Source: an optimization exercise on an open RTL-to-GDS flow (aim: small area). Production flows keep margins and buffers that such runs may drop. Where RTL was checked, it was by simulation tests only, not by an equivalence proof against the original. The series may have gaps, and a smaller design here may also do less where the tests do not look. Only the layout flow was run in runs 2 and 3; the RTL was not checked for function there. The flow treats the clock pin as an ideal source, which a real chip does not have. No activity file was given, so power comes from the tool's default toggle rates.

run_1/io_fan.png
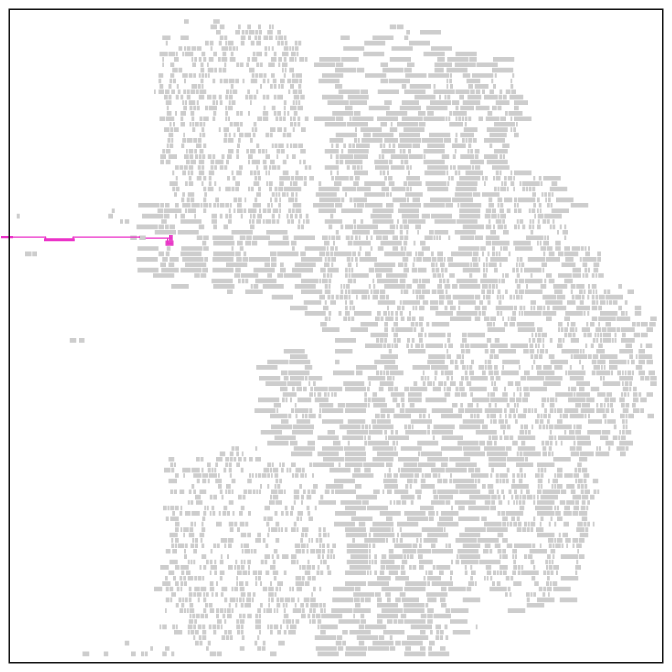
run_1/detail.png
The bar under the picture is 10 um long. Region (226, 62) to (266, 102) um. Cells in grey, sequential cells in the stronger grey; small squares are vias.
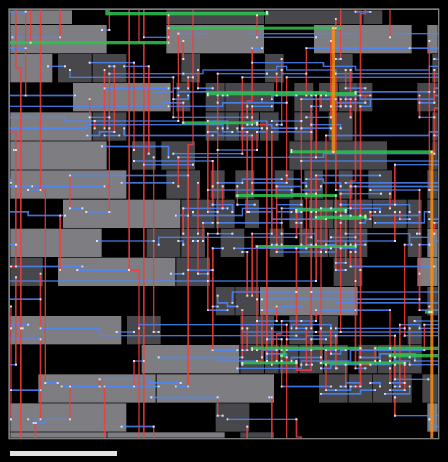
run_1/logic_types.png
The bar under the picture is 100 um long.
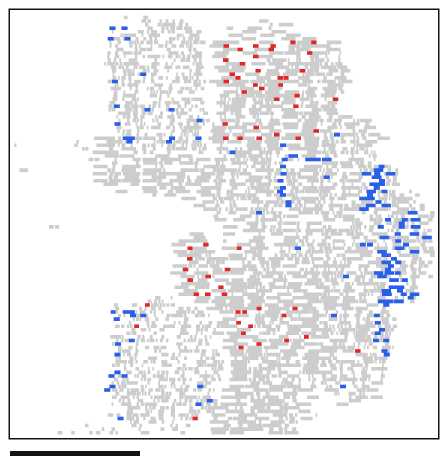
==> flow/design.v <==
module PWM_gen_x (
    input clk,
    input reset,
    input [11:0] num_1,
    input [11:0] num_2,
    output reg PWM
);
    reg [12:0] sav_num;
    always @(posedge clk, posedge reset) begin
        if (reset) begin
            sav_num <= 13'd0;
            PWM <= 1'b0;
        end else begin
            PWM <= sav_num[12];
            sav_num <= sav_num[11:0] + num_1[11:3] + num_2[11:3] + sav_num[12];
        end
    end
endmodule
module tri_voice (
    input clk,
    input reset,
    input take,             
    input free,             
    input [7:0] note,
    input [10:0] ds_in,
    input [7:0] n1_in,
    input [10:0] ts_in,
    output busy,
    output match,
    output [9:0] num
);
    localparam [10:0] TERM = 11'h7FF;
    reg sel;
    reg [7:0] note_r;
    reg [10:0] ds, ts;
    reg [7:0] n1;
    reg [10:0] q;
    reg ph;
    reg [10:0] z;
    assign busy = sel;
    assign match = (note_r == note);
    assign num = ({10{q[10]}} | q[9:0]) ^ {10{ph}};
    wire ev = (z == TERM);
    wire [10:0] z_step = {z[9:2], z[1] ^ z[10], z[0], z[10]};
    wire rise_end = q[10] & (q[7:0] == n1);
    wire fall_end = &q[9:0];
    always @(posedge clk) begin
        if (!sel) begin
            note_r <= note;
            ds <= ds_in;
            n1 <= n1_in;
            ts <= ts_in;
        end
    end
    always @(posedge clk, posedge reset) begin
        if (reset) begin
            sel <= 1'b0;
        end else begin
            sel <= sel ? !free : take;
        end
    end
    always @(posedge clk, posedge reset) begin
        if (reset) begin
            q <= 11'd0;
            ph <= 1'b0;
        end else begin
            if (!sel || (ev && ph && q[10])) begin
                q <= 11'd0;
                ph <= 1'b0;
            end else if (ev) begin
                if (!ph && rise_end) begin
                    q <= 11'd1;
                    ph <= 1'b1;
                end else begin
                    q <= q + 11'd1;
                end
            end
        end
    end
    always @(posedge clk) begin
        if (!sel || (ev && ph && q[10]))
            z <= TERM;
        else if (ev)
            z <= (ph && fall_end) ? ts : ds;
        else
            z <= z_step;
    end
endmodule
module note_rom(input [7:0] note, output reg [10:0] ds, output reg [7:0] n1, output reg [10:0] ts);
    always @(*) begin
        case (note)
            8'h18: begin ds = 11'd35; n1 = 8'd1; ts = 11'd131; end
            8'h19: begin ds = 11'd919; n1 = 8'd1; ts = 11'd1943; end
            8'h1A: begin ds = 11'd1376; n1 = 8'd1; ts = 11'd2028; end
            8'h1B: begin ds = 11'd660; n1 = 8'd1; ts = 11'd1147; end
            8'h1C: begin ds = 11'd1665; n1 = 8'd1; ts = 11'd370; end
            8'h1D: begin ds = 11'd1119; n1 = 8'd1; ts = 11'd1843; end
            8'h1E: begin ds = 11'd1270; n1 = 8'd1; ts = 11'd680; end
            8'h1F: begin ds = 11'd136; n1 = 8'd1; ts = 11'd20; end
            8'h20: begin ds = 11'd1605; n1 = 8'd1; ts = 11'd1415; end
            8'h21: begin ds = 11'd1940; n1 = 8'd1; ts = 11'd1884; end
            8'h22: begin ds = 11'd696; n1 = 8'd2; ts = 11'd1066; end
            8'h23: begin ds = 11'd1909; n1 = 8'd1; ts = 11'd1399; end
            8'h24: begin ds = 11'd1140; n1 = 8'd1; ts = 11'd434; end
            8'h25: begin ds = 11'd706; n1 = 8'd1; ts = 11'd667; end
            8'h26: begin ds = 11'd1165; n1 = 8'd2; ts = 11'd1496; end
            8'h27: begin ds = 11'd881; n1 = 8'd1; ts = 11'd1075; end
            8'h28: begin ds = 11'd732; n1 = 8'd1; ts = 11'd221; end
            8'h29: begin ds = 11'd1644; n1 = 8'd1; ts = 11'd1072; end
            8'h2A: begin ds = 11'd180; n1 = 8'd2; ts = 11'd340; end
            8'h2B: begin ds = 11'd536; n1 = 8'd1; ts = 11'd1803; end
            8'h2C: begin ds = 11'd1589; n1 = 8'd1; ts = 11'd1856; end
            8'h2D: begin ds = 11'd1550; n1 = 8'd3; ts = 11'd1874; end
            8'h2E: begin ds = 11'd1441; n1 = 8'd3; ts = 11'd1259; end
            8'h2F: begin ds = 11'd1623; n1 = 8'd3; ts = 11'd275; end
            8'h30: begin ds = 11'd1129; n1 = 8'd3; ts = 11'd1611; end
            8'h31: begin ds = 11'd1368; n1 = 8'd3; ts = 11'd170; end
            8'h32: begin ds = 11'd125; n1 = 8'd1; ts = 11'd1157; end
            8'h33: begin ds = 11'd636; n1 = 8'd1; ts = 11'd334; end
            8'h34: begin ds = 11'd362; n1 = 8'd4; ts = 11'd64; end
            8'h35: begin ds = 11'd1037; n1 = 8'd3; ts = 11'd663; end
            8'h36: begin ds = 11'd1125; n1 = 8'd4; ts = 11'd1447; end
            8'h37: begin ds = 11'd1993; n1 = 8'd1; ts = 11'd1531; end
            8'h38: begin ds = 11'd1808; n1 = 8'd4; ts = 11'd1016; end
            8'h39: begin ds = 11'd759; n1 = 8'd5; ts = 11'd1254; end
            8'h3A: begin ds = 11'd604; n1 = 8'd3; ts = 11'd793; end
            8'h3B: begin ds = 11'd1618; n1 = 8'd4; ts = 11'd433; end
            8'h3C: begin ds = 11'd1813; n1 = 8'd3; ts = 11'd472; end
            8'h3D: begin ds = 11'd423; n1 = 8'd2; ts = 11'd898; end
            8'h3E: begin ds = 11'd1951; n1 = 8'd1; ts = 11'd2020; end
            8'h3F: begin ds = 11'd123; n1 = 8'd1; ts = 11'd1660; end
            8'h40: begin ds = 11'd1225; n1 = 8'd7; ts = 11'd252; end
            8'h41: begin ds = 11'd1021; n1 = 8'd7; ts = 11'd1346; end
            8'h42: begin ds = 11'd1155; n1 = 8'd8; ts = 11'd1868; end
            8'h43: begin ds = 11'd232; n1 = 8'd5; ts = 11'd1414; end
            8'h44: begin ds = 11'd1078; n1 = 8'd6; ts = 11'd997; end
            8'h45: begin ds = 11'd591; n1 = 8'd10; ts = 11'd1280; end
            8'h46: begin ds = 11'd922; n1 = 8'd8; ts = 11'd1215; end
            8'h47: begin ds = 11'd1772; n1 = 8'd9; ts = 11'd937; end
            8'h48: begin ds = 11'd1527; n1 = 8'd3; ts = 11'd482; end
            8'h49: begin ds = 11'd1707; n1 = 8'd2; ts = 11'd1308; end
            8'h4A: begin ds = 11'd1298; n1 = 8'd1; ts = 11'd649; end
            8'h4B: begin ds = 11'd516; n1 = 8'd7; ts = 11'd447; end
            8'h4C: begin ds = 11'd168; n1 = 8'd14; ts = 11'd635; end
            8'h4D: begin ds = 11'd645; n1 = 8'd15; ts = 11'd85; end
            8'h4E: begin ds = 11'd65; n1 = 8'd16; ts = 11'd1503; end
            8'h4F: begin ds = 11'd520; n1 = 8'd5; ts = 11'd1957; end
            8'h50: begin ds = 11'd148; n1 = 8'd15; ts = 11'd1631; end
            8'h51: begin ds = 11'd1184; n1 = 8'd10; ts = 11'd67; end
            8'h52: begin ds = 11'd1300; n1 = 8'd8; ts = 11'd1760; end
            8'h53: begin ds = 11'd177; n1 = 8'd9; ts = 11'd876; end
            8'h54: begin ds = 11'd1416; n1 = 8'd14; ts = 11'd1597; end
            8'h55: begin ds = 11'd1578; n1 = 8'd2; ts = 11'd959; end
            8'h56: begin ds = 11'd334; n1 = 8'd13; ts = 11'd1924; end
            8'h57: begin ds = 11'd1336; n1 = 8'd7; ts = 11'd31; end
            8'h58: begin ds = 11'd465; n1 = 8'd29; ts = 11'd1; end
            8'h59: begin ds = 11'd1860; n1 = 8'd30; ts = 11'd64; end
            8'h5A: begin ds = 11'd1311; n1 = 8'd32; ts = 11'd955; end
            8'h5B: begin ds = 11'd571; n1 = 8'd5; ts = 11'd1251; end
            8'h5C: begin ds = 11'd233; n1 = 8'd15; ts = 11'd1049; end
            8'h5D: begin ds = 11'd932; n1 = 8'd29; ts = 11'd190; end
            8'h5E: begin ds = 11'd1864; n1 = 8'd8; ts = 11'd1970; end
            8'h5F: begin ds = 11'd1327; n1 = 8'd31; ts = 11'd1422; end
            8'h60: begin ds = 11'd603; n1 = 8'd14; ts = 11'd739; end
            8'h61: begin ds = 11'd1206; n1 = 8'd2; ts = 11'd354; end
            8'h62: begin ds = 11'd722; n1 = 8'd39; ts = 11'd947; end
            8'h63: begin ds = 11'd1444; n1 = 8'd34; ts = 11'd777; end
            8'h64: begin ds = 11'd845; n1 = 8'd29; ts = 11'd765; end
            8'h65: begin ds = 11'd1690; n1 = 8'd30; ts = 11'd2018; end
            8'h66: begin ds = 11'd1329; n1 = 8'd32; ts = 11'd612; end
            8'h67: begin ds = 11'd615; n1 = 8'd39; ts = 11'd183; end
            8'h68: begin ds = 11'd1230; n1 = 8'd52; ts = 11'd793; end
            8'h69: begin ds = 11'd409; n1 = 8'd69; ts = 11'd1074; end
            8'h6A: begin ds = 11'd409; n1 = 8'd8; ts = 11'd1182; end
            8'h6B: begin ds = 11'd818; n1 = 8'd31; ts = 11'd1397; end
            default: begin ds = 11'd2045; n1 = 8'd226; ts = 11'd855; end
        endcase
    end
endmodule
module tri_track (
    input clk,
    input reset,
    input on,
    input valid,
    input on_off,
    input [7:0] note,
    output [11:0] num
);
    wire [10:0] ds, ts;
    wire [7:0] n1;
    wire [3:0] busy, match;
    wire [9:0] num_1, num_2, num_3, num_4;
    wire note_on = valid & on_off;
    wire note_off = valid & ~on_off;
    wire [3:0] take = {note_on & busy[0] & busy[1] & busy[2] & ~busy[3],
                       note_on & busy[0] & busy[1] & ~busy[2],
                       note_on & busy[0] & ~busy[1],
                       note_on & ~busy[0]};
    wire [3:0] free = {4{note_off}} & match;
    note_rom rom(.note(note), .ds(ds), .n1(n1), .ts(ts));
    tri_voice v1(.clk(clk), .reset(reset), .take(take[0]), .free(free[0]), .note(note),
                 .ds_in(ds), .n1_in(n1), .ts_in(ts), .busy(busy[0]), .match(match[0]), .num(num_1));
    tri_voice v2(.clk(clk), .reset(reset), .take(take[1]), .free(free[1]), .note(note),
                 .ds_in(ds), .n1_in(n1), .ts_in(ts), .busy(busy[1]), .match(match[1]), .num(num_2));
    tri_voice v3(.clk(clk), .reset(reset), .take(take[2]), .free(free[2]), .note(note),
                 .ds_in(ds), .n1_in(n1), .ts_in(ts), .busy(busy[2]), .match(match[2]), .num(num_3));
    tri_voice v4(.clk(clk), .reset(reset), .take(take[3]), .free(free[3]), .note(note),
                 .ds_in(ds), .n1_in(n1), .ts_in(ts), .busy(busy[3]), .match(match[3]), .num(num_4));
    assign num = on ? (num_1 + num_2 + num_3 + num_4) : 12'd0;
endmodule
module wave_synth(
    input clk,
    input rst,
    input on,
    input valid_1,
    input on_off_1,
    input [7:0] note_1,
    input valid_2,
    input on_off_2,
    input [7:0] note_2,
    output [11:0] num_track_1,
    output [11:0] num_track_2,
    output pwm
);
    tri_track track_1(.clk(clk), .reset(rst), .on(on), .valid(valid_1), .on_off(on_off_1),
                      .note(note_1), .num(num_track_1));
    tri_track track_2(.clk(clk), .reset(rst), .on(on), .valid(valid_2), .on_off(on_off_2),
                      .note(note_2), .num(num_track_2));
    PWM_gen_x all_track(.clk(clk), .reset(rst), .num_1(num_track_1), .num_2(num_track_2), .PWM(pwm));
endmodule
==> flow/run.sh <==
#!/bin/bash
# synth_recipe.tcl (not shown) runs the flow's synth.tcl, then flattens the netlist and writes it again
# the make line also repeats each setting of config.mk as NAME=value (left out here)
make -C /OpenROAD-flow-scripts/flow DESIGN_CONFIG=/design/flow/config.mk WORK_HOME=/design/flow/orfs CLKGATE_MAP_FILE= SYNTH_SCRIPT=/design/flow/synth_recipe.tcl finish
==> flow/config.mk <==
export PLATFORM = sky130hd
export DESIGN_NAME = wave_synth
export DESIGN_NICKNAME = wave_synth
export VERILOG_FILES = /design/flow/design.v
export SDC_FILE = /design/flow/constraint.sdc
export NUM_CORES = 4
export LEC_CHECK = 0
export CAP_MARGIN = 20
export CORE_MARGIN = 2
export CORE_UTILIZATION = 30
export SLEW_MARGIN = 20
==> flow/constraint.sdc <==
create_clock -name core_clock -period 200.0 [get_ports {clk}]
set_input_delay 40.0000 -clock core_clock [delete_from_list [all_inputs] [get_ports {clk}]]
set_output_delay 40.0000 -clock core_clock [all_outputs]
set_load 0.01 [all_outputs]
==> impl_summary.txt, run 1 <==
----------------------------------------------------
[Layout]
  Share of cells above drive strength 1 ... 6.45%
  Largest register by flop count ... all_track.sav_num
  Multi-input comb cells ... 2,584
  Flip-flop and latch share of the layout cell area ... 39.8%
  Count of plain and timing-repair buffers in the layout ... 95
  Area used by sequential logic in the layout ... 0.0138 sq mm
  Portion of the layout cell area used by non-clock buffers ... 2.30%
  Number of diodes added for antenna fixing ... 1
  Proportion of cell area spent on the clock network ... 4.85%
  Layout clock buffer count ... 74
  Leading cell types in the layout, fill and taps excluded ... sky130_fd_sc_hd__nand2_1, sky130_fd_sc_hd__edfxtp_1, sky130_fd_sc_hd__o21ai_0
  Non-CTS inverters ... 92
  Area Growth Syn to Fin ... 10.4%
  Final Util ... 33.5%
  Number of sequential cells ... 510
  Max FFs per register ... 13
  Area occupied by multi-input gates ... 0.0164 sq mm

[Worst hold path]
  Hold Path Class ... reg2reg
  Endpoint of the worst hold path ... all_track.PWM
  Hold Crit Depth ... 0
  Hold wc startpoint ... all_track.sav_num[12]

[CTS]
  Clock net sink count ... 510
  Number of buffers added for setup after CTS ... 0
  Number of instances resized during post-cts repair ... 0
  Insertion delay of the later-clocked pin in the worst-skew pair ... 0.60 ns
  Number of hold-repair buffers added at the cts stage ... 0
  Maximum clock path buffer count ... 3
  CTS Buf Count ... 53
  Level count of the clock H-tree ... 2
  Clock slew at reported path FFs ... 0.06 ns

[STA]
  Setup repair after global routing missed its margin ... false
  Final critical path time including I/O delays and setup ... 81.71 ns
  Final setup skew ... 0.0141 ns
  Final worst path period share ... 40.9%
  Worst-margin pin slew ... 1.13 ns
  Max_slew headroom ... 24.6%
  Final Worst Setup Slack ... 118.29 ns
  Max-slew violation total from the final report ... 0
  Setup violators final ... 0
  WHS ... 0.395 ns
  Fmax achieved ... 12.2 MHz
  Setup total negative slack ... 0 ns

[Synthesis]
  Count of mapped cells out of synthesis ... 3,437
  Adder-Cell Fraction of Synth Area ... 5.84%
  Distinct cell type count after synthesis ... 77
  Cell area after synthesis ... 0.0315 sq mm
  Post-synth ARST share ... 23.1%
  Syn avg cell area ... 9.17 sq um
  Part of the Yosys area used for sequential elements ... 43.9%
  Mux share of post-synthesis cell area ... 2.14%
  Nets in the synthesized netlist ... 3,586
  Number of enable flip-flop cells after synthesis ... 304
  Combinational family with the most area after synthesis ... compound AO/OA/AOI/OAI gates
  Synthesized-area fraction occupied by ao, oa, aoi and oai cells ... 19.4%
  Most frequently used flop master after synthesis ... sky130_fd_sc_hd__edfxtp_1

[Power]
  Reg power frac ... 47.1%
  Cell Int Power ... 0.000205 W
  Largest power group ... sequential cells
  Sequential group power ... 0.000137 W
  Total leakage power ... 12.7 nW
  Power consumed by the clock network ... 0.0000956 W
  Clock network fraction of design power ... 32.8%
  Total combinational power ... 0.0000584 W
  Switching portion of total power ... 29.5%
  Final total power ... 0.000291 W
  Largest voltage drop on the vdd net ... 0.00634 mV
  Net Switching ... 0.0000861 W
  Power per cell area ... 8.38 mW/mm^2
  Gate power share ... 20.0%

[Route]
  Post-route antenna net violation count ... 0
  Vias post-DR ... 26,400
  Length of the first detailed-routing pass in iterations ... 6
  Average wire per standard cell ... 20.3 um
  Vias/cell ... 5.55
  DRC errors left ... 0

[Floorplan]
  Core Box Area ... 0.104 sq mm
  Well-tap cell count ... 1,380
  Horizontal extent of the die ... 328 um
  Height of the chip ... 328 um
  Number of core rows ... 118

[Worst setup path]
  Type of origin of the critical path ... input port
  Worst setup path class ... in2out
  Critical path startpoint ... on
  Startpoint of the worst register-to-register path ... track_1.v1.ph
  Depth of the worst register-to-register path ... 23
  Worst setup endpoint ... num_track_2[3]
  Worst Setup End Kind ... output pin
  Arrival time worst endpoint ... 41.71 ns
  Flop2flop setup slack ... 193.24 ns
  Most frequent cell on the critical path ... sky130_fd_sc_hd__clkdlybuf4s50_1
  Delay of the slowest critical-path stage ... 0.61 ns
  Worst flop-to-flop path endpoint ... all_track.sav_num[12]
  Worst path required time ... 160.00 ns

[GRT]
  Largest net degree at the start of global routing ... 79
  Sum of overflow across all layers after global routing ... 0
  Global-route usage over all layers ... 17.5%
  Global-route wire length before repair ... 149,000 um

[Flow run]
  Max-cap viol count ... 0

[Placed design]
  Setup Slack @ Placement ... 118.26 ns
  Total half-perimeter wirelength after legalization and detailed placement ... 65,700 um
  Number of cells after detailed placement ... 4,660
  Area after DPL ... 0.0331 sq mm

[Outcome]
  Run status ... complete, no violations

----------------------------------------------------
About io_fan.png:
legend:
  `on_off_2`:
    colour: magenta
    direction: input
    end_cells: 3
    buffers: 1
    wire: 85.8 um
Port Buf Inserts: 47
number of placed I/O pins: 48

About detail.png:
legend:
  metal 3:
    colour: green
  metal 4:
    colour: orange
  metal 2:
    colour: red
  metal 1:
    colour: blue
sequential cells in the window: 16
cells with their middle in the window: 89
netlist names of flops here include: `track_1.v2.n1` (7), `track_1.v2.q` (5), `track_1.v1.n1` (3)
most frequent: edfxtp_1 (11), nand2_1 (10), a21oi_1 (9)

About logic_types.png:
legend:
  adder and majority cells:
    colour: blue
    cells: 127
  multiplexers:
    colour: red
    cells: 62
final std cells w/o fill: 4,761
multi-input gate share of the layout cell area: 47.1%
most frequent standard cell in the layout excluding fill and tap cells: sky130_fd_sc_hd__nand2_1

==> run 1: metal layers <==
layer	track usage [%]	vias to the layer above	share of wire, %
met5	0	-	0.043
met3	3.48	276	8.6
li1	-	12200	-
met4	6.91	8	4.0
met1	25.0	12600	45
met2	25.8	1267	42
==> run 1: cells in the mapped netlist, types with 21 or more instances <==
master | number | share of area, %
sky130_fd_sc_hd__nor3_1 | 102 | 1.6
sky130_fd_sc_hd__mux2_2 | 42 | 1.5
sky130_fd_sc_hd__and2_1 | 28 | 0.56
sky130_fd_sc_hd__nor2_1 | 275 | 3.3
sky130_fd_sc_hd__buf_1 | 33 | 0.39
sky130_fd_sc_hd__a21o_1 | 56 | 1.3
sky130_fd_sc_hd__buf_2 | 22 | 0.35
sky130_fd_sc_hd__xor2_1 | 70 | 1.9
sky130_fd_sc_hd__and3_1 | 40 | 0.79
sky130_fd_sc_hd__fa_1 | 34 | 2.2
sky130_fd_sc_hd__o21ai_0 | 298 | 4.7
sky130_fd_sc_hd__a22oi_1 | 24 | 0.57
sky130_fd_sc_hd__ha_1 | 92 | 3.7
sky130_fd_sc_hd__dfrtp_1 | 118 | 9.4
sky130_fd_sc_hd__or3_1 | 25 | 0.50
sky130_fd_sc_hd__o211ai_1 | 32 | 0.76
sky130_fd_sc_hd__dfxtp_1 | 88 | 5.6
sky130_fd_sc_hd__xnor2_1 | 186 | 5.2
sky130_fd_sc_hd__nor4_1 | 35 | 0.69
sky130_fd_sc_hd__a211oi_1 | 23 | 0.55
sky130_fd_sc_hd__inv_1 | 84 | 1.0
sky130_fd_sc_hd__nand2_1 | 358 | 4.3
sky130_fd_sc_hd__o31ai_1 | 40 | 0.95
sky130_fd_sc_hd__nor2b_1 | 61 | 1.2
sky130_fd_sc_hd__nand2b_1 | 59 | 1.2
sky130_fd_sc_hd__a31oi_1 | 41 | 0.81
sky130_fd_sc_hd__a21oi_1 | 240 | 3.8
sky130_fd_sc_hd__clkbuf_1 | 196 | 2.3
sky130_fd_sc_hd__nand4_1 | 40 | 0.79
sky130_fd_sc_hd__o21a_1 | 21 | 0.50
sky130_fd_sc_hd__edfxtp_1 | 304 | 29
sky130_fd_sc_hd__nand3_1 | 104 | 1.7
==> run 1: critical path: cells and delay by family <==
| family | cells | cell delay, ns |
|---|---|---|
| AND/OR/NAND/NOR | 1 | 0.36 |
| buffers and inverters | 3 | 1.35 |
run_1/wires.png
Two of the layers only.
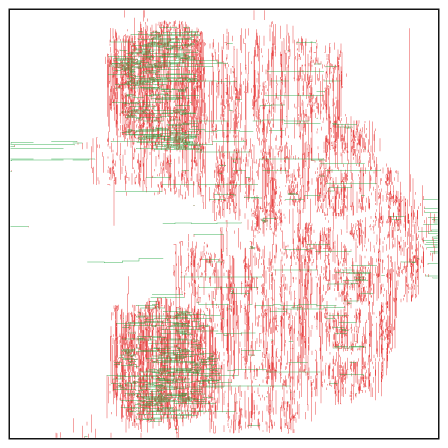

==> run 2, diff against run 1 <==
--- a/flow/design.v
+++ b/flow/design.v
@@ -6,13 +6,24 @@
     output reg PWM
 );
     reg [12:0] sav_num;
+    wire [8:0] x = num_1[11:3], y = num_2[11:3];
+    wire [11:0] a = sav_num[11:0];
+    wire [12:0] s1 = {1'b0, a ^ {3'b0, x} ^ {3'b0, y}};
+    wire [12:0] c1 = {(a & {3'b0, x}) | ({3'b0, y} & (a ^ {3'b0, x})), sav_num[12]};
+    wire [13:0] rc;
+    assign rc[0] = 1'b0;
+    genvar gi;
+    generate for (gi = 0; gi < 13; gi = gi + 1) begin : rca
+        assign rc[gi+1] = (s1[gi] & c1[gi]) | (rc[gi] & (s1[gi] ^ c1[gi]));
+    end endgenerate
+    wire [12:0] acc_next = s1 ^ c1 ^ rc[12:0];
     always @(posedge clk, posedge reset) begin
         if (reset) begin
             sav_num <= 13'd0;
             PWM <= 1'b0;
         end else begin
             PWM <= sav_num[12];
-            sav_num <= sav_num[11:0] + num_1[11:3] + num_2[11:3] + sav_num[12];
+            sav_num <= acc_next;
         end
     end
 endmodule
@@ -40,6 +51,13 @@
     assign busy = sel;
     assign match = (note_r == note);
     assign num = ({10{q[10]}} | q[9:0]) ^ {10{ph}};
+    wire [11:0] qc;
+    assign qc[0] = 1'b1;
+    genvar gi;
+    generate for (gi = 0; gi < 11; gi = gi + 1) begin : inc
+        assign qc[gi+1] = qc[gi] & q[gi];
+    end endgenerate
+    wire [10:0] q_inc = q ^ qc[10:0];
     wire ev = (z == TERM);
     wire [10:0] z_step = {z[9:2], z[1] ^ z[10], z[0], z[10]};
     wire rise_end = q[10] & (q[7:0] == n1);
@@ -72,7 +90,7 @@
                     q <= 11'd1;
                     ph <= 1'b1;
                 end else begin
-                    q <= q + 11'd1;
+                    q <= q_inc;
                 end
             end
         end
@@ -206,7 +224,20 @@
                  .ds_in(ds), .n1_in(n1), .ts_in(ts), .busy(busy[2]), .match(match[2]), .num(num_3));
     tri_voice v4(.clk(clk), .reset(reset), .take(take[3]), .free(free[3]), .note(note),
                  .ds_in(ds), .n1_in(n1), .ts_in(ts), .busy(busy[3]), .match(match[3]), .num(num_4));
-    assign num = on ? (num_1 + num_2 + num_3 + num_4) : 12'd0;
+    wire [9:0] s1 = num_1 ^ num_2 ^ num_3;
+    wire [9:0] c1 = (num_1 & num_2) | (num_3 & (num_1 ^ num_2));
+    wire [10:0] s2 = {1'b0, s1} ^ {c1, 1'b0} ^ {1'b0, num_4};
+    wire [10:0] c2 = ({1'b0, s1} & {c1, 1'b0}) | ({1'b0, num_4} & ({1'b0, s1} ^ {c1, 1'b0}));
+    wire [12:0] rc;
+    wire [11:0] a = {1'b0, s2};
+    wire [11:0] b = {c2, 1'b0};
+    assign rc[0] = 1'b0;
+    genvar gi;
+    generate for (gi = 0; gi < 12; gi = gi + 1) begin : rca
+        assign rc[gi+1] = (a[gi] & b[gi]) | (rc[gi] & (a[gi] ^ b[gi]));
+    end endgenerate
+    wire [11:0] sum = a ^ b ^ rc[11:0];
+    assign num = on ? sum : 12'd0;
 endmodule
 module wave_synth(
     input clk,
--- a/flow/config.mk
+++ b/flow/config.mk
@@ -7,5 +7,6 @@
 export LEC_CHECK = 0
 export CAP_MARGIN = 20
 export CORE_MARGIN = 2
-export CORE_UTILIZATION = 30
+export CORE_UTILIZATION = 50
+export CTS_BUF_LIST = sky130_fd_sc_hd__clkbuf_2
 export SLEW_MARGIN = 20
run_2/wires.png
Two of the layers only.
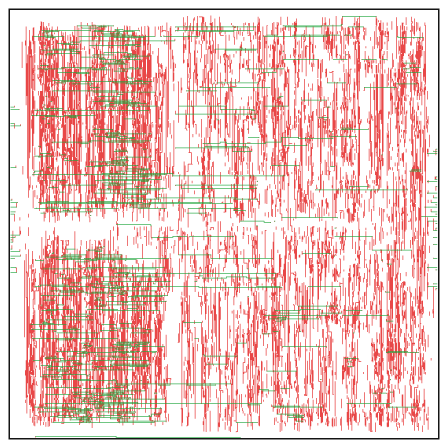
legend:
  metal 3:
    colour: green
    wire_length: 7,520 um
  metal 2:
    colour: red
    wire_length: 42.3 mm
vias post-DR: 24,100
average wire per standard cell: 24.6 um

run_2/logic_types.png
The bar under the picture is 100 um long.
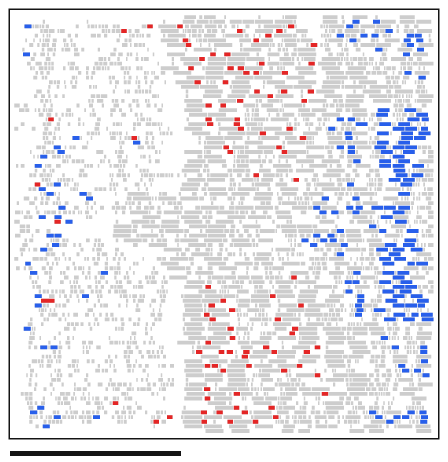
legend:
  adder and majority cells:
    colour: blue
    cells: 188
    where: all over the die
  multiplexers:
    colour: red
    cells: 98
final std cells w/o fill: 3,881
multi-input gate share of the layout cell area: 46.8%
most frequent standard cell in the layout excluding fill and tap cells: sky130_fd_sc_hd__edfxtp_1

==> impl_summary.txt, run 2 <==
----------------------------------------------------
[Outcome]
  Run status ... complete, no violations

[Synthesis]
  Area share of the leading cell type in the synthesized netlist ... 30.1% (+1.1 points)
  Count of mapped cells out of synthesis ... 2,982 (-13%)
  Distinct cell type count after synthesis ... 91 (+18%)
  Number of enable flip-flop cells after synthesis ... 304 (unchanged)
  Part of the Yosys area used for sequential elements ... 45.6% (+1.7 points)
  Cell area after synthesis ... 0.0303 sq mm (-3.7%)
  Top cells by count, synth ... sky130_fd_sc_hd__edfxtp_1, sky130_fd_sc_hd__nand2_1, sky130_fd_sc_hd__o21ai_0
  Ranking of synthesized cells by area ... sky130_fd_sc_hd__edfxtp_1, sky130_fd_sc_hd__dfrtp_1, sky130_fd_sc_hd__dfxtp_1
  Most instantiated library cell after synthesis ... sky130_fd_sc_hd__edfxtp_1
  Syn avg cell area ... 10.2 sq um (+11%)
  Post-synth ARST share ... 23.1% (unchanged)
  #FFs+latches synth ... 510
  Cell taking the most area after synthesis ... sky130_fd_sc_hd__edfxtp_1
  Yosys warns ... 3
  Nets in the synthesized netlist ... 3,192 (-11%)
  Most frequently used flop master after synthesis ... sky130_fd_sc_hd__edfxtp_1

[Power]
  Power per cell area ... 7.92 mW/mm^2 (-5.4%)
  Total leakage power ... 12.9 nW (+1.5%)
  Largest power group ... sequential cells
  Net Switching ... 0.0000826 W (-4.0%)
  Total combinational power ... 0.0000514 W (-12%)
  Clock network fraction of design power ... 27.2% (-5.6 points)
  Final total power ... 0.000258 W (-12%)
  Gate power share ... 20.0% (about the same)
  Largest voltage drop on the vdd net ... 0.00423 mV (-33%)
  Switching portion of total power ... 32.1% (+2.5 points)
  Sequential group power ... 0.000136 W (about the same)
  Reg power frac ... 52.8% (+5.7 points)
  Cell Int Power ... 0.000175 W (-15%)
  Power consumed by the clock network ... 0.0000701 W (-27%)

[Worst hold path]
  Hold Crit Depth ... 2 (+2)
  Hold wc startpoint ... track_1.v4.z[9]
  Endpoint of the worst hold path ... track_1.v4.z[10]
  Hold Path Class ... reg2reg

[Placed design]
  Routability congestion estimate ... 0.992
  Port Buf Inserts ... 47 (unchanged)
  Total half-perimeter wirelength after legalization and detailed placement ... 66,400 um (+1.2%)

[Layout]
  Area Growth Syn to Fin ... 7.20%
  Area used by sequential logic in the layout ... 0.0138 sq mm (unchanged)
  Largest register by flop count ... all_track.sav_num
  Leading cell types in the layout, fill and taps excluded ... sky130_fd_sc_hd__edfxtp_1, sky130_fd_sc_hd__nand2_1, sky130_fd_sc_hd__nor2_1
  Max FFs per register ... 13 (unchanged)
  Post-layout net count ... 3,201
  Share of cells above drive strength 1 ... 10.7% (+4.2 points)
  Area occupied by multi-input gates ... 0.0152 sq mm (-7.1%)
  Number of inserted filler cells in the final layout ... 5,441

[STA]
  Worst-margin pin slew ... 1.21 ns (+0.0791 ns)
  Setup violators final ... 0 (unchanged)
  Setup repair after global routing missed its margin ... false
  Final worst path period share ... 40.9% (+0.057 points)
  Hold Vio Cnt, Final ... 0
  Final setup skew ... 0.0769 ns (+0.0627 ns)
  Fmax achieved ... 12.2 MHz (-0.14%)
  Max-slew violation total from the final report ... 0 (unchanged)
  Setup total negative slack ... 0 ns (unchanged)
  Max_slew headroom ... 19.5% (-5.1 points)
  Final critical path time including I/O delays and setup ... 81.83 ns (+0.114 ns)

[CTS]
  Number of instances resized during post-cts repair ... 0 (unchanged)
  Clock root cell ... sky130_fd_sc_hd__clkbuf_2
  Number of hold-repair buffers added at the cts stage ... 0 (unchanged)
  Clock net sink count ... 510 (unchanged)
  Number of buffers added for setup after CTS ... 0 (unchanged)
  Maximum clock path buffer count ... 3 (unchanged)
  Level count of the clock H-tree ... 3 (+1)
  Clock slew at reported path FFs ... 0.11 ns (+0.05 ns)
  Insertion delay of the later-clocked pin in the worst-skew pair ... 1.10 ns (+0.50 ns)
  CTS Buf Count ... 118 (+120%)

[Worst setup path]
  Flop2flop setup slack ... 191.06 ns (-2.18 ns)
  Startpoint of the worst register-to-register path ... track_2.v2.ph
  Worst flop-to-flop path endpoint ... all_track.sav_num[11]
  Critical path startpoint ... on
  Type of origin of the critical path ... input port
  Worst Setup End Kind ... output pin
  Arrival time worst endpoint ... 41.83 ns (+0.12 ns)
  Depth of the worst register-to-register path ... 25 (+8.7%)
  Worst setup endpoint ... num_track_2[5]
  Worst setup path class ... in2out
  Worst path required time ... 160.00 ns (about the same)

[GRT]
  Global-route usage over all layers ... 30.4% (+13 points)
  Number of global-route vias before repair ... 23,400
  Largest net degree at the start of global routing ... 79 (unchanged)
  Global-route wire length before repair ... 145,000 um (-2.2%)
  Initial antenna violation count ... 3
  Sum of overflow across all layers after global routing ... 0 (unchanged)

[Route]
  Length of the first detailed-routing pass in iterations ... 6 (unchanged)
  DRC errors left ... 0 (unchanged)
  Vias/cell ... 6.22 (+12%)
  Post-route antenna net violation count ... 0 (unchanged)
  Iter 0 DRT Violations ... 2,607
  Total detailed-routing wirelength ... 95,400 um

[Floorplan]
  Number of placed I/O pins ... 48 (unchanged)
  Number of core rows ... 90 (-24%)
  Initial cell density of the core ... 50.4%
  DIE AREA ... 0.0627 sq mm
  Horizontal extent of the die ... 250 um (-24%)
  Core Box Area ... 0.0601 sq mm (-42%)
  Height of the chip ... 250 um (-24%)

[Flow run]
  Max-cap viol count ... 0 (unchanged)

----------------------------------------------------
-- run 2: changes by cell type in the layout (fill, tap and decap cells not counted), sizes merged, moves of 40 or more --
| cell | delta |
|---|---|
| o21ai | -94 |
| clkbuf | +86 |
| a21oi | -72 |
| nand2 | -71 |
| nor2 | -71 |
| xnor2 | -65 |
| nor3 | -51 |
| clkinv | +42 |
| nand3 | -42 |
| a22o | +41 |
| fa | +40 |
-- run 2: area by class of cell --
| type | count | area share (%) |
|---|---|---|
| inverters | 120 | 1.40 |
| multi-input cells | 2144 | 46.8 |
| repair buffers | 97 | 2.49 |
| diodes | 3 | 0.0231 |
| flip-flops and latches | 510 | 42.6 |
| well taps | 782 | 3.01 |
| clock buffers | 159 | 2.45 |
| clock inverters | 66 | 1.26 |
-- run 2: metrics by stage --
step	util, %	setup WS, ns	cells	instance area (sq um)	hold slack [ns]
5_1_grt	54.1	118.06	3881	32500	0.417
4_1_cts	54.0	118.18	3877	32500	0.371
3_5_place_dp	52.0	118.18	3652	31300	0.398
3_3_place_gp	52.0	118.25	3652	31300	0.396
2_1_floorplan	-	119.51	2982	30300	0.360
6_report	54.1	118.17	3881	32500	0.414
-- run 2: cell families after synthesis --
| family | after synthesis | synth area share (%) |
|---|---|---|
| buffers and inverters | 328 | 4.52 |
| AND/OR/NAND/NOR | 869 | 13.6 |
| multiplexers | 98 | 3.46 |
| adder cells (fa/ha/maj) | 188 | 9.58 |
| flip-flops | 510 | 45.6 |
| XOR/XNOR | 216 | 6.24 |
| AO/OA/AOI/OAI | 773 | 17.0 |
-- run 2: critical path: stages --
cell and delay (ns):
sky130_fd_sc_hd__clkdlybuf4s50_1 0.93, sky130_fd_sc_hd__nand2_1 0.26, sky130_fd_sc_hd__inv_1 0.10, sky130_fd_sc_hd__clkdlybuf4s50_1 0.53
-- run 2: layer usage --
layer	track usage, %	wire, um	vias to the layer above	part of all wire (%)
li1	-	-	10900	-
met1	43.5	41900	11900	44
met2	45.7	42300	1092	44
met3	5.63	7520	231	7.9
met4	12.5	3640	0	3.8
met5	0	0	-	0
run_2/detail.png
The bar under the picture is 10 um long. Region (168, 43) to (208, 83) um. Cells in grey, sequential cells in the stronger grey; small squares are vias.
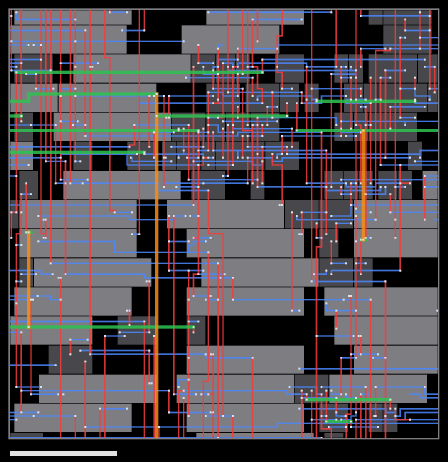

==> run 3, diff against run 2 <==
--- a/flow/config.mk
+++ b/flow/config.mk
@@ -8,5 +8,5 @@
 export CAP_MARGIN = 20
 export CORE_MARGIN = 2
 export CORE_UTILIZATION = 50
-export CTS_BUF_LIST = sky130_fd_sc_hd__clkbuf_2
+export CTS_BUF_LIST = sky130_fd_sc_hd__clkbuf_4
 export SLEW_MARGIN = 20
run_3/detail.png
The bar under the picture is 10 um long. Region (168, 43) to (208, 83) um. Cells in grey, sequential cells in the stronger grey; small squares are vias.
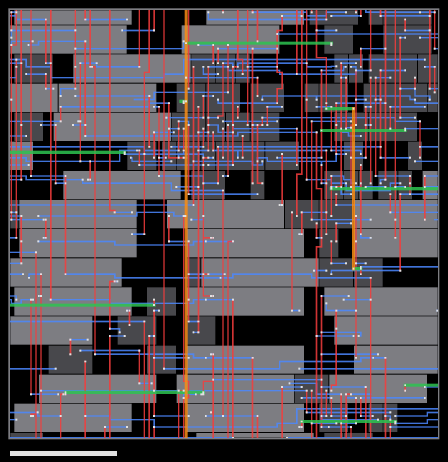
legend:
  metal 1:
    colour: blue
  metal 2:
    colour: red
  metal 3:
    colour: green
  metal 4:
    colour: orange
cells with their middle in the window: 86
netlist names of flops here include: `track_1.v3.n1` (7), `track_1.v4.n1` (6), `track_1.v1.n1` (4)
sequential cells in the window: 28
most frequent: edfxtp_1 (22), nand2_1 (13), clkbuf_4 (8)

run_3/layout.png
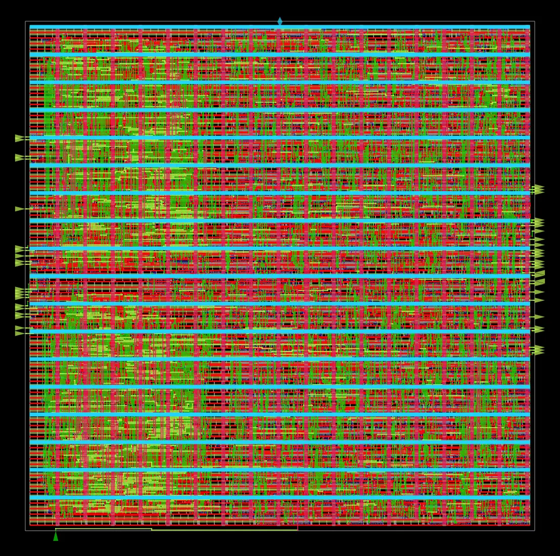
number of core rows: 90
final std cells w/o fill: 3,896
total detailed-routing wirelength: 96,000 um
Final Util: 55.2%
DIE AREA: 0.0627 sq mm

==> impl_summary.txt, run 3 <==
----------------------------------------------------
[STA]
  Final critical path time including I/O delays and setup ... 81.82 ns (-0.0100 ns)
  Max-slew violation total from the final report ... 0 (unchanged)
  Setup repair after global routing missed its margin ... false
  Final worst path period share ... 40.9% (about the same)
  Hold Vio Cnt, Final ... 0 (unchanged)
  Max_slew headroom ... 19.1% (-0.36 points)
  Setup total negative slack ... 0 ns (unchanged)
  Worst-margin pin slew ... 1.20 ns (-0.00722 ns)
  WHS ... 0.406 ns (-0.00769 ns)
  Fmax achieved ... 12.2 MHz (about the same)
  Final setup skew ... 0.0650 ns (-0.0118 ns)

[Worst setup path]
  WP depth ... 4 (unchanged)
  Largest delay share family, worst path ... buffers and inverters
  Arrival time worst endpoint ... 41.82 ns (about the same)
  Flop2flop setup slack ... 191.14 ns (+0.08 ns)
  Worst Setup End Kind ... output pin
  Worst setup endpoint ... num_track_2[5]
  Depth of the worst register-to-register path ... 25 (unchanged)
  Buffer and inverter count on the worst path ... 3 (unchanged)
  Worst setup path class ... in2out
  Critical path startpoint ... on
  Worst flop-to-flop path endpoint ... all_track.sav_num[11]
  Most frequent cell on the critical path ... sky130_fd_sc_hd__clkdlybuf4s50_1
  Type of origin of the critical path ... input port
  Startpoint of the worst register-to-register path ... track_2.v3.ph

[CTS]
  Level count of the clock H-tree ... 4 (+1)
  Maximum clock path buffer count ... 3 (unchanged)
  Clock net sink count ... 510 (unchanged)
  CTS Buf Count ... 130 (+10%)
  Insertion delay of the later-clocked pin in the worst-skew pair ... 0.87 ns (-0.23 ns)
  Clock root cell ... sky130_fd_sc_hd__clkbuf_4
  Number of buffers added for setup after CTS ... 0 (unchanged)
  CTS tree ... yes
  Number of hold-repair buffers added at the cts stage ... 0 (unchanged)
  Number of instances resized during post-cts repair ... 0 (unchanged)
  Clock slew at reported path FFs ... 0.06 ns (-0.05 ns)

[Synthesis]
  Nets in the synthesized netlist ... 3,192 (unchanged)
  Area share of the leading cell type in the synthesized netlist ... 30.1% (unchanged)
  Number of enable flip-flop cells after synthesis ... 304 (unchanged)
  Ranking of synthesized cells by area ... sky130_fd_sc_hd__edfxtp_1, sky130_fd_sc_hd__dfrtp_1, sky130_fd_sc_hd__dfxtp_1
  Part of the Yosys area used for sequential elements ... 45.6% (unchanged)
  Most instantiated library cell after synthesis ... sky130_fd_sc_hd__edfxtp_1
  Cell area after synthesis ... 0.0303 sq mm (unchanged)
  Yosys warns ... 3 (unchanged)
  Top cells by count, synth ... sky130_fd_sc_hd__edfxtp_1, sky130_fd_sc_hd__nand2_1, sky130_fd_sc_hd__o21ai_0
  Distinct cell type count after synthesis ... 91 (unchanged)
  Syn avg cell area ... 10.2 sq um (unchanged)
  Most frequently used flop master after synthesis ... sky130_fd_sc_hd__edfxtp_1
  Cell taking the most area after synthesis ... sky130_fd_sc_hd__edfxtp_1
  Post-synth ARST share ... 23.1% (unchanged)
  #FFs+latches synth ... 510 (unchanged)
  Count of mapped cells out of synthesis ... 2,982 (unchanged)

[Floorplan]
  Height of the chip ... 250 um (unchanged)
  Initial cell density of the core ... 50.4% (unchanged)
  Core Box Area ... 0.0601 sq mm (unchanged)
  Number of placed I/O pins ... 48 (unchanged)

[Power]
  Largest power group ... sequential cells
  Cell Int Power ... 0.000202 W (+15%)
  Power consumed by the clock network ... 0.0000969 W (+38%)
  Reg power frac ... 47.9% (-4.9 points)
  Power per cell area ... 8.58 mW/mm^2 (+8.3%)
  Total leakage power ... 13.1 nW (+1.8%)
  Switching portion of total power ... 29.1% (-3.0 points)
  Total combinational power ... 0.0000515 W (about the same)
  Clock network fraction of design power ... 34.0% (+6.8 points)
  Gate power share ... 18.1% (-1.9 points)
  Largest voltage drop on the vdd net ... 0.00480 mV (+13%)
  Sequential group power ... 0.000136 W (about the same)
  Net Switching ... 0.0000827 W (+0.17%)

[Route]
  Length of the first detailed-routing pass in iterations ... 6 (unchanged)
  Post-route antenna net violation count ... 0 (unchanged)
  Vias/cell ... 6.25 (+0.61%)
  DRC errors left ... 0 (unchanged)
  Average wire per standard cell ... 24.6 um (+0.23%)
  Vias post-DR ... 24,400 (+0.99%)
  Iter 0 DRT Violations ... 2,658 (+2.0%)

[Layout]
  Post-layout net count ... 3,213 (+0.37%)
  Number of inserted filler cells in the final layout ... 5,341 (-1.8%)
  Leading cell types in the layout, fill and taps excluded ... sky130_fd_sc_hd__edfxtp_1, sky130_fd_sc_hd__nand2_1, sky130_fd_sc_hd__clkbuf_4
  Area Growth Syn to Fin ... 9.36%
  Largest register by flop count ... all_track.sav_num
  Max FFs per register ... 13 (unchanged)
  Most frequent standard cell in the layout excluding fill and tap cells ... sky130_fd_sc_hd__edfxtp_1

[Worst hold path]
  Hold Path Class ... reg2reg
  Hold Crit Depth ... 0 (-2)
  Hold wc startpoint ... all_track.sav_num[12]
  Endpoint of the worst hold path ... all_track.PWM

[GRT]
  Sum of overflow across all layers after global routing ... 0 (unchanged)
  Number of global-route vias before repair ... 23,600 (+0.65%)
  Initial antenna violation count ... 2 (-1)
  Global-route usage over all layers ... 30.5% (+0.12 points)
  Global-route wire length before repair ... 146,000 um (+0.28%)
  Largest net degree at the start of global routing ... 79 (unchanged)

[Placed design]
  Routability congestion estimate ... 0.992 (unchanged)
  Total half-perimeter wirelength after legalization and detailed placement ... 66,400 um (unchanged)
  Port Buf Inserts ... 47 (unchanged)

[Outcome]
  Run status ... complete, no violations

[Flow run]
  Max-cap viol count ... 0 (unchanged)

----------------------------------------------------
[run 3: changes by cell type in the layout (fill, tap and decap cells not counted)]
cell / delta
sky130_fd_sc_hd__clkinv_1: -26
sky130_fd_sc_hd__clkinv_2: -14
sky130_fd_sc_hd__clkinvlp_4: +1
sky130_fd_sc_hd__clkbuf_4: +211
sky130_fd_sc_hd__clkinv_4: -1
sky130_fd_sc_hd__bufinv_16: +1
sky130_fd_sc_hd__inv_2: +2
sky130_fd_sc_hd__clkbuf_2: -159
[run 3: cells by family (layout without fill, tap and decap cells)]
logic type	after synthesis	count (layout)	synth area share, %
adder cells (fa/ha/maj)	188	188	9.58
XOR/XNOR	216	216	6.24
flip-flops	510	510	45.6
buffers and inverters	328	457	4.52
AO/OA/AOI/OAI	773	773	17.0
AND/OR/NAND/NOR	869	869	13.6
other	0	3	0
multiplexers	98	98	3.46
[run 3: layer usage]
layer  wire (um)  vias to the layer above  global-route usage [%]
li1            -                    11000                       -
met1       42000                    12000                    43.3
met2       42700                     1183                    45.9
met3        7790                      241                    5.82
met4        3600                        0                    12.9
met5           0                        -                       0
[run 3: metrics by stage]
stage | setup WS (ns) | cells | instance area, sq um | total power (W)
floorplan | 119.51 | 2982 | 30300 | 0.000170
global placement | 118.25 | 3652 | 31300 | 0.000187
detailed placement | 118.18 | 3652 | 31300 | 0.000189
CTS | 118.18 | 3892 | 33100 | 0.000286
global route | 118.06 | 3894 | 33200 | 0.000299
finish | 118.18 | 3896 | 33200 | 0.000285
[run 3: cell type report]
| class | instances | area (sq um) | share of cell area [%] |
|---|---|---|---|
| repair buffers | 97 | 811 | 2.44 |
| multi-input cells | 2144 | 15200 | 45.9 |
| flip-flops and latches | 510 | 13800 | 41.7 |
| well taps | 782 | 978 | 2.95 |
| inverters | 120 | 455 | 1.37 |
| diodes | 3 | 7.51 | 0.0226 |
| clock inverters | 29 | 279 | 0.841 |
| clock buffers | 211 | 1580 | 4.77 |
[run 3: worst reg2reg max path, delay by kind of cell, from the launching register on]
family        cells  cell delay (ns)
xor+xnor          1             0.22
fa+ha+maj        18             7.38
buf+inv           5             0.29
flops             1             0.79
simple gates      1             0.11
run_3/logic_types.png
The bar under the picture is 100 um long.
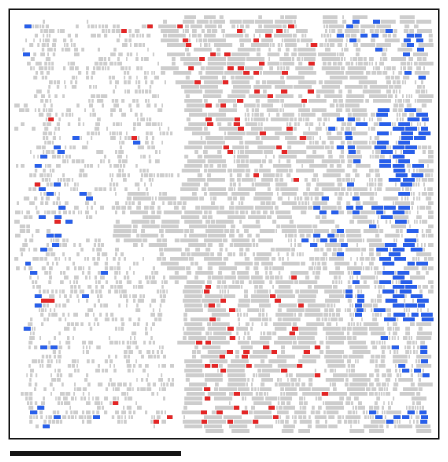

## Run 4: files that changed since run 3, shown whole
removed: flow/run.sh
==> flow/design.v <==
module PWM_gen_x (
    input clk,
    input reset,
    input [11:0] num_1,
    input [11:0] num_2,
    output reg PWM
);
    reg [12:0] sav_num;
    wire [8:0] x = num_1[11:3], y = num_2[11:3];
    wire [11:0] a = sav_num[11:0];
    wire [12:0] s1 = {1'b0, a ^ {3'b0, x} ^ {3'b0, y}};
    wire [12:0] c1 = {(a & {3'b0, x}) | ({3'b0, y} & (a ^ {3'b0, x})), sav_num[12]};
    wire [13:0] rc;
    assign rc[0] = 1'b0;
    genvar gi;
    generate for (gi = 0; gi < 13; gi = gi + 1) begin : rca
        assign rc[gi+1] = (s1[gi] & c1[gi]) | (rc[gi] & (s1[gi] ^ c1[gi]));
    end endgenerate
    wire [12:0] acc_next = s1 ^ c1 ^ rc[12:0];
    always @(posedge clk, posedge reset) begin
        if (reset) begin
            sav_num <= 13'd0;
            PWM <= 1'b0;
        end else begin
            PWM <= sav_num[12];
            sav_num <= acc_next;
        end
    end
endmodule
module tri_voice (
    input clk,
    input reset,
    input take,             
    input slot,             
    input free,             
    input [7:0] note,
    input [10:0] ds_in,
    input [10:0] aux_in,
    output busy,
    output phase,
    output match,
    output [7:0] note_q,
    output [9:0] num
);
    localparam [10:0] TERM = 11'd1282;
    reg sel;
    reg [7:0] note_r;
    reg [10:0] ds;
    reg [10:0] aux;    
    reg [10:0] q;
    reg ph;
    reg [10:0] z;
    assign busy = sel;
    assign phase = ph;
    assign note_q = note_r;
    assign match = (note_r == note);
    assign num = ({10{q[10]}} | q[9:0]) ^ {10{ph}};
    wire [11:0] qc;
    assign qc[0] = 1'b1;
    genvar gi;
    generate for (gi = 0; gi < 11; gi = gi + 1) begin : inc
        assign qc[gi+1] = qc[gi] & q[gi];
    end endgenerate
    wire [10:0] q_inc = q ^ qc[10:0];
    wire ev = (z == TERM);
    wire [10:0] z_step = {z[9:0], z[10] ^ z[8]};
    wire rise_end = q[10] & (q[7:0] == aux[7:0]);
    wire fall_end = &q[9:0];
    always @(posedge clk) begin
        if (!sel) begin
            note_r <= note;
            ds <= ds_in;
        end
    end
    always @(posedge clk) begin
        if (slot)
            aux <= aux_in;
    end
    always @(posedge clk, posedge reset) begin
        if (reset) begin
            sel <= 1'b0;
        end else begin
            sel <= sel ? !free : take;
        end
    end
    always @(posedge clk) begin
        if (!sel || (ev && ph && q[10])) begin
            q <= 11'd0;
            ph <= 1'b0;
        end else if (ev) begin
            if (!ph && rise_end) begin
                q <= 11'd1;
                ph <= 1'b1;
            end else begin
                q <= q_inc;
            end
        end
    end
    always @(posedge clk) begin
        if (!sel || (ev && ph && q[10]))
            z <= TERM;
        else if (ev)
            z <= (ph && fall_end) ? aux : ds;
        else
            z <= z_step;
    end
endmodule
module ds_rom(input [7:0] note, output reg [10:0] ds);
    always @(*) begin
        case (note)
            8'h18: ds = 11'd1137;
            8'h19: ds = 11'd1336;
            8'h1A: ds = 11'd1966;
            8'h1B: ds = 11'd226;
            8'h1C: ds = 11'd1631;
            8'h1D: ds = 11'd1876;
            8'h1E: ds = 11'd614;
            8'h1F: ds = 11'd1728;
            8'h20: ds = 11'd499;
            8'h21: ds = 11'd1817;
            8'h22: ds = 11'd475;
            8'h23: ds = 11'd1089;
            8'h24: ds = 11'd1321;
            8'h25: ds = 11'd1048;
            8'h26: ds = 11'd1124;
            8'h27: ds = 11'd1316;
            8'h28: ds = 11'd1672;
            8'h29: ds = 11'd1037;
            8'h2A: ds = 11'd992;
            8'h2B: ds = 11'd292;
            8'h2C: ds = 11'd1471;
            8'h2D: ds = 11'd987;
            8'h2E: ds = 11'd1221;
            8'h2F: ds = 11'd617;
            8'h30: ds = 11'd1019;
            8'h31: ds = 11'd1416;
            8'h32: ds = 11'd1671;
            8'h33: ds = 11'd1655;
            8'h34: ds = 11'd66;
            8'h35: ds = 11'd1192;
            8'h36: ds = 11'd753;
            8'h37: ds = 11'd429;
            8'h38: ds = 11'd211;
            8'h39: ds = 11'd1269;
            8'h3A: ds = 11'd1604;
            8'h3B: ds = 11'd1710;
            8'h3C: ds = 11'd1044;
            8'h3D: ds = 11'd547;
            8'h3E: ds = 11'd1367;
            8'h3F: ds = 11'd1538;
            8'h40: ds = 11'd772;
            8'h41: ds = 11'd1250;
            8'h42: ds = 11'd749;
            8'h43: ds = 11'd1685;
            8'h44: ds = 11'd716;
            8'h45: ds = 11'd1567;
            8'h46: ds = 11'd2035;
            8'h47: ds = 11'd1217;
            8'h48: ds = 11'd63;
            8'h49: ds = 11'd2019;
            8'h4A: ds = 11'd1121;
            8'h4B: ds = 11'd1079;
            8'h4C: ds = 11'd1779;
            8'h4D: ds = 11'd1850;
            8'h4E: ds = 11'd935;
            8'h4F: ds = 11'd1341;
            8'h50: ds = 11'd979;
            8'h51: ds = 11'd1692;
            8'h52: ds = 11'd1252;
            8'h53: ds = 11'd1831;
            8'h54: ds = 11'd315;
            8'h55: ds = 11'd1262;
            8'h56: ds = 11'd1911;
            8'h57: ds = 11'd1501;
            8'h58: ds = 11'd1770;
            8'h59: ds = 11'd938;
            8'h5A: ds = 11'd1706;
            8'h5B: ds = 11'd1365;
            8'h5C: ds = 11'd1364;
            8'h5D: ds = 11'd1360;
            8'h5E: ds = 11'd672;
            8'h5F: ds = 11'd640;
            8'h60: ds = 11'd1280;
            8'h61: ds = 11'd512;
            8'h62: ds = 11'd1;
            8'h63: ds = 11'd2;
            8'h64: ds = 11'd4;
            8'h65: ds = 11'd8;
            8'h66: ds = 11'd16;
            8'h67: ds = 11'd32;
            8'h68: ds = 11'd64;
            8'h69: ds = 11'd128;
            8'h6A: ds = 11'd128;
            8'h6B: ds = 11'd256;
            default: ds = 11'd641;
        endcase
    end
endmodule
module nt_rom(input [7:0] note, output reg [7:0] n1, output reg [10:0] ts);
    always @(*) begin
        case (note)
            8'h18: begin n1 = 8'd1; ts = 11'd1166; end
            8'h19: begin n1 = 8'd1; ts = 11'd859; end
            8'h1A: begin n1 = 8'd1; ts = 11'd1369; end
            8'h1B: begin n1 = 8'd1; ts = 11'd97; end
            8'h1C: begin n1 = 8'd1; ts = 11'd599; end
            8'h1D: begin n1 = 8'd1; ts = 11'd1186; end
            8'h1E: begin n1 = 8'd1; ts = 11'd1474; end
            8'h1F: begin n1 = 8'd1; ts = 11'd799; end
            8'h20: begin n1 = 8'd1; ts = 11'd1139; end
            8'h21: begin n1 = 8'd1; ts = 11'd447; end
            8'h22: begin n1 = 8'd2; ts = 11'd2015; end
            8'h23: begin n1 = 8'd1; ts = 11'd243; end
            8'h24: begin n1 = 8'd1; ts = 11'd765; end
            8'h25: begin n1 = 8'd1; ts = 11'd1450; end
            8'h26: begin n1 = 8'd2; ts = 11'd1348; end
            8'h27: begin n1 = 8'd1; ts = 11'd1547; end
            8'h28: begin n1 = 8'd1; ts = 11'd1656; end
            8'h29: begin n1 = 8'd1; ts = 11'd585; end
            8'h2A: begin n1 = 8'd2; ts = 11'd737; end
            8'h2B: begin n1 = 8'd1; ts = 11'd1668; end
            8'h2C: begin n1 = 8'd1; ts = 11'd1196; end
            8'h2D: begin n1 = 8'd3; ts = 11'd1846; end
            8'h2E: begin n1 = 8'd3; ts = 11'd1204; end
            8'h2F: begin n1 = 8'd3; ts = 11'd451; end
            8'h30: begin n1 = 8'd3; ts = 11'd1914; end
            8'h31: begin n1 = 8'd3; ts = 11'd368; end
            8'h32: begin n1 = 8'd1; ts = 11'd616; end
            8'h33: begin n1 = 8'd1; ts = 11'd1911; end
            8'h34: begin n1 = 8'd4; ts = 11'd102; end
            8'h35: begin n1 = 8'd3; ts = 11'd1184; end
            8'h36: begin n1 = 8'd4; ts = 11'd1088; end
            8'h37: begin n1 = 8'd1; ts = 11'd309; end
            8'h38: begin n1 = 8'd4; ts = 11'd37; end
            8'h39: begin n1 = 8'd5; ts = 11'd1663; end
            8'h3A: begin n1 = 8'd3; ts = 11'd893; end
            8'h3B: begin n1 = 8'd4; ts = 11'd1727; end
            8'h3C: begin n1 = 8'd3; ts = 11'd807; end
            8'h3D: begin n1 = 8'd2; ts = 11'd1510; end
            8'h3E: begin n1 = 8'd1; ts = 11'd853; end
            8'h3F: begin n1 = 8'd1; ts = 11'd20; end
            8'h40: begin n1 = 8'd7; ts = 11'd1418; end
            8'h41: begin n1 = 8'd7; ts = 11'd30; end
            8'h42: begin n1 = 8'd8; ts = 11'd1446; end
            8'h43: begin n1 = 8'd5; ts = 11'd1970; end
            8'h44: begin n1 = 8'd6; ts = 11'd1783; end
            8'h45: begin n1 = 8'd10; ts = 11'd2043; end
            8'h46: begin n1 = 8'd8; ts = 11'd1997; end
            8'h47: begin n1 = 8'd9; ts = 11'd1947; end
            8'h48: begin n1 = 8'd3; ts = 11'd1666; end
            8'h49: begin n1 = 8'd2; ts = 11'd744; end
            8'h4A: begin n1 = 8'd1; ts = 11'd1584; end
            8'h4B: begin n1 = 8'd7; ts = 11'd54; end
            8'h4C: begin n1 = 8'd14; ts = 11'd1331; end
            8'h4D: begin n1 = 8'd15; ts = 11'd184; end
            8'h4E: begin n1 = 8'd16; ts = 11'd1536; end
            8'h4F: begin n1 = 8'd5; ts = 11'd242; end
            8'h50: begin n1 = 8'd15; ts = 11'd1125; end
            8'h51: begin n1 = 8'd10; ts = 11'd1060; end
            8'h52: begin n1 = 8'd8; ts = 11'd1483; end
            8'h53: begin n1 = 8'd9; ts = 11'd1014; end
            8'h54: begin n1 = 8'd14; ts = 11'd947; end
            8'h55: begin n1 = 8'd2; ts = 11'd775; end
            8'h56: begin n1 = 8'd13; ts = 11'd768; end
            8'h57: begin n1 = 8'd7; ts = 11'd337; end
            8'h58: begin n1 = 8'd29; ts = 11'd961; end
            8'h59: begin n1 = 8'd30; ts = 11'd102; end
            8'h5A: begin n1 = 8'd32; ts = 11'd1025; end
            8'h5B: begin n1 = 8'd5; ts = 11'd696; end
            8'h5C: begin n1 = 8'd15; ts = 11'd1975; end
            8'h5D: begin n1 = 8'd29; ts = 11'd623; end
            8'h5E: begin n1 = 8'd8; ts = 11'd1967; end
            8'h5F: begin n1 = 8'd31; ts = 11'd446; end
            8'h60: begin n1 = 8'd14; ts = 11'd2026; end
            8'h61: begin n1 = 8'd2; ts = 11'd1614; end
            8'h62: begin n1 = 8'd39; ts = 11'd525; end
            8'h63: begin n1 = 8'd34; ts = 11'd1892; end
            8'h64: begin n1 = 8'd29; ts = 11'd1402; end
            8'h65: begin n1 = 8'd30; ts = 11'd976; end
            8'h66: begin n1 = 8'd32; ts = 11'd1122; end
            8'h67: begin n1 = 8'd39; ts = 11'd1954; end
            8'h68: begin n1 = 8'd52; ts = 11'd893; end
            8'h69: begin n1 = 8'd69; ts = 11'd1482; end
            8'h6A: begin n1 = 8'd8; ts = 11'd1087; end
            8'h6B: begin n1 = 8'd31; ts = 11'd1904; end
            default: begin n1 = 8'd226; ts = 11'd1426; end
        endcase
    end
endmodule
module tri_track (
    input clk,
    input reset,
    input on,
    input started,
    input valid,
    input on_off,
    input [7:0] note,
    input [3:0] slot,
    input [10:0] aux,
    output [31:0] notes,
    output [3:0] phases,
    output [11:0] num
);
    wire [10:0] ds;
    wire [3:0] busy, match;
    wire [9:0] num_1, num_2, num_3, num_4;
    wire note_on = valid & on_off;
    wire note_off = valid & ~on_off;
    wire [3:0] take = {note_on & busy[0] & busy[1] & busy[2] & ~busy[3],
                       note_on & busy[0] & busy[1] & ~busy[2],
                       note_on & busy[0] & ~busy[1],
                       note_on & ~busy[0]};
    wire [3:0] free = {4{note_off}} & match;
    ds_rom rom(.note(note), .ds(ds));
    tri_voice v1(.clk(clk), .reset(reset), .take(take[0]), .slot(slot[0]), .free(free[0]), .note(note),
                 .ds_in(ds), .aux_in(aux), .busy(busy[0]), .phase(phases[0]), .match(match[0]),
                 .note_q(notes[7:0]), .num(num_1));
    tri_voice v2(.clk(clk), .reset(reset), .take(take[1]), .slot(slot[1]), .free(free[1]), .note(note),
                 .ds_in(ds), .aux_in(aux), .busy(busy[1]), .phase(phases[1]), .match(match[1]),
                 .note_q(notes[15:8]), .num(num_2));
    tri_voice v3(.clk(clk), .reset(reset), .take(take[2]), .slot(slot[2]), .free(free[2]), .note(note),
                 .ds_in(ds), .aux_in(aux), .busy(busy[2]), .phase(phases[2]), .match(match[2]),
                 .note_q(notes[23:16]), .num(num_3));
    tri_voice v4(.clk(clk), .reset(reset), .take(take[3]), .slot(slot[3]), .free(free[3]), .note(note),
                 .ds_in(ds), .aux_in(aux), .busy(busy[3]), .phase(phases[3]), .match(match[3]),
                 .note_q(notes[31:24]), .num(num_4));
    wire [9:0] s1 = num_1 ^ num_2 ^ num_3;
    wire [9:0] c1 = (num_1 & num_2) | (num_3 & (num_1 ^ num_2));
    wire [10:0] s2 = {1'b0, s1} ^ {c1, 1'b0} ^ {1'b0, num_4};
    wire [10:0] c2 = ({1'b0, s1} & {c1, 1'b0}) | ({1'b0, num_4} & ({1'b0, s1} ^ {c1, 1'b0}));
    wire [12:0] rc;
    wire [11:0] a = {1'b0, s2};
    wire [11:0] b = {c2, 1'b0};
    assign rc[0] = 1'b0;
    genvar gi;
    generate for (gi = 0; gi < 12; gi = gi + 1) begin : rca
        assign rc[gi+1] = (a[gi] & b[gi]) | (rc[gi] & (a[gi] ^ b[gi]));
    end endgenerate
    wire [11:0] sum = a ^ b ^ rc[11:0];
    assign num = (on & started) ? sum : 12'd0;
endmodule
module wave_synth(
    input clk,
    input rst,
    input on,
    input valid_1,
    input on_off_1,
    input [7:0] note_1,
    input valid_2,
    input on_off_2,
    input [7:0] note_2,
    output [11:0] num_track_1,
    output [11:0] num_track_2,
    output pwm
);
    reg started;
    always @(posedge clk, posedge rst) begin
        if (rst)
            started <= 1'b0;
        else
            started <= 1'b1;
    end
    reg [2:0] turn;
    always @(posedge clk, posedge rst) begin
        if (rst)
            turn <= 3'd0;
        else
            turn <= turn + 3'd1;
    end
    wire [7:0] slot = 8'd1 << turn;
    wire [31:0] notes_1, notes_2;
    wire [63:0] notes = {notes_2, notes_1};
    wire [3:0] phases_1, phases_2;
    wire [7:0] phases = {phases_2, phases_1};
    wire [7:0] rom_note = notes[turn*8 +: 8];
    wire [7:0] n1;
    wire [10:0] ts;
    nt_rom rom(.note(rom_note), .n1(n1), .ts(ts));
    wire [10:0] aux = phases[turn] ? ts : {3'b000, n1};
    tri_track track_1(.clk(clk), .reset(rst), .on(on), .started(started),
                      .slot(slot[3:0]), .aux(aux), .notes(notes_1), .phases(phases_1), .valid(valid_1), .on_off(on_off_1),
                      .note(note_1), .num(num_track_1));
    tri_track track_2(.clk(clk), .reset(rst), .on(on), .started(started),
                      .slot(slot[7:4]), .aux(aux), .notes(notes_2), .phases(phases_2), .valid(valid_2), .on_off(on_off_2),
                      .note(note_2), .num(num_track_2));
    PWM_gen_x all_track(.clk(clk), .reset(rst), .num_1(num_track_1), .num_2(num_track_2), .PWM(pwm));
endmodule
==> flow/flow/run.sh <==
#!/bin/bash
# Own flow: the standard layout (standard.sh) with an area-oriented ABC
# script for the technology mapping step, no full-adder cell extraction, a
# smaller clock tree and the smallest port buffers. Each tool's output is
# logged in this folder (make_*.log) and under orfs/logs/.
set -euo pipefail
work=$(pwd)
export MY_ABC_DIR="$work/flow"
export FLOW_SYNTH_TCL="$work/synth_recipe.tcl"
# clock tree: no dummy loads, small buffers, larger sink clusters
export CTS_ARGS="$(cat "$work/flow/cts_args.txt")"
# no full-adder cell extraction: ABC maps the adders as plain logic
export ADDER_MAP_FILE=
# port buffers: the smallest buffer
export BUFFER_PORTS_ARGS="-buffer_cell sky130_fd_sc_hd__buf_1"
grep -q "SYNTH_SCRIPT=$work/synth_recipe.tcl " standard.sh
sed "s#SYNTH_SCRIPT=$work/synth_recipe.tcl #SYNTH_SCRIPT=$work/flow/my_synth.tcl #" standard.sh > my_standard.sh
bash my_standard.sh synth > make_synth.log 2>&1
bash my_standard.sh > make_layout.log 2>&1
test -f out/final.def
==> flow/flow/abc_s1.script <==
strash
&get -n
&deepsyn -T 60 -S 1
&dch -f
&nf -R 1000
&put
topo
==> flow/flow/abc_s2.script <==
strash
&get -n
&deepsyn -T 60 -S 2
&dch -f
&nf -R 1000
&put
topo
==> flow/flow/abc_s3.script <==
strash
&get -n
&deepsyn -T 60 -S 3
&dch -f
&nf -R 1000
&put
topo
==> flow/flow/abc_s4.script <==
strash
&get -n
&deepsyn -T 60 -S 4
&dch -f
&nf -R 1000
&put
topo
==> flow/flow/abc_s5.script <==
strash
&get -n
&deepsyn -T 60 -S 5
&dch -f
&nf -R 1000
&put
topo
==> flow/flow/cts_args.txt <==
-sink_clustering_enable -repair_clock_nets -dont_use_dummy_load -buf_list sky130_fd_sc_hd__clkbuf_8 -sink_clustering_size 14 -sink_clustering_max_diameter 60
==> flow/flow/my_synth.tcl <==
# The standard flow's synthesis (synth_recipe.tcl, unchanged) with one difference: the
# technology-mapping ABC call uses area-oriented scripts (abc_s*.script in
# this folder: &deepsyn with different seeds) in place of ORFS's speed script,
# and keeps the smallest result. Registers are mapped by dfflibmap before this
# call, so they are the standard synthesis's.
proc abc {args} {
  set i [lsearch -exact $args -script]
  if { $i >= 0 } {
    set args [lreplace $args $i [expr {$i + 1}]]
  }
  set i [lsearch -exact $args -D]
  if { $i >= 0 } {
    set args [lreplace $args $i [expr {$i + 1}]]
  }
  set lib [lindex $args [expr {[lsearch -exact $args -liberty] + 1}]]
  yosys design -save pre_abc
  set best -1
  set n 0
  foreach script [lsort [glob $::env(MY_ABC_DIR)/abc_s*.script]] {
    yosys design -load pre_abc
    puts "area abc: -script $script $args"
    yosys abc -script $script {*}$args
    set st [yosys tee -q -s result.string stat -liberty $lib]
    if { ![regexp {Chip area for module[^:]*: +([0-9.]+)} $st -> area] } {
      error "no area from stat"
    }
    puts "area abc result: $script $area"
    if { $best < 0 || $area < $best } {
      set best $area
      yosys design -save best_abc
    }
    incr n
  }
  puts "area abc best: $best of $n"
  yosys design -load best_abc
}
source $::env(FLOW_SYNTH_TCL)
==> flow/standard.sh <==
#!/bin/bash
# synth_recipe.tcl (not shown) runs the flow's synth.tcl, then flattens the netlist and writes it again
# the make line also repeats each setting of config.mk as NAME=value (left out here)
make -C /OpenROAD-flow-scripts/flow DESIGN_CONFIG=/design/flow/config.mk WORK_HOME=/design/flow/orfs CLKGATE_MAP_FILE= SYNTH_SCRIPT=/design/flow/synth_recipe.tcl "${@:-finish}"
==> flow/config.mk <==
export PLATFORM = sky130hd
export DESIGN_NAME = wave_synth
export DESIGN_NICKNAME = wave_synth
export VERILOG_FILES = /design/flow/design.v
export SDC_FILE = /design/flow/constraint.sdc
export NUM_CORES = 4
export LEC_CHECK = 0
export CAP_MARGIN = 20
export CORE_MARGIN = 2
export CORE_UTILIZATION = 65
export GPL_TIMING_DRIVEN = 0
export SLEW_MARGIN = 20
run_4/logic_types.png
The bar under the picture is 50 um long.
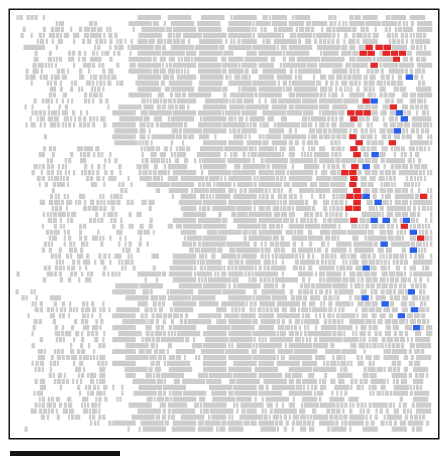
legend:
  multiplexers:
    colour: red
    cells: 36
  adder and majority cells:
    colour: blue
    cells: 22
final std cells w/o fill: 3,167
most frequent standard cell in the layout excluding fill and tap cells: sky130_fd_sc_hd__nor2_1

run_4/detail.png
The bar under the picture is 10 um long. Region (126, 29) to (166, 69) um. Cells in grey, sequential cells in the stronger grey; small squares are vias.
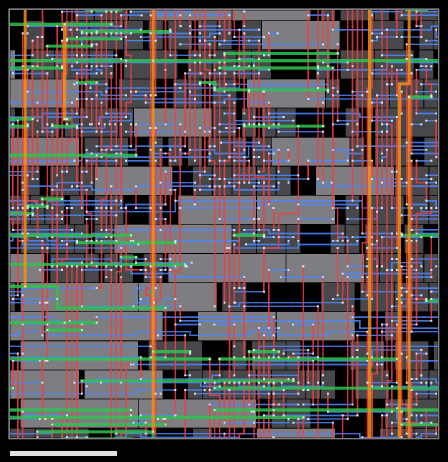
legend:
  metal 3:
    colour: green
  metal 2:
    colour: red
  metal 4:
    colour: orange
  metal 1:
    colour: blue
netlist names of flops here include: `track_2.v2.aux` (8), `track_2.v3.q` (8), `track_2.v2.z` (4)
most frequent: nor2_1 (29), dfxtp_1 (13)
cells with their middle in the window: 140
sequential cells in the window: 23

==> impl_summary.txt, run 4 <==
----------------------------------------------------
[Outcome]
  Run status ... complete, no violations

[Floorplan]
  Number of placed I/O pins ... 48 (unchanged)
  DIE AREA ... 0.0381 sq mm (-39%)
  Number of core rows ... 70 (-22%)
  Core Box Area ... 0.0363 sq mm (-40%)
  Height of the chip ... 195 um (-22%)

[Synthesis]
  #FFs+latches synth ... 450 (-12%)
  Cell taking the most area after synthesis ... sky130_fd_sc_hd__edfxtp_1
  Ranking of synthesized cells by area ... sky130_fd_sc_hd__edfxtp_1, sky130_fd_sc_hd__dfxtp_1, sky130_fd_sc_hd__nor2_1
  Most frequently used flop master after synthesis ... sky130_fd_sc_hd__edfxtp_1
  Count of mapped cells out of synthesis ... 2,596 (-13%)
  Area share of the leading cell type in the synthesized netlist ... 30.3% (+0.24 points)
  Nets in the synthesized netlist ... 2,619 (-18%)
  Post-synth ARST share ... 5.78% (-17 points)
  Number of enable flip-flop cells after synthesis ... 240 (-21%)
  Cell area after synthesis ... 0.0238 sq mm (-22%)
  Syn avg cell area ... 9.15 sq um (-10%)
  Part of the Yosys area used for sequential elements ... 48.6% (+2.9 points)
  Distinct cell type count after synthesis ... 63 (-31%)
  Most instantiated library cell after synthesis ... sky130_fd_sc_hd__nor2_1

[Layout]
  Max FFs per register ... 13 (unchanged)
  Largest register by flop count ... all_track.sav_num
  Number of diodes added for antenna fixing ... 0 (-3)
  Area Growth Syn to Fin ... 6.46%

[CTS]
  Number of instances resized during post-cts repair ... 0 (unchanged)
  Insertion delay of the later-clocked pin in the worst-skew pair ... 0.60 ns (-0.27 ns)
  Number of buffers added for setup after CTS ... 0 (unchanged)
  Number of hold-repair buffers added at the cts stage ... 0 (unchanged)
  Maximum clock path buffer count ... 3 (unchanged)
  Level count of the clock H-tree ... 2 (-2)
  Clock net sink count ... 450 (-12%)
  CTS tree ... yes
  CTS Buf Count ... 38 (-71%)
  Clock root cell ... sky130_fd_sc_hd__clkbuf_8

[GRT]
  Sum of overflow across all layers after global routing ... 0 (unchanged)
  Initial antenna violation count ... 0 (-2)
  Global-route usage over all layers ... 37.8% (+7.3 points)
  Number of global-route vias before repair ... 20,900 (-11%)
  Largest net degree at the start of global routing ... 39 (-51%)

[STA]
  Final worst path period share ... 40.7% (-0.19 points)
  Setup total negative slack ... 0 ns (unchanged)
  Setup repair after global routing missed its margin ... false
  Worst-margin pin slew ... 1.24 ns (+0.0406 ns)
  Final critical path time including I/O delays and setup ... 81.43 ns (-0.387 ns)
  Final Worst Setup Slack ... 118.57 ns (+0.387 ns)
  Fmax achieved ... 12.3 MHz (+0.48%)
  Hold Vio Cnt, Final ... 0 (unchanged)
  Max_slew headroom ... 16.7% (-2.4 points)

[Placed design]
  Setup Slack @ Placement ... 118.59 ns (+0.410 ns)
  Total half-perimeter wirelength after legalization and detailed placement ... 52,400 um (-21%)
  Routability congestion estimate ... 1.01 (+2.0%)
  Port Buf Inserts ... 47 (unchanged)
  Area after DPL ... 0.0247 sq mm (-21%)

[Worst setup path]
  Worst Setup End Kind ... output pin
  Most frequent cell on the critical path ... sky130_fd_sc_hd__buf_1
  Worst setup path class ... in2out
  Type of origin of the critical path ... input port
  Buffer and inverter count on the worst path ... 2 (-1)
  Arrival time worst endpoint ... 41.43 ns (-0.39 ns)
  Largest delay share family, worst path ... simple AND/OR/NAND/NOR gates
  Worst path required time ... 160.00 ns

[Route]
  Iter 0 DRT Violations ... 2,911 (+9.5%)
  Length of the first detailed-routing pass in iterations ... 10 (+4)
  Post-route antenna net violation count ... 0 (unchanged)
  Vias/cell ... 6.93 (+11%)
  Total detailed-routing wirelength ... 72,600 um (-24%)
  Top Metal Used ... met4
  Routed metal-1 wire length ... 28,300 um (-33%)
  DRC errors left ... 0 (unchanged)
  Vias post-DR ... 21,900 (-10%)
  Average wire per standard cell ... 22.9 um (-6.9%)
  Met3 routed WL ... 8310 um (+6.7%)
  Length of routed met2 wiring ... 32,600 um (-24%)

[Power]
  Largest voltage drop on the vdd net ... 0.00432 mV (-9.9%)
  Final total power ... 0.000196 W (-31%)
  Power per cell area ... 7.74 mW/mm^2 (-9.8%)
  Total leakage power ... 8.50 nW (-35%)

[Flow run]
  Max-cap viol count ... 0 (unchanged)

----------------------------------------------------
[run 4: changes by cell type after synthesis, moves of 85 or more]
cell	delta
sky130_fd_sc_hd__ha_1	-113
sky130_fd_sc_hd__dfxtp_1	+96
sky130_fd_sc_hd__nor2_1	+156
sky130_fd_sc_hd__buf_2	-85
sky130_fd_sc_hd__inv_1	-112
sky130_fd_sc_hd__clkbuf_1	-105
sky130_fd_sc_hd__clkinv_1	+122
sky130_fd_sc_hd__dfrtp_1	-92
[run 4: power breakdown]
part | internal [W] | switching (W) | leakage [nW] | total [W]
sequential | 0.000109 | 0.00000839 | 3.96 | 0.000117
clock | 0.0000171 | 0.0000280 | 0.273 | 0.0000451
combinational | 0.0000134 | 0.0000199 | 4.27 | 0.0000334
total | 0.000139 | 0.0000563 | 8.50 | 0.000196
[run 4: layout make-up]
type                       count  area (sq um)
clock buffer                  38           523
tap                          468           586
timing repair buffer          65           354
sequential                   450         11500
multi-input combinational   2018         11800
inverter                     128           482
fill                        2721         11000
[run 4: through the flow]
step	hold slack, ns	utilization (%)	cells
CTS	0.432	69.7	3165
floorplan	0.402	-	2596
global placement	0.408	67.6	3111
global route	0.453	69.8	3167
detailed placement	0.420	68.2	3127
finish	0.434	69.8	3167
[run 4: tightest hold or removal path, stage by stage (launching register included)]
cell                       delay (ns)
sky130_fd_sc_hd__dfxtp_1         0.32
sky130_fd_sc_hd__clkinv_1        0.04
sky130_fd_sc_hd__nor3_1          0.04
[run 4: path summary, 6_finish.rpt]
check | startpoint | end | slack, ns | depth (start not counted)
setup reg to reg | track_2.v1.ph | all_track.sav_num[12] | 192.55 | 30
hold / removal | track_1.v4.z[1] | track_1.v4.z[2] | 0.43 | 2
hold reg to reg | track_1.v4.z[1] | track_1.v4.z[2] | 0.43 | 2
max in group asynchronous | rst | all_track.PWM | 160.15 | 2
setup / recovery | on | num_track_2[7] | 118.57 | 5
min in group asynchronous | rst | track_1.v2.sel | 39.44 | 2
[run 4: logic make-up (layout without fill, tap and decap cells)]
family,count (synthesis),count (layout),synth area share [%]
other cells,1,1,0.0158
compound gates,733,733,19.6
simple gates,1016,1016,19.5
mux,36,36,1.52
xor+xnor,210,210,7.74
buf+inv,128,231,2.02
fa+ha+maj,22,22,0.927
flops,450,450,48.6
[run 4: routing by layer]
layer  up-vias  track usage [%]
met5         -                0
met4         0             17.1
met3       280             8.10
met2      1567             60.0
met1     10200             50.1
li1       9879                -
run_4/io_fan.png
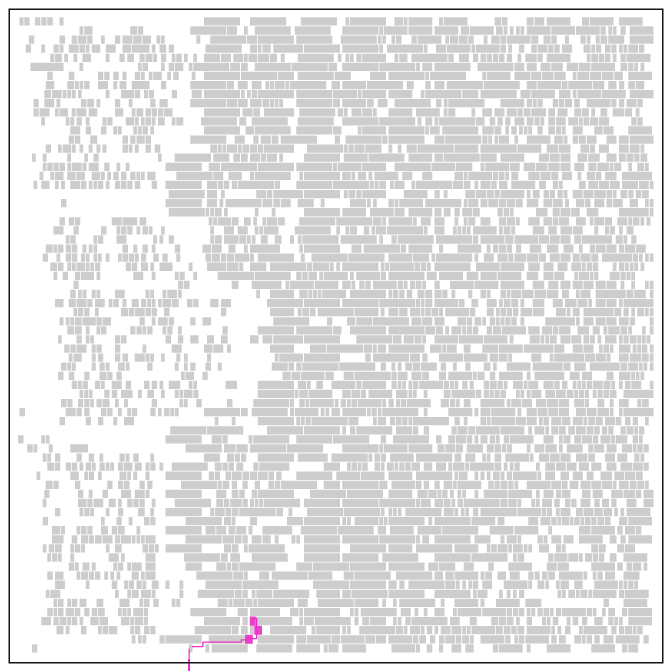

==> run 5, diff against run 4 <==
==> flow/flow/abc_s1.script (replaced) <==
strash
&get -n
&deepsyn -T 60 -S 1
&dch -f
&nf -R 1000 -p -F 8 -a -A 4
&st
&deepsyn -T 30 -S 1
&dch -f
&nf -R 1000 -p -F 8 -a -A 4
&st
&dch -f
&nf -R 1000 -p -F 8 -a -A 4
&st
&dch -f
&nf -R 1000 -p -F 8 -a -A 4
&put
topo
==> flow/flow/abc_s2.script (replaced) <==
strash
&get -n
&deepsyn -T 60 -S 2
&dch -f
&nf -R 1000 -p -F 8 -a -A 4
&st
&deepsyn -T 30 -S 2
&dch -f
&nf -R 1000 -p -F 8 -a -A 4
&st
&dch -f
&nf -R 1000 -p -F 8 -a -A 4
&st
&dch -f
&nf -R 1000 -p -F 8 -a -A 4
&put
topo
==> flow/flow/abc_s3.script (replaced) <==
strash
&get -n
&deepsyn -T 60 -S 3
&dch -f
&nf -R 1000 -p -F 8 -a -A 4
&st
&deepsyn -T 30 -S 3
&dch -f
&nf -R 1000 -p -F 8 -a -A 4
&st
&dch -f
&nf -R 1000 -p -F 8 -a -A 4
&st
&dch -f
&nf -R 1000 -p -F 8 -a -A 4
&put
topo
==> flow/flow/abc_s4.script (replaced) <==
strash
&get -n
&deepsyn -T 60 -S 4
&dch -f
&nf -R 1000 -p -F 8 -a -A 4
&st
&deepsyn -T 30 -S 4
&dch -f
&nf -R 1000 -p -F 8 -a -A 4
&st
&dch -f
&nf -R 1000 -p -F 8 -a -A 4
&st
&dch -f
&nf -R 1000 -p -F 8 -a -A 4
&put
topo
==> flow/flow/abc_s5.script (replaced) <==
strash
&get -n
&deepsyn -T 60 -S 5
&dch -f
&nf -R 1000 -p -F 8 -a -A 4
&st
&deepsyn -T 30 -S 5
&dch -f
&nf -R 1000 -p -F 8 -a -A 4
&st
&dch -f
&nf -R 1000 -p -F 8 -a -A 4
&st
&dch -f
&nf -R 1000 -p -F 8 -a -A 4
&put
topo
run_5/io_fan.png
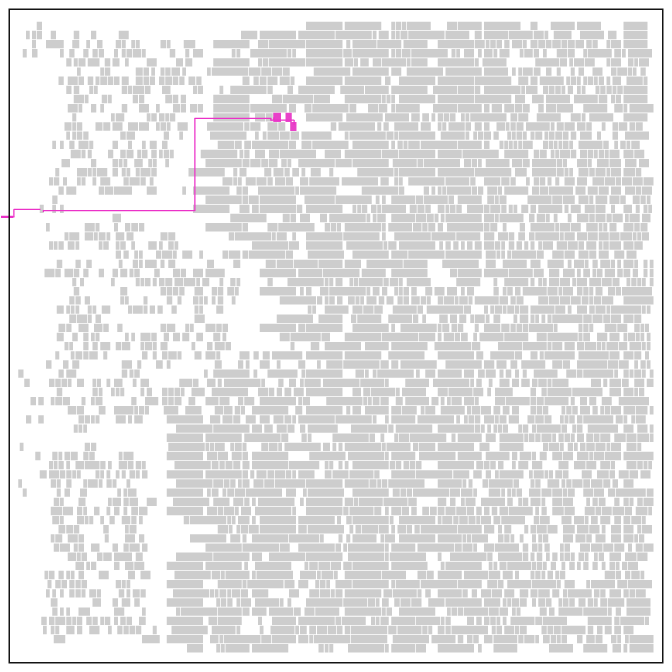
legend:
  `on_off_2`:
    colour: magenta
    direction: input
    end_cells: 3
    buffers: 1
    wire: 116 um

==> impl_summary.txt, run 5 <==
----------------------------------------------------
[Layout]
  Max FFs per register ... 13 (unchanged)
  Number of diodes added for antenna fixing ... 0 (unchanged)
  Area Growth Syn to Fin ... 6.47% (about the same)
  Largest register by flop count ... all_track.sav_num
  Share of cells above drive strength 1 ... 3.28%
  Most frequent standard cell in the layout excluding fill and tap cells ... sky130_fd_sc_hd__nor2_1
  Leading cell types in the layout, fill and taps excluded ... sky130_fd_sc_hd__nor2_1, sky130_fd_sc_hd__a21oi_1, sky130_fd_sc_hd__edfxtp_1

[Floorplan]
  DIE AREA ... 0.0375 sq mm (-1.5%)
  Number of core rows ... 69 (-1.4%)
  Height of the chip ... 194 um (-0.74%)
  Core Box Area ... 0.0355 sq mm (-2.1%)

[GRT]
  Number of global-route vias before repair ... 19,800 (-5.3%)
  Initial antenna violation count ... 1 (+1)
  Largest net degree at the start of global routing ... 41 (+5.1%)
  Global-route wire length before repair ... 108,000 um
  Global-route usage over all layers ... 36.0% (-1.8 points)
  Sum of overflow across all layers after global routing ... 0 (unchanged)

[Synthesis]
  Number of enable flip-flop cells after synthesis ... 240 (unchanged)
  Post-synth ARST share ... 5.78% (unchanged)
  Nets in the synthesized netlist ... 2,548 (-2.7%)
  Cell area after synthesis ... 0.0234 sq mm (-1.5%)
  #FFs+latches synth ... 450 (unchanged)
  Ranking of synthesized cells by area ... sky130_fd_sc_hd__edfxtp_1, sky130_fd_sc_hd__dfxtp_1, sky130_fd_sc_hd__nor2_1
  Cell taking the most area after synthesis ... sky130_fd_sc_hd__edfxtp_1
  Syn avg cell area ... 9.27 sq um (+1.3%)
  Part of the Yosys area used for sequential elements ... 49.3% (+0.74 points)
  Distinct cell type count after synthesis ... 62 (-1.6%)
  Area share of the leading cell type in the synthesized netlist ... 30.8% (+0.46 points)
  Most frequently used flop master after synthesis ... sky130_fd_sc_hd__edfxtp_1
  Most instantiated library cell after synthesis ... sky130_fd_sc_hd__nor2_1
  Count of mapped cells out of synthesis ... 2,525 (-2.7%)

[CTS]
  Number of instances resized during post-cts repair ... 0 (unchanged)
  Insertion delay of the later-clocked pin in the worst-skew pair ... 0.61 ns (about the same)
  Number of hold-repair buffers added at the cts stage ... 0 (unchanged)
  CTS tree ... yes
  CTS Buf Count ... 38 (unchanged)
  Clock net sink count ... 450 (unchanged)
  Clock root cell ... sky130_fd_sc_hd__clkbuf_8
  Number of buffers added for setup after CTS ... 0 (unchanged)
  Maximum clock path buffer count ... 3 (unchanged)
  Level count of the clock H-tree ... 2 (unchanged)

[Outcome]
  Run status ... complete, no violations

[Placed design]
  Area after DPL ... 0.0243 sq mm (-1.6%)
  Setup Slack @ Placement ... 118.48 ns (-0.109 ns)
  Total half-perimeter wirelength after legalization and detailed placement ... 50,000 um (-4.7%)
  Port Buf Inserts ... 47 (unchanged)
  Routability congestion estimate ... 0.993 (-1.8%)

[STA]
  Final worst path period share ... 40.7% (about the same)
  Max_slew headroom ... 18.6% (+1.8 points)
  Setup total negative slack ... 0 ns (unchanged)
  Worst-margin pin slew ... 1.21 ns (-0.0324 ns)
  Fmax achieved ... 12.3 MHz (about the same)
  Final Worst Setup Slack ... 118.52 ns (-0.0470 ns)
  Hold Vio Cnt, Final ... 0 (unchanged)
  Final critical path time including I/O delays and setup ... 81.48 ns (+0.0470 ns)
  Setup repair after global routing missed its margin ... false

[Route]
  DRC errors left ... 0 (unchanged)
  Vias/cell ... 6.88 (-0.67%)
  Iter 0 DRT Violations ... 3,025 (+3.9%)
  Post-route antenna net violation count ... 0 (unchanged)
  Average wire per standard cell ... 22.5 um (-1.8%)
  Total detailed-routing wirelength ... 69,400 um (-4.4%)
  Length of the first detailed-routing pass in iterations ... 9 (-1)
  Vias post-DR ... 21,200 (-3.3%)

[Worst setup path]
  Type of origin of the critical path ... input port
  Worst path required time ... 160.00 ns (about the same)
  Worst Setup End Kind ... output pin
  Arrival time worst endpoint ... 41.48 ns (+0.05 ns)
  Worst setup path class ... in2out

[Power]
  Largest voltage drop on the vdd net ... 0.00741 mV (+71%)
  Power per cell area ... 8.04 mW/mm^2 (+3.9%)
  Total leakage power ... 8.40 nW (-1.1%)

[Worst hold path]
  Hold Path Class ... reg2reg

[Flow run]
  Max-cap viol count ... 0 (unchanged)

----------------------------------------------------
run_5/detail.png
The bar under the picture is 10 um long. Region (125, 28) to (165, 68) um. Cells in grey, sequential cells in the stronger grey; small squares are vias.
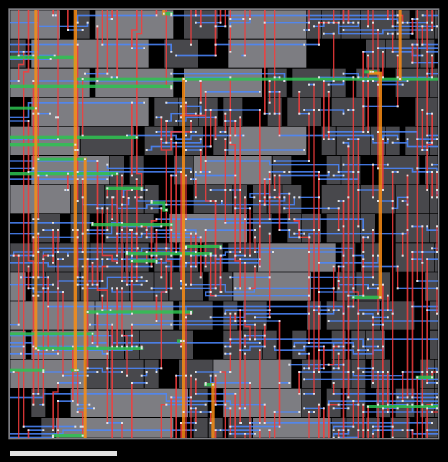
legend:
  metal 1:
    colour: blue
  metal 4:
    colour: orange
  metal 3:
    colour: green
  metal 2:
    colour: red
cells with their middle in the window: 154
sequential cells in the window: 25
most frequent: nor2_1 (32), a21oi_1 (25), dfxtp_1 (16)
netlist names of flops here include: `track_1.v3.q` (10), `track_1.v2.aux` (3), `track_1.v3.aux` (3)

-- run 5: cell types whose count changed in the layout (fill, tap and decap cells not counted), moves of 19 or more --
cell	before	now
sky130_fd_sc_hd__nor2b_1	17	36
sky130_fd_sc_hd__nor3_1	129	107
sky130_fd_sc_hd__mux2i_1	36	4
sky130_fd_sc_hd__a21oi_1	206	249
sky130_fd_sc_hd__o21ai_0	161	133
sky130_fd_sc_hd__nand2_1	248	214
-- run 5: where the power goes --
part | internal [W] | switching, W
clock network | 0.0000171 | 0.0000277
registers | 0.000110 | 0.00000933
logic | 0.0000146 | 0.0000212
-- run 5: final cells by class --
cell class              instances  area, sq um
multi-input cells            1964        11600
fillers                      2590        10600
clock buffers                  38          523
inverters                     111          418
repair buffers                 59          295
flip-flops and latches        450        11500
well taps                     461          577
-- run 5: path summary, 6_finish.rpt --
| path | cells after the start | slack, ns | start | to |
|---|---|---|---|---|
| worst max-delay path | 4 | 118.52 | on | num_track_2[9] |
| worst min-delay path | 2 | 0.43 | track_1.v2.z[7] | track_1.v2.z[8] |
| worst max register to register | 28 | 191.89 | track_2.v1.ph | all_track.sav_num[10] |
| worst min register to register | 2 | 0.43 | track_1.v2.z[7] | track_1.v2.z[8] |
| max in group asynchronous | 2 | 160.16 | rst | all_track.sav_num[1] |
| min in group asynchronous | 2 | 39.40 | rst | turn[1] |
-- run 5: cells by family after synthesis --
kind of cell / synth area share (%)
xor+xnor: 8.42
simple gates: 19.3
fa+ha+maj: 1.50
compound gates: 19.5
other cells: 0.0160
mux: 0.171
flops: 49.3
buf+inv: 1.78
-- run 5: routing by layer --
layer	track usage, %	share of wire, %	wire length [um]
met2	56.5	45	31300
met1	49.3	39	27000
met4	17.4	5.0	3460
met3	5.71	11	7680
met5	0	0.019	13
-- run 5: through the flow --
step / hold slack [ns] / utilization (%) / instances / power [W]
2_1_floorplan: 0.400 / - / 2525 / 0.000144
3_3_place_gp: 0.411 / 68.1 / 3033 / 0.000153
3_5_place_dp: 0.418 / 68.6 / 3043 / 0.000156
4_1_cts: 0.436 / 70.1 / 3081 / 0.000199
5_1_grt: 0.443 / 70.2 / 3083 / 0.000208
6_report: 0.432 / 70.2 / 3083 / 0.000200
-- run 5: critical path, stage by stage --
cell and delay (ns):
sky130_fd_sc_hd__buf_1 0.09, sky130_fd_sc_hd__nand2_1 0.46, sky130_fd_sc_hd__nor3b_1 0.71, sky130_fd_sc_hd__buf_1 0.21
run_5/wires.png
Two of the layers only.
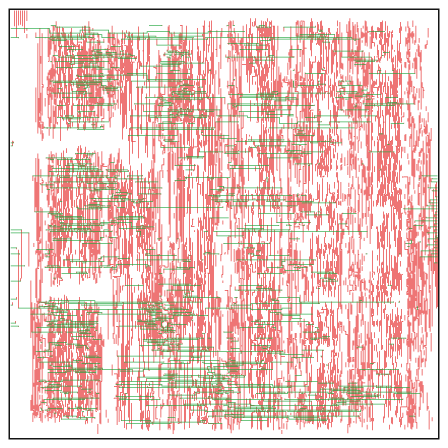

==> run 6, diff against run 5 <==
--- a/flow/flow/run.sh
+++ b/flow/flow/run.sh
@@ -16,5 +16,14 @@
 grep -q "SYNTH_SCRIPT=$work/synth_recipe.tcl " standard.sh
 sed "s#SYNTH_SCRIPT=$work/synth_recipe.tcl #SYNTH_SCRIPT=$work/flow/my_synth.tcl #" standard.sh > my_standard.sh
 bash my_standard.sh synth > make_synth.log 2>&1
+bash my_standard.sh cts > make_cts.log 2>&1
+export CTS_RESULTS="$work/orfs/results/sky130hd/wave_synth/base"
+openroad -no_init -exit flow/clk_slew.tcl > clk_slew.log 2>&1
+slew=$(awk '/^CLK_SLEW/ {print $2}' clk_slew.log)
+if [[ -z "$slew" ]] || awk -v s="$slew" 'BEGIN { exit !(s > 0.105) }'; then
+  bash my_standard.sh clean_cts > make_clean_cts.log 2>&1
+  export CTS_ARGS="$(cat "$work/flow/cts_args_safe.txt")"
+  bash my_standard.sh cts > make_cts_safe.log 2>&1
+fi
 bash my_standard.sh > make_layout.log 2>&1
 test -f out/final.def
==> flow/flow/clk_slew.tcl (new file) <==
# Prints the worst estimated (placement parasitics) slew at any flip-flop
# clock pin of the clock tree in 4_cts.odb, in ns.
set platform $::env(FLOW_HOME)/platforms/sky130hd
read_lef $platform/lef/sky130_fd_sc_hd.tlef
read_lef $platform/lef/sky130_fd_sc_hd_merged.lef
read_liberty $platform/lib/sky130_fd_sc_hd__tt_025C_1v80.lib
read_db $::env(CTS_RESULTS)/4_cts.odb
read_sdc $::env(CTS_RESULTS)/4_cts.sdc
source $platform/setRC.tcl
set_wire_rc -clock -layer met5
set_wire_rc -signal -layer met2
set_propagated_clock [all_clocks]
estimate_parasitics -placement
set worst 0
foreach pin [get_pins -hierarchical */CLK] {
  set s [get_property $pin slew_max]
  if { $s > $worst } { set worst $s }
}
puts "CLK_SLEW $worst"
==> flow/flow/cts_args.txt (replaced) <==
-sink_clustering_enable -repair_clock_nets -dont_use_dummy_load -buf_list sky130_fd_sc_hd__clkbuf_8 -sink_clustering_size 18 -sink_clustering_max_diameter 60
==> flow/flow/cts_args_safe.txt (new file) <==
-sink_clustering_enable -repair_clock_nets -dont_use_dummy_load -buf_list sky130_fd_sc_hd__clkbuf_8 -sink_clustering_size 14 -sink_clustering_max_diameter 60
run_6/wires.png
Two of the layers only.
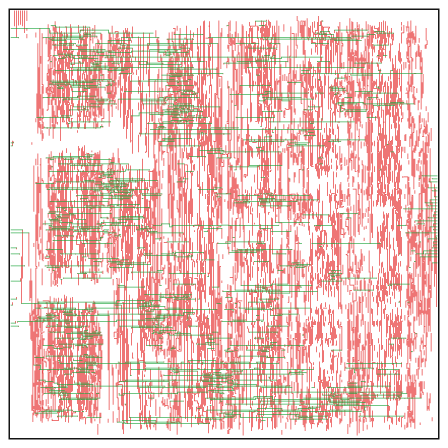
legend:
  metal 3:
    colour: green
    wire_length: 7,350 um
  metal 2:
    colour: red
    wire_length: 31.1 mm
global-route usage over all layers: 35.8%
vias post-DR: 21,100

==> impl_summary.txt, run 6 <==
----------------------------------------------------
[Outcome]
  Run status ... complete, no violations

[Synthesis]
  Cell taking the most area after synthesis ... sky130_fd_sc_hd__edfxtp_1
  Count of mapped cells out of synthesis ... 2,525 (unchanged)
  Number of enable flip-flop cells after synthesis ... 240 (unchanged)
  Most frequently used flop master after synthesis ... sky130_fd_sc_hd__edfxtp_1
  #FFs+latches synth ... 450 (unchanged)
  Ranking of synthesized cells by area ... sky130_fd_sc_hd__edfxtp_1, sky130_fd_sc_hd__dfxtp_1, sky130_fd_sc_hd__nor2_1
  Most instantiated library cell after synthesis ... sky130_fd_sc_hd__nor2_1
  Area share of the leading cell type in the synthesized netlist ... 30.8% (unchanged)
  Post-synth ARST share ... 5.78% (unchanged)
  Syn avg cell area ... 9.27 sq um (unchanged)
  Distinct cell type count after synthesis ... 62 (unchanged)
  Part of the Yosys area used for sequential elements ... 49.3% (unchanged)
  Nets in the synthesized netlist ... 2,548 (unchanged)

[Worst hold path]
  Hold Path Class ... reg2reg

[CTS]
  Maximum clock path buffer count ... 3 (unchanged)
  Number of buffers added for setup after CTS ... 0 (unchanged)
  CTS tree ... yes
  Clock net sink count ... 450 (unchanged)
  Number of instances resized during post-cts repair ... 0 (unchanged)
  CTS Buf Count ... 30 (-21%)
  Insertion delay of the later-clocked pin in the worst-skew pair ... 0.66 ns (+0.05 ns)
  Number of hold-repair buffers added at the cts stage ... 0 (unchanged)
  Level count of the clock H-tree ... 1 (-1)

[Layout]
  Most frequent standard cell in the layout excluding fill and tap cells ... sky130_fd_sc_hd__nor2_1
  Number of diodes added for antenna fixing ... 0 (unchanged)
  Area Growth Syn to Fin ... 5.97%
  Share of cells above drive strength 1 ... 2.91% (-0.37 points)
  Max FFs per register ... 13 (unchanged)
  Leading cell types in the layout, fill and taps excluded ... sky130_fd_sc_hd__nor2_1, sky130_fd_sc_hd__a21oi_1, sky130_fd_sc_hd__edfxtp_1

[Floorplan]
  Height of the chip ... 194 um (unchanged)
  Number of core rows ... 69 (unchanged)
  Core Box Area ... 0.0355 sq mm (unchanged)
  DIE AREA ... 0.0375 sq mm (unchanged)

[Worst setup path]
  Chain of cells forming the critical path ... buf_1 -> nand2_1 -> nor3_1 -> buf_1
  Arrival time worst endpoint ... 41.51 ns (+0.03 ns)
  Most frequent cell on the critical path ... sky130_fd_sc_hd__buf_1
  Delay of the slowest critical-path stage ... 0.73 ns (+0.02 ns)
  Buffer and inverter count on the worst path ... 2 (unchanged)
  Largest delay share family, worst path ... simple AND/OR/NAND/NOR gates
  Type of origin of the critical path ... input port

[GRT]
  Largest net degree at the start of global routing ... 41 (unchanged)
  Global-route wire length before repair ... 107,000 um (-0.42%)
  Sum of overflow across all layers after global routing ... 0 (unchanged)

[Placed design]
  Area after DPL ... 0.0243 sq mm (unchanged)
  Routability congestion estimate ... 0.993 (unchanged)
  Port Buf Inserts ... 47 (unchanged)
  Total half-perimeter wirelength after legalization and detailed placement ... 50,000 um (unchanged)

[STA]
  Setup total negative slack ... 0 ns (unchanged)
  Final critical path time including I/O delays and setup ... 81.51 ns (+0.0280 ns)
  Hold Vio Cnt, Final ... 0 (unchanged)
  Setup repair after global routing missed its margin ... false
  Worst-margin pin slew ... 1.23 ns (+0.0252 ns)
  Max_slew headroom ... 16.9% (-1.7 points)
  Final worst path period share ... 40.8% (about the same)
  Fmax achieved ... 12.3 MHz (about the same)

[Power]
  Power per cell area ... 7.86 mW/mm^2 (-2.3%)
  Final total power ... 0.000195 W (-2.7%)
  Largest voltage drop on the vdd net ... 0.00565 mV (-24%)
  Total leakage power ... 8.34 nW (-0.73%)

[Route]
  Vias/cell ... 6.87 (-0.22%)
  Total detailed-routing wirelength ... 68,900 um (-0.71%)
  Iter 0 DRT Violations ... 2,957 (-2.2%)
  DRC errors left ... 0 (unchanged)
  Average wire per standard cell ... 22.4 um (-0.42%)
  Length of the first detailed-routing pass in iterations ... 8 (-1)
  Post-route antenna net violation count ... 0 (unchanged)

[Flow run]
  Max-cap viol count ... 0 (unchanged)

----------------------------------------------------
run_6/io_fan.png
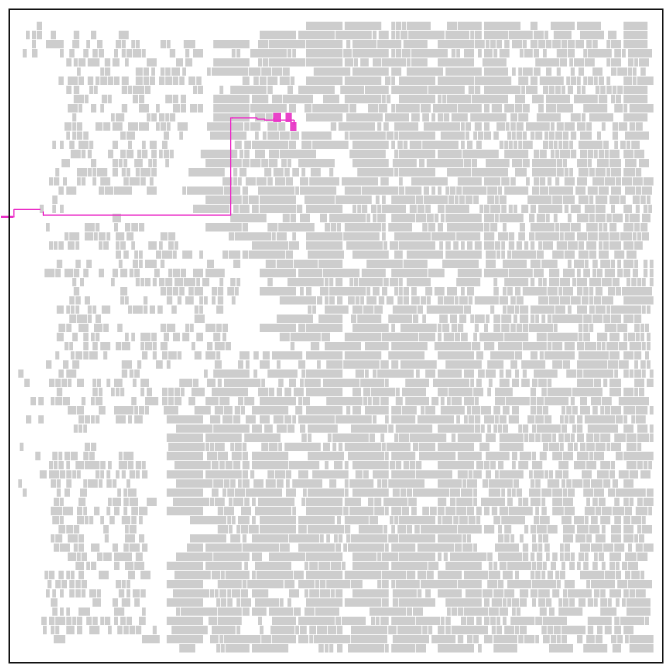
legend:
  `on_off_2`:
    colour: magenta
    direction: input
    end_cells: 3
    buffers: 1
    wire: 118 um

## run 6: cell counts after synthesis
Identical to the previous run, type by type.
## run 6: cell families after synthesis
kind of cell / count (synthesis) / share of synthesized area, %
adders and majority gates: 35 / 1.50
muxes: 4 / 0.171
buffers and inverters: 111 / 1.78
DFF: 450 / 49.3
xor gates and xnor gates: 225 / 8.42
and+or+nand+nor: 973 / 19.3
other: 1 / 0.0160
AOI/OAI and AO/OA: 726 / 19.5
## run 6: report_power, final
| part | total, W | leakage (nW) | switching (W) | internal, W |
|---|---|---|---|---|
| logic | 0.0000358 | 4.18 | 0.0000212 | 0.0000146 |
| clock network | 0.0000395 | 0.216 | 0.0000261 | 0.0000134 |
| registers | 0.000120 | 3.95 | 0.00000919 | 0.000110 |
## run 6: layout make-up
type / count / area [sq um] / share of cell area [%]
Multi-Input combinational cell: 1964 / 11600 / 46.6
Sequential cell: 450 / 11500 / 46.5
Tap cell: 461 / 577 / 2.33
Inverter: 111 / 418 / 1.69
Clock buffer: 30 / 413 / 1.67
Timing Repair Buffer: 58 / 290 / 1.17
## run 6: through the flow
stage | worst slack, ns | std cells
after global placement | 118.51 | 3033
after CTS | 118.48 | 3073
after floorplan | 119.15 | 2525
final | 118.49 | 3074
after detailed placement | 118.48 | 3043
after global routing | 118.39 | 3074
## run 6: routing by layer
layer  vias up  part of all wire [%]  global-route usage, %  wire length (um)
met2      1400                    45                   55.8             31100
met4         2                   5.1                   17.8              3510
met3       265                    11                   5.29              7350
met1      9880                    39                   49.2             26900
met5         -                 0.019                      0                13
li1       9560                     -                      -                 -
## run 6: final timing paths
| check | from | to | slack [ns] | depth (start not counted) |
|---|---|---|---|---|
| min in group asynchronous | rst | turn[1] | 39.35 | 2 |
| worst max-delay path | on | num_track_2[10] | 118.49 | 4 |
| worst min-delay path | track_1.v1.aux[10] | track_1.v1.z[10] | 0.40 | 2 |
| worst max register to register | track_2.v1.ph | all_track.sav_num[10] | 191.92 | 28 |
| worst min register to register | track_1.v1.aux[10] | track_1.v1.z[10] | 0.40 | 2 |
| max in group asynchronous | rst | track_2.v3.sel | 160.24 | 2 |
## run 6: worst min-delay path: stages, from the launching register on
cell and delay (ns):
sky130_fd_sc_hd__edfxtp_1 0.31, sky130_fd_sc_hd__a22oi_1 0.06, sky130_fd_sc_hd__nand2_1 0.06
run_6/detail.png
The bar under the picture is 10 um long. Region (125, 28) to (165, 68) um. Cells in grey, sequential cells in the stronger grey; small squares are vias.
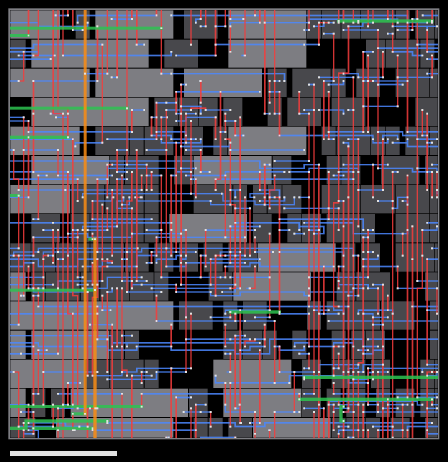

==> run 7, diff against run 6 <==
--- a/flow/config.mk
+++ b/flow/config.mk
@@ -7,6 +7,6 @@
 export LEC_CHECK = 0
 export CAP_MARGIN = 20
 export CORE_MARGIN = 2
-export CORE_UTILIZATION = 65
+export CORE_UTILIZATION = 72
 export GPL_TIMING_DRIVEN = 0
 export SLEW_MARGIN = 20
run_7/detail.png
The bar under the picture is 10 um long. Region (118, 26) to (158, 66) um. Cells in grey, sequential cells in the stronger grey; small squares are vias.
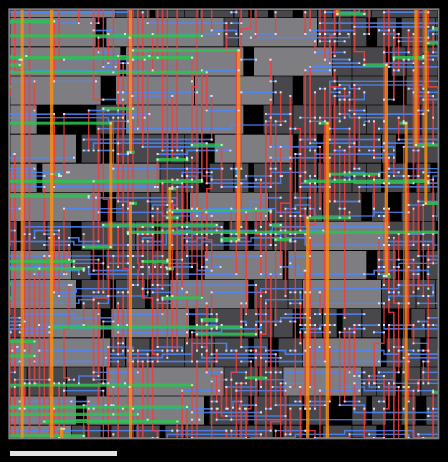
legend:
  metal 4:
    colour: orange
  metal 1:
    colour: blue
  metal 3:
    colour: green
  metal 2:
    colour: red
sequential cells in the window: 30
cells with their middle in the window: 146
most frequent: nor2_1 (29), a21oi_1 (19), dfxtp_1 (16)
netlist names of flops here include: `track_1.v3.q` (11), `track_1.v3.aux` (7), `track_1.v2.aux` (4)

run_7/io_fan.png
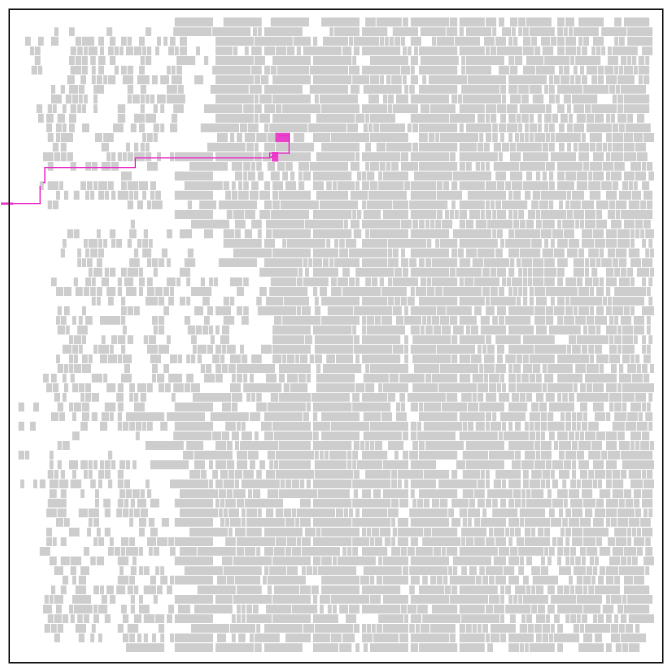
legend:
  `on_off_2`:
    colour: magenta
    direction: input
    end_cells: 3
    buffers: 1
    wire: 101 um

==> impl_summary.txt, run 7 <==
----------------------------------------------------
[Outcome]
  Run status ... complete, no violations

[CTS]
  CTS Buf Count ... 38 (+27%)
  Insertion delay of the later-clocked pin in the worst-skew pair ... 0.59 ns (-0.07 ns)
  Number of hold-repair buffers added at the cts stage ... 0 (unchanged)
  Level count of the clock H-tree ... 2 (+1)
  Clock net sink count ... 450 (unchanged)
  Number of buffers added for setup after CTS ... 0 (unchanged)
  Number of instances resized during post-cts repair ... 0 (unchanged)
  CTS tree ... yes
  Maximum clock path buffer count ... 3 (unchanged)

[Floorplan]
  DIE AREA ... 0.0340 sq mm (-9.5%)
  Core Box Area ... 0.0323 sq mm (-9.0%)
  Number of core rows ... 66 (-4.3%)
  Height of the chip ... 184 um (-4.9%)

[Synthesis]
  Area share of the leading cell type in the synthesized netlist ... 30.8% (unchanged)
  Post-synthesis share of cell area spent on and, or, nand and nor gates ... 19.3% (unchanged)
  Combinational family with the most area after synthesis ... compound AO/OA/AOI/OAI gates
  Ranking of synthesized cells by area ... sky130_fd_sc_hd__edfxtp_1, sky130_fd_sc_hd__dfxtp_1, sky130_fd_sc_hd__nor2_1
  #FFs+latches synth ... 450 (unchanged)
  Syn avg cell area ... 9.27 sq um (unchanged)
  Post-synthesis share of cell area spent on xor and xnor gates ... 8.42% (unchanged)
  Post-synth ARST share ... 5.78% (unchanged)
  Most instantiated library cell after synthesis ... sky130_fd_sc_hd__nor2_1
  Cell taking the most area after synthesis ... sky130_fd_sc_hd__edfxtp_1
  Number of enable flip-flop cells after synthesis ... 240 (unchanged)
  Count of mapped cells out of synthesis ... 2,525 (unchanged)
  Cell area after synthesis ... 0.0234 sq mm
  Adder-Cell Fraction of Synth Area ... 1.50% (unchanged)
  Nets in the synthesized netlist ... 2,548 (unchanged)
  Most frequently used flop master after synthesis ... sky130_fd_sc_hd__edfxtp_1
  Part of the Yosys area used for sequential elements ... 49.3% (unchanged)
  Synthesized-area fraction occupied by ao, oa, aoi and oai cells ... 19.5% (unchanged)
  Distinct cell type count after synthesis ... 62 (unchanged)
  Mux share of post-synthesis cell area ... 0.171% (unchanged)

[Route]
  Average wire per standard cell ... 25.8 um (+15%)
  DRC errors left ... 0 (unchanged)
  Iter 0 DRT Violations ... 4,171 (+41%)
  Vias post-DR ... 23,000 (+9.0%)
  Length of the first detailed-routing pass in iterations ... 10 (+2)
  Vias/cell ... 7.51 (+9.4%)
  Post-route antenna net violation count ... 0 (unchanged)
  Total detailed-routing wirelength ... 78,900 um (+14%)

[Layout]
  Max FFs per register ... 13 (unchanged)
  Area Growth Syn to Fin ... 6.36%
  Final std cells w/o fill ... 3,063 (-0.36%)
  Number of diodes added for antenna fixing ... 0 (unchanged)
  Share of cells above drive strength 1 ... 3.43% (+0.53 points)
  Most frequent standard cell in the layout excluding fill and tap cells ... sky130_fd_sc_hd__nor2_1
  Area occupied by multi-input gates ... 0.0116 sq mm (+0.23%)
  Area used by sequential logic in the layout ... 0.0115 sq mm (unchanged)
  Leading cell types in the layout, fill and taps excluded ... sky130_fd_sc_hd__nor2_1, sky130_fd_sc_hd__a21oi_1, sky130_fd_sc_hd__edfxtp_1

[Worst setup path]
  Flop2flop setup slack ... 191.37 ns (-0.55 ns)
  Most frequent cell on the critical path ... sky130_fd_sc_hd__buf_1
  Critical path startpoint ... on
  Depth of the worst register-to-register path ... 28 (unchanged)
  Type of origin of the critical path ... input port
  Delay of the slowest critical-path stage ... 0.94 ns (+0.21 ns)
  Worst flop-to-flop path endpoint ... all_track.sav_num[10]
  Startpoint of the worst register-to-register path ... track_2.v1.ph
  Chain of cells forming the critical path ... buf_1 -> nand2_1 -> nor3b_1 -> buf_1
  Arrival time worst endpoint ... 41.72 ns (+0.21 ns)

[Power]
  Largest voltage drop on the vdd net ... 0.00448 mV (-21%)
  Total leakage power ... 8.41 nW (+0.78%)
  Power per cell area ... 8.27 mW/mm^2 (+5.2%)

[GRT]
  Largest net degree at the start of global routing ... 41 (unchanged)
  Sum of overflow across all layers after global routing ... 0 (unchanged)
  Global-route wire length before repair ... 121,000 um (+12%)
  Global-route usage over all layers ... 46.2% (+10 points)

[STA]
  Hold Vio Cnt, Final ... 0 (unchanged)
  Fmax achieved ... 12.2 MHz (-0.26%)
  Setup repair after global routing missed its margin ... false
  Max_slew headroom ... 13.6% (-3.3 points)
  Final worst path period share ... 40.9% (+0.11 points)
  Max-slew violation total from the final report ... 0
  Setup total negative slack ... 0 ns (unchanged)
  Worst-margin pin slew ... 1.28 ns (+0.0486 ns)
  Final critical path time including I/O delays and setup ... 81.72 ns (+0.216 ns)

[Placed design]
  Total half-perimeter wirelength after legalization and detailed placement ... 52,200 um (+4.6%)
  Port Buf Inserts ... 47 (unchanged)
  Routability congestion estimate ... 1.03 (+3.6%)
  Number of cells after detailed placement ... 3,021 (-0.72%)

[Worst hold path]
  Endpoint of the worst hold path ... track_2.v4.z[10]
  Hold Path Class ... reg2reg
  Hold wc startpoint ... track_2.v4.z[9]
  Hold Crit Depth ... 2 (unchanged)

[Flow run]
  Max-cap viol count ... 0 (unchanged)

----------------------------------------------------
run 7: worst max path at each step:
stage,cells after the start,endpoint,slack [ns]
floorplan,2,num_track_2[10],119.15
global placement,4,num_track_2[7],118.59
detailed placement,4,num_track_2[7],118.51
CTS,4,num_track_2[7],118.50
global route,4,num_track_2[7],118.17
finish,4,num_track_2[7],118.28
run 7: critical path: cells and delay by family:
family	cells	cell delay, ns
and+or+nand+nor	2	1.40
buffers and inverters	2	0.32
run 7: cell type report:
class / count / share of cell area (%)
tap: 442 / 2.22
multi-input combinational: 1964 / 46.5
timing repair buffer: 58 / 1.09
clock buffer: 38 / 2.10
inverter: 111 / 1.67
sequential: 450 / 46.4
run 7: power breakdown:
group	leakage [nW]	internal, W	switching, W
clock	0.273	0.0000171	0.0000288
sequential	3.95	0.000111	0.0000107
combinational	4.18	0.0000147	0.0000241
total	8.41	0.000142	0.0000636
run 7: metal layers:
layer	wire, um	track usage (%)
met5	16	0
met4	6110	28.4
met3	11800	13.4
met2	34500	71.4
met1	26600	57.7
run 7: cells by family after synthesis:
kind of cell,count (synthesis)
other,1
AND/OR/NAND/NOR,973
AO/OA/AOI/OAI,726
buffers and inverters,111
adder cells (fa/ha/maj),35
flip-flops,450
multiplexers,4
XOR/XNOR,225
run 7: per-stage QoR:
step / power [W] / instance area, sq um / hold WS [ns] / setup slack (ns) / util, %
6_report: 0.000206 / 24900 / 0.450 / 118.28 / 77.1
5_1_grt: 0.000212 / 24900 / 0.463 / 118.17 / 77.1
4_1_cts: 0.000202 / 24800 / 0.441 / 118.50 / 76.8
3_5_place_dp: 0.000157 / 24300 / 0.426 / 118.51 / 75.2
3_3_place_gp: 0.000152 / 24100 / 0.410 / 118.59 / 74.7
2_1_floorplan: 0.000144 / 23400 / 0.400 / 119.15 / -

==> layout pictures side by side <==
Signal wires by layer.
Two of the layers only.
picture 1
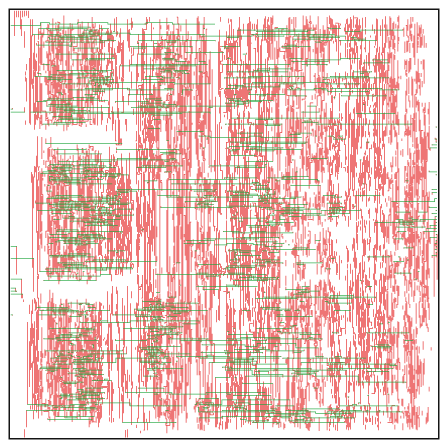
picture 2
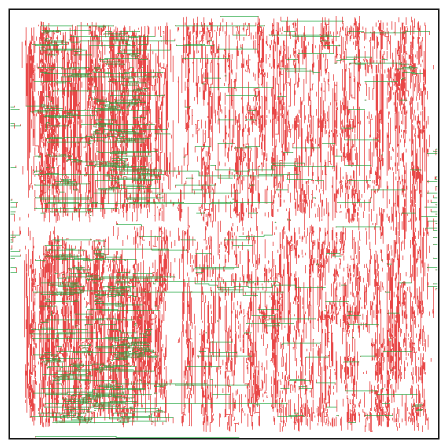
picture 3
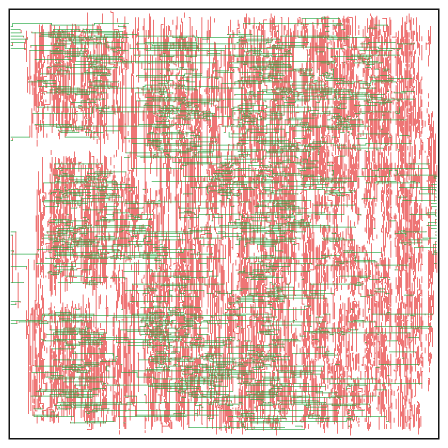
run 3 -> picture 2
run 7 -> picture 3
run 4 -> picture 1

Key to picture 1:
legend:
  metal 2:
    colour: red
    wire_length: 32.6 mm
  metal 3:
    colour: green
    wire_length: 8,310 um

-- static timing again, ports no longer ideal --
In the flow no input, the clock included, has a driving cell. The finished layouts below were timed again as built, in two steps. Step 1, drivers: a clkbuf_16 drives clk and a buf_2 each remaining input, both assumed. Step 2 adds t to the input delays and takes it off the output delays; t is the mean of the earliest and latest rising clock arrival at the registers after step 1. Input paths then give back, and output paths get back, about the clock's delay inside the block. a / b / c = ideal / step 1 / step 2; a / b = the first two.
| run | t (ns) | slack for setup (ns) | worst setup path after step 2 | pins driven straight from the clock port |
|---|---|---|---|---|
| run 1 | 0.656 | 118.286 / 118.262 / 118.262 | input to output | 1 |
| run 2 | 1.130 | 118.172 / 118.146 / 118.146 | input to output | 1 |
| run 3 | 0.889 | 118.182 / 118.155 / 118.155 | input to output | 1 |
| run 4 | 0.629 | 118.569 / 118.535 / 118.535 | input to output | 1 |
| run 5 | 0.624 | 118.522 / 118.493 / 118.493 | input to output | 1 |
| run 6 | 0.673 | 118.494 / 118.465 / 118.465 | input to output | 1 |
| run 7 | 0.627 | 118.278 / 118.240 / 118.240 | input to output | 1 |
After both steps setup and hold are still met in every run listed. The setup slack of run 7, which loses most, moves by -0.038 ns with the drivers and by -0.038 ns with both steps.
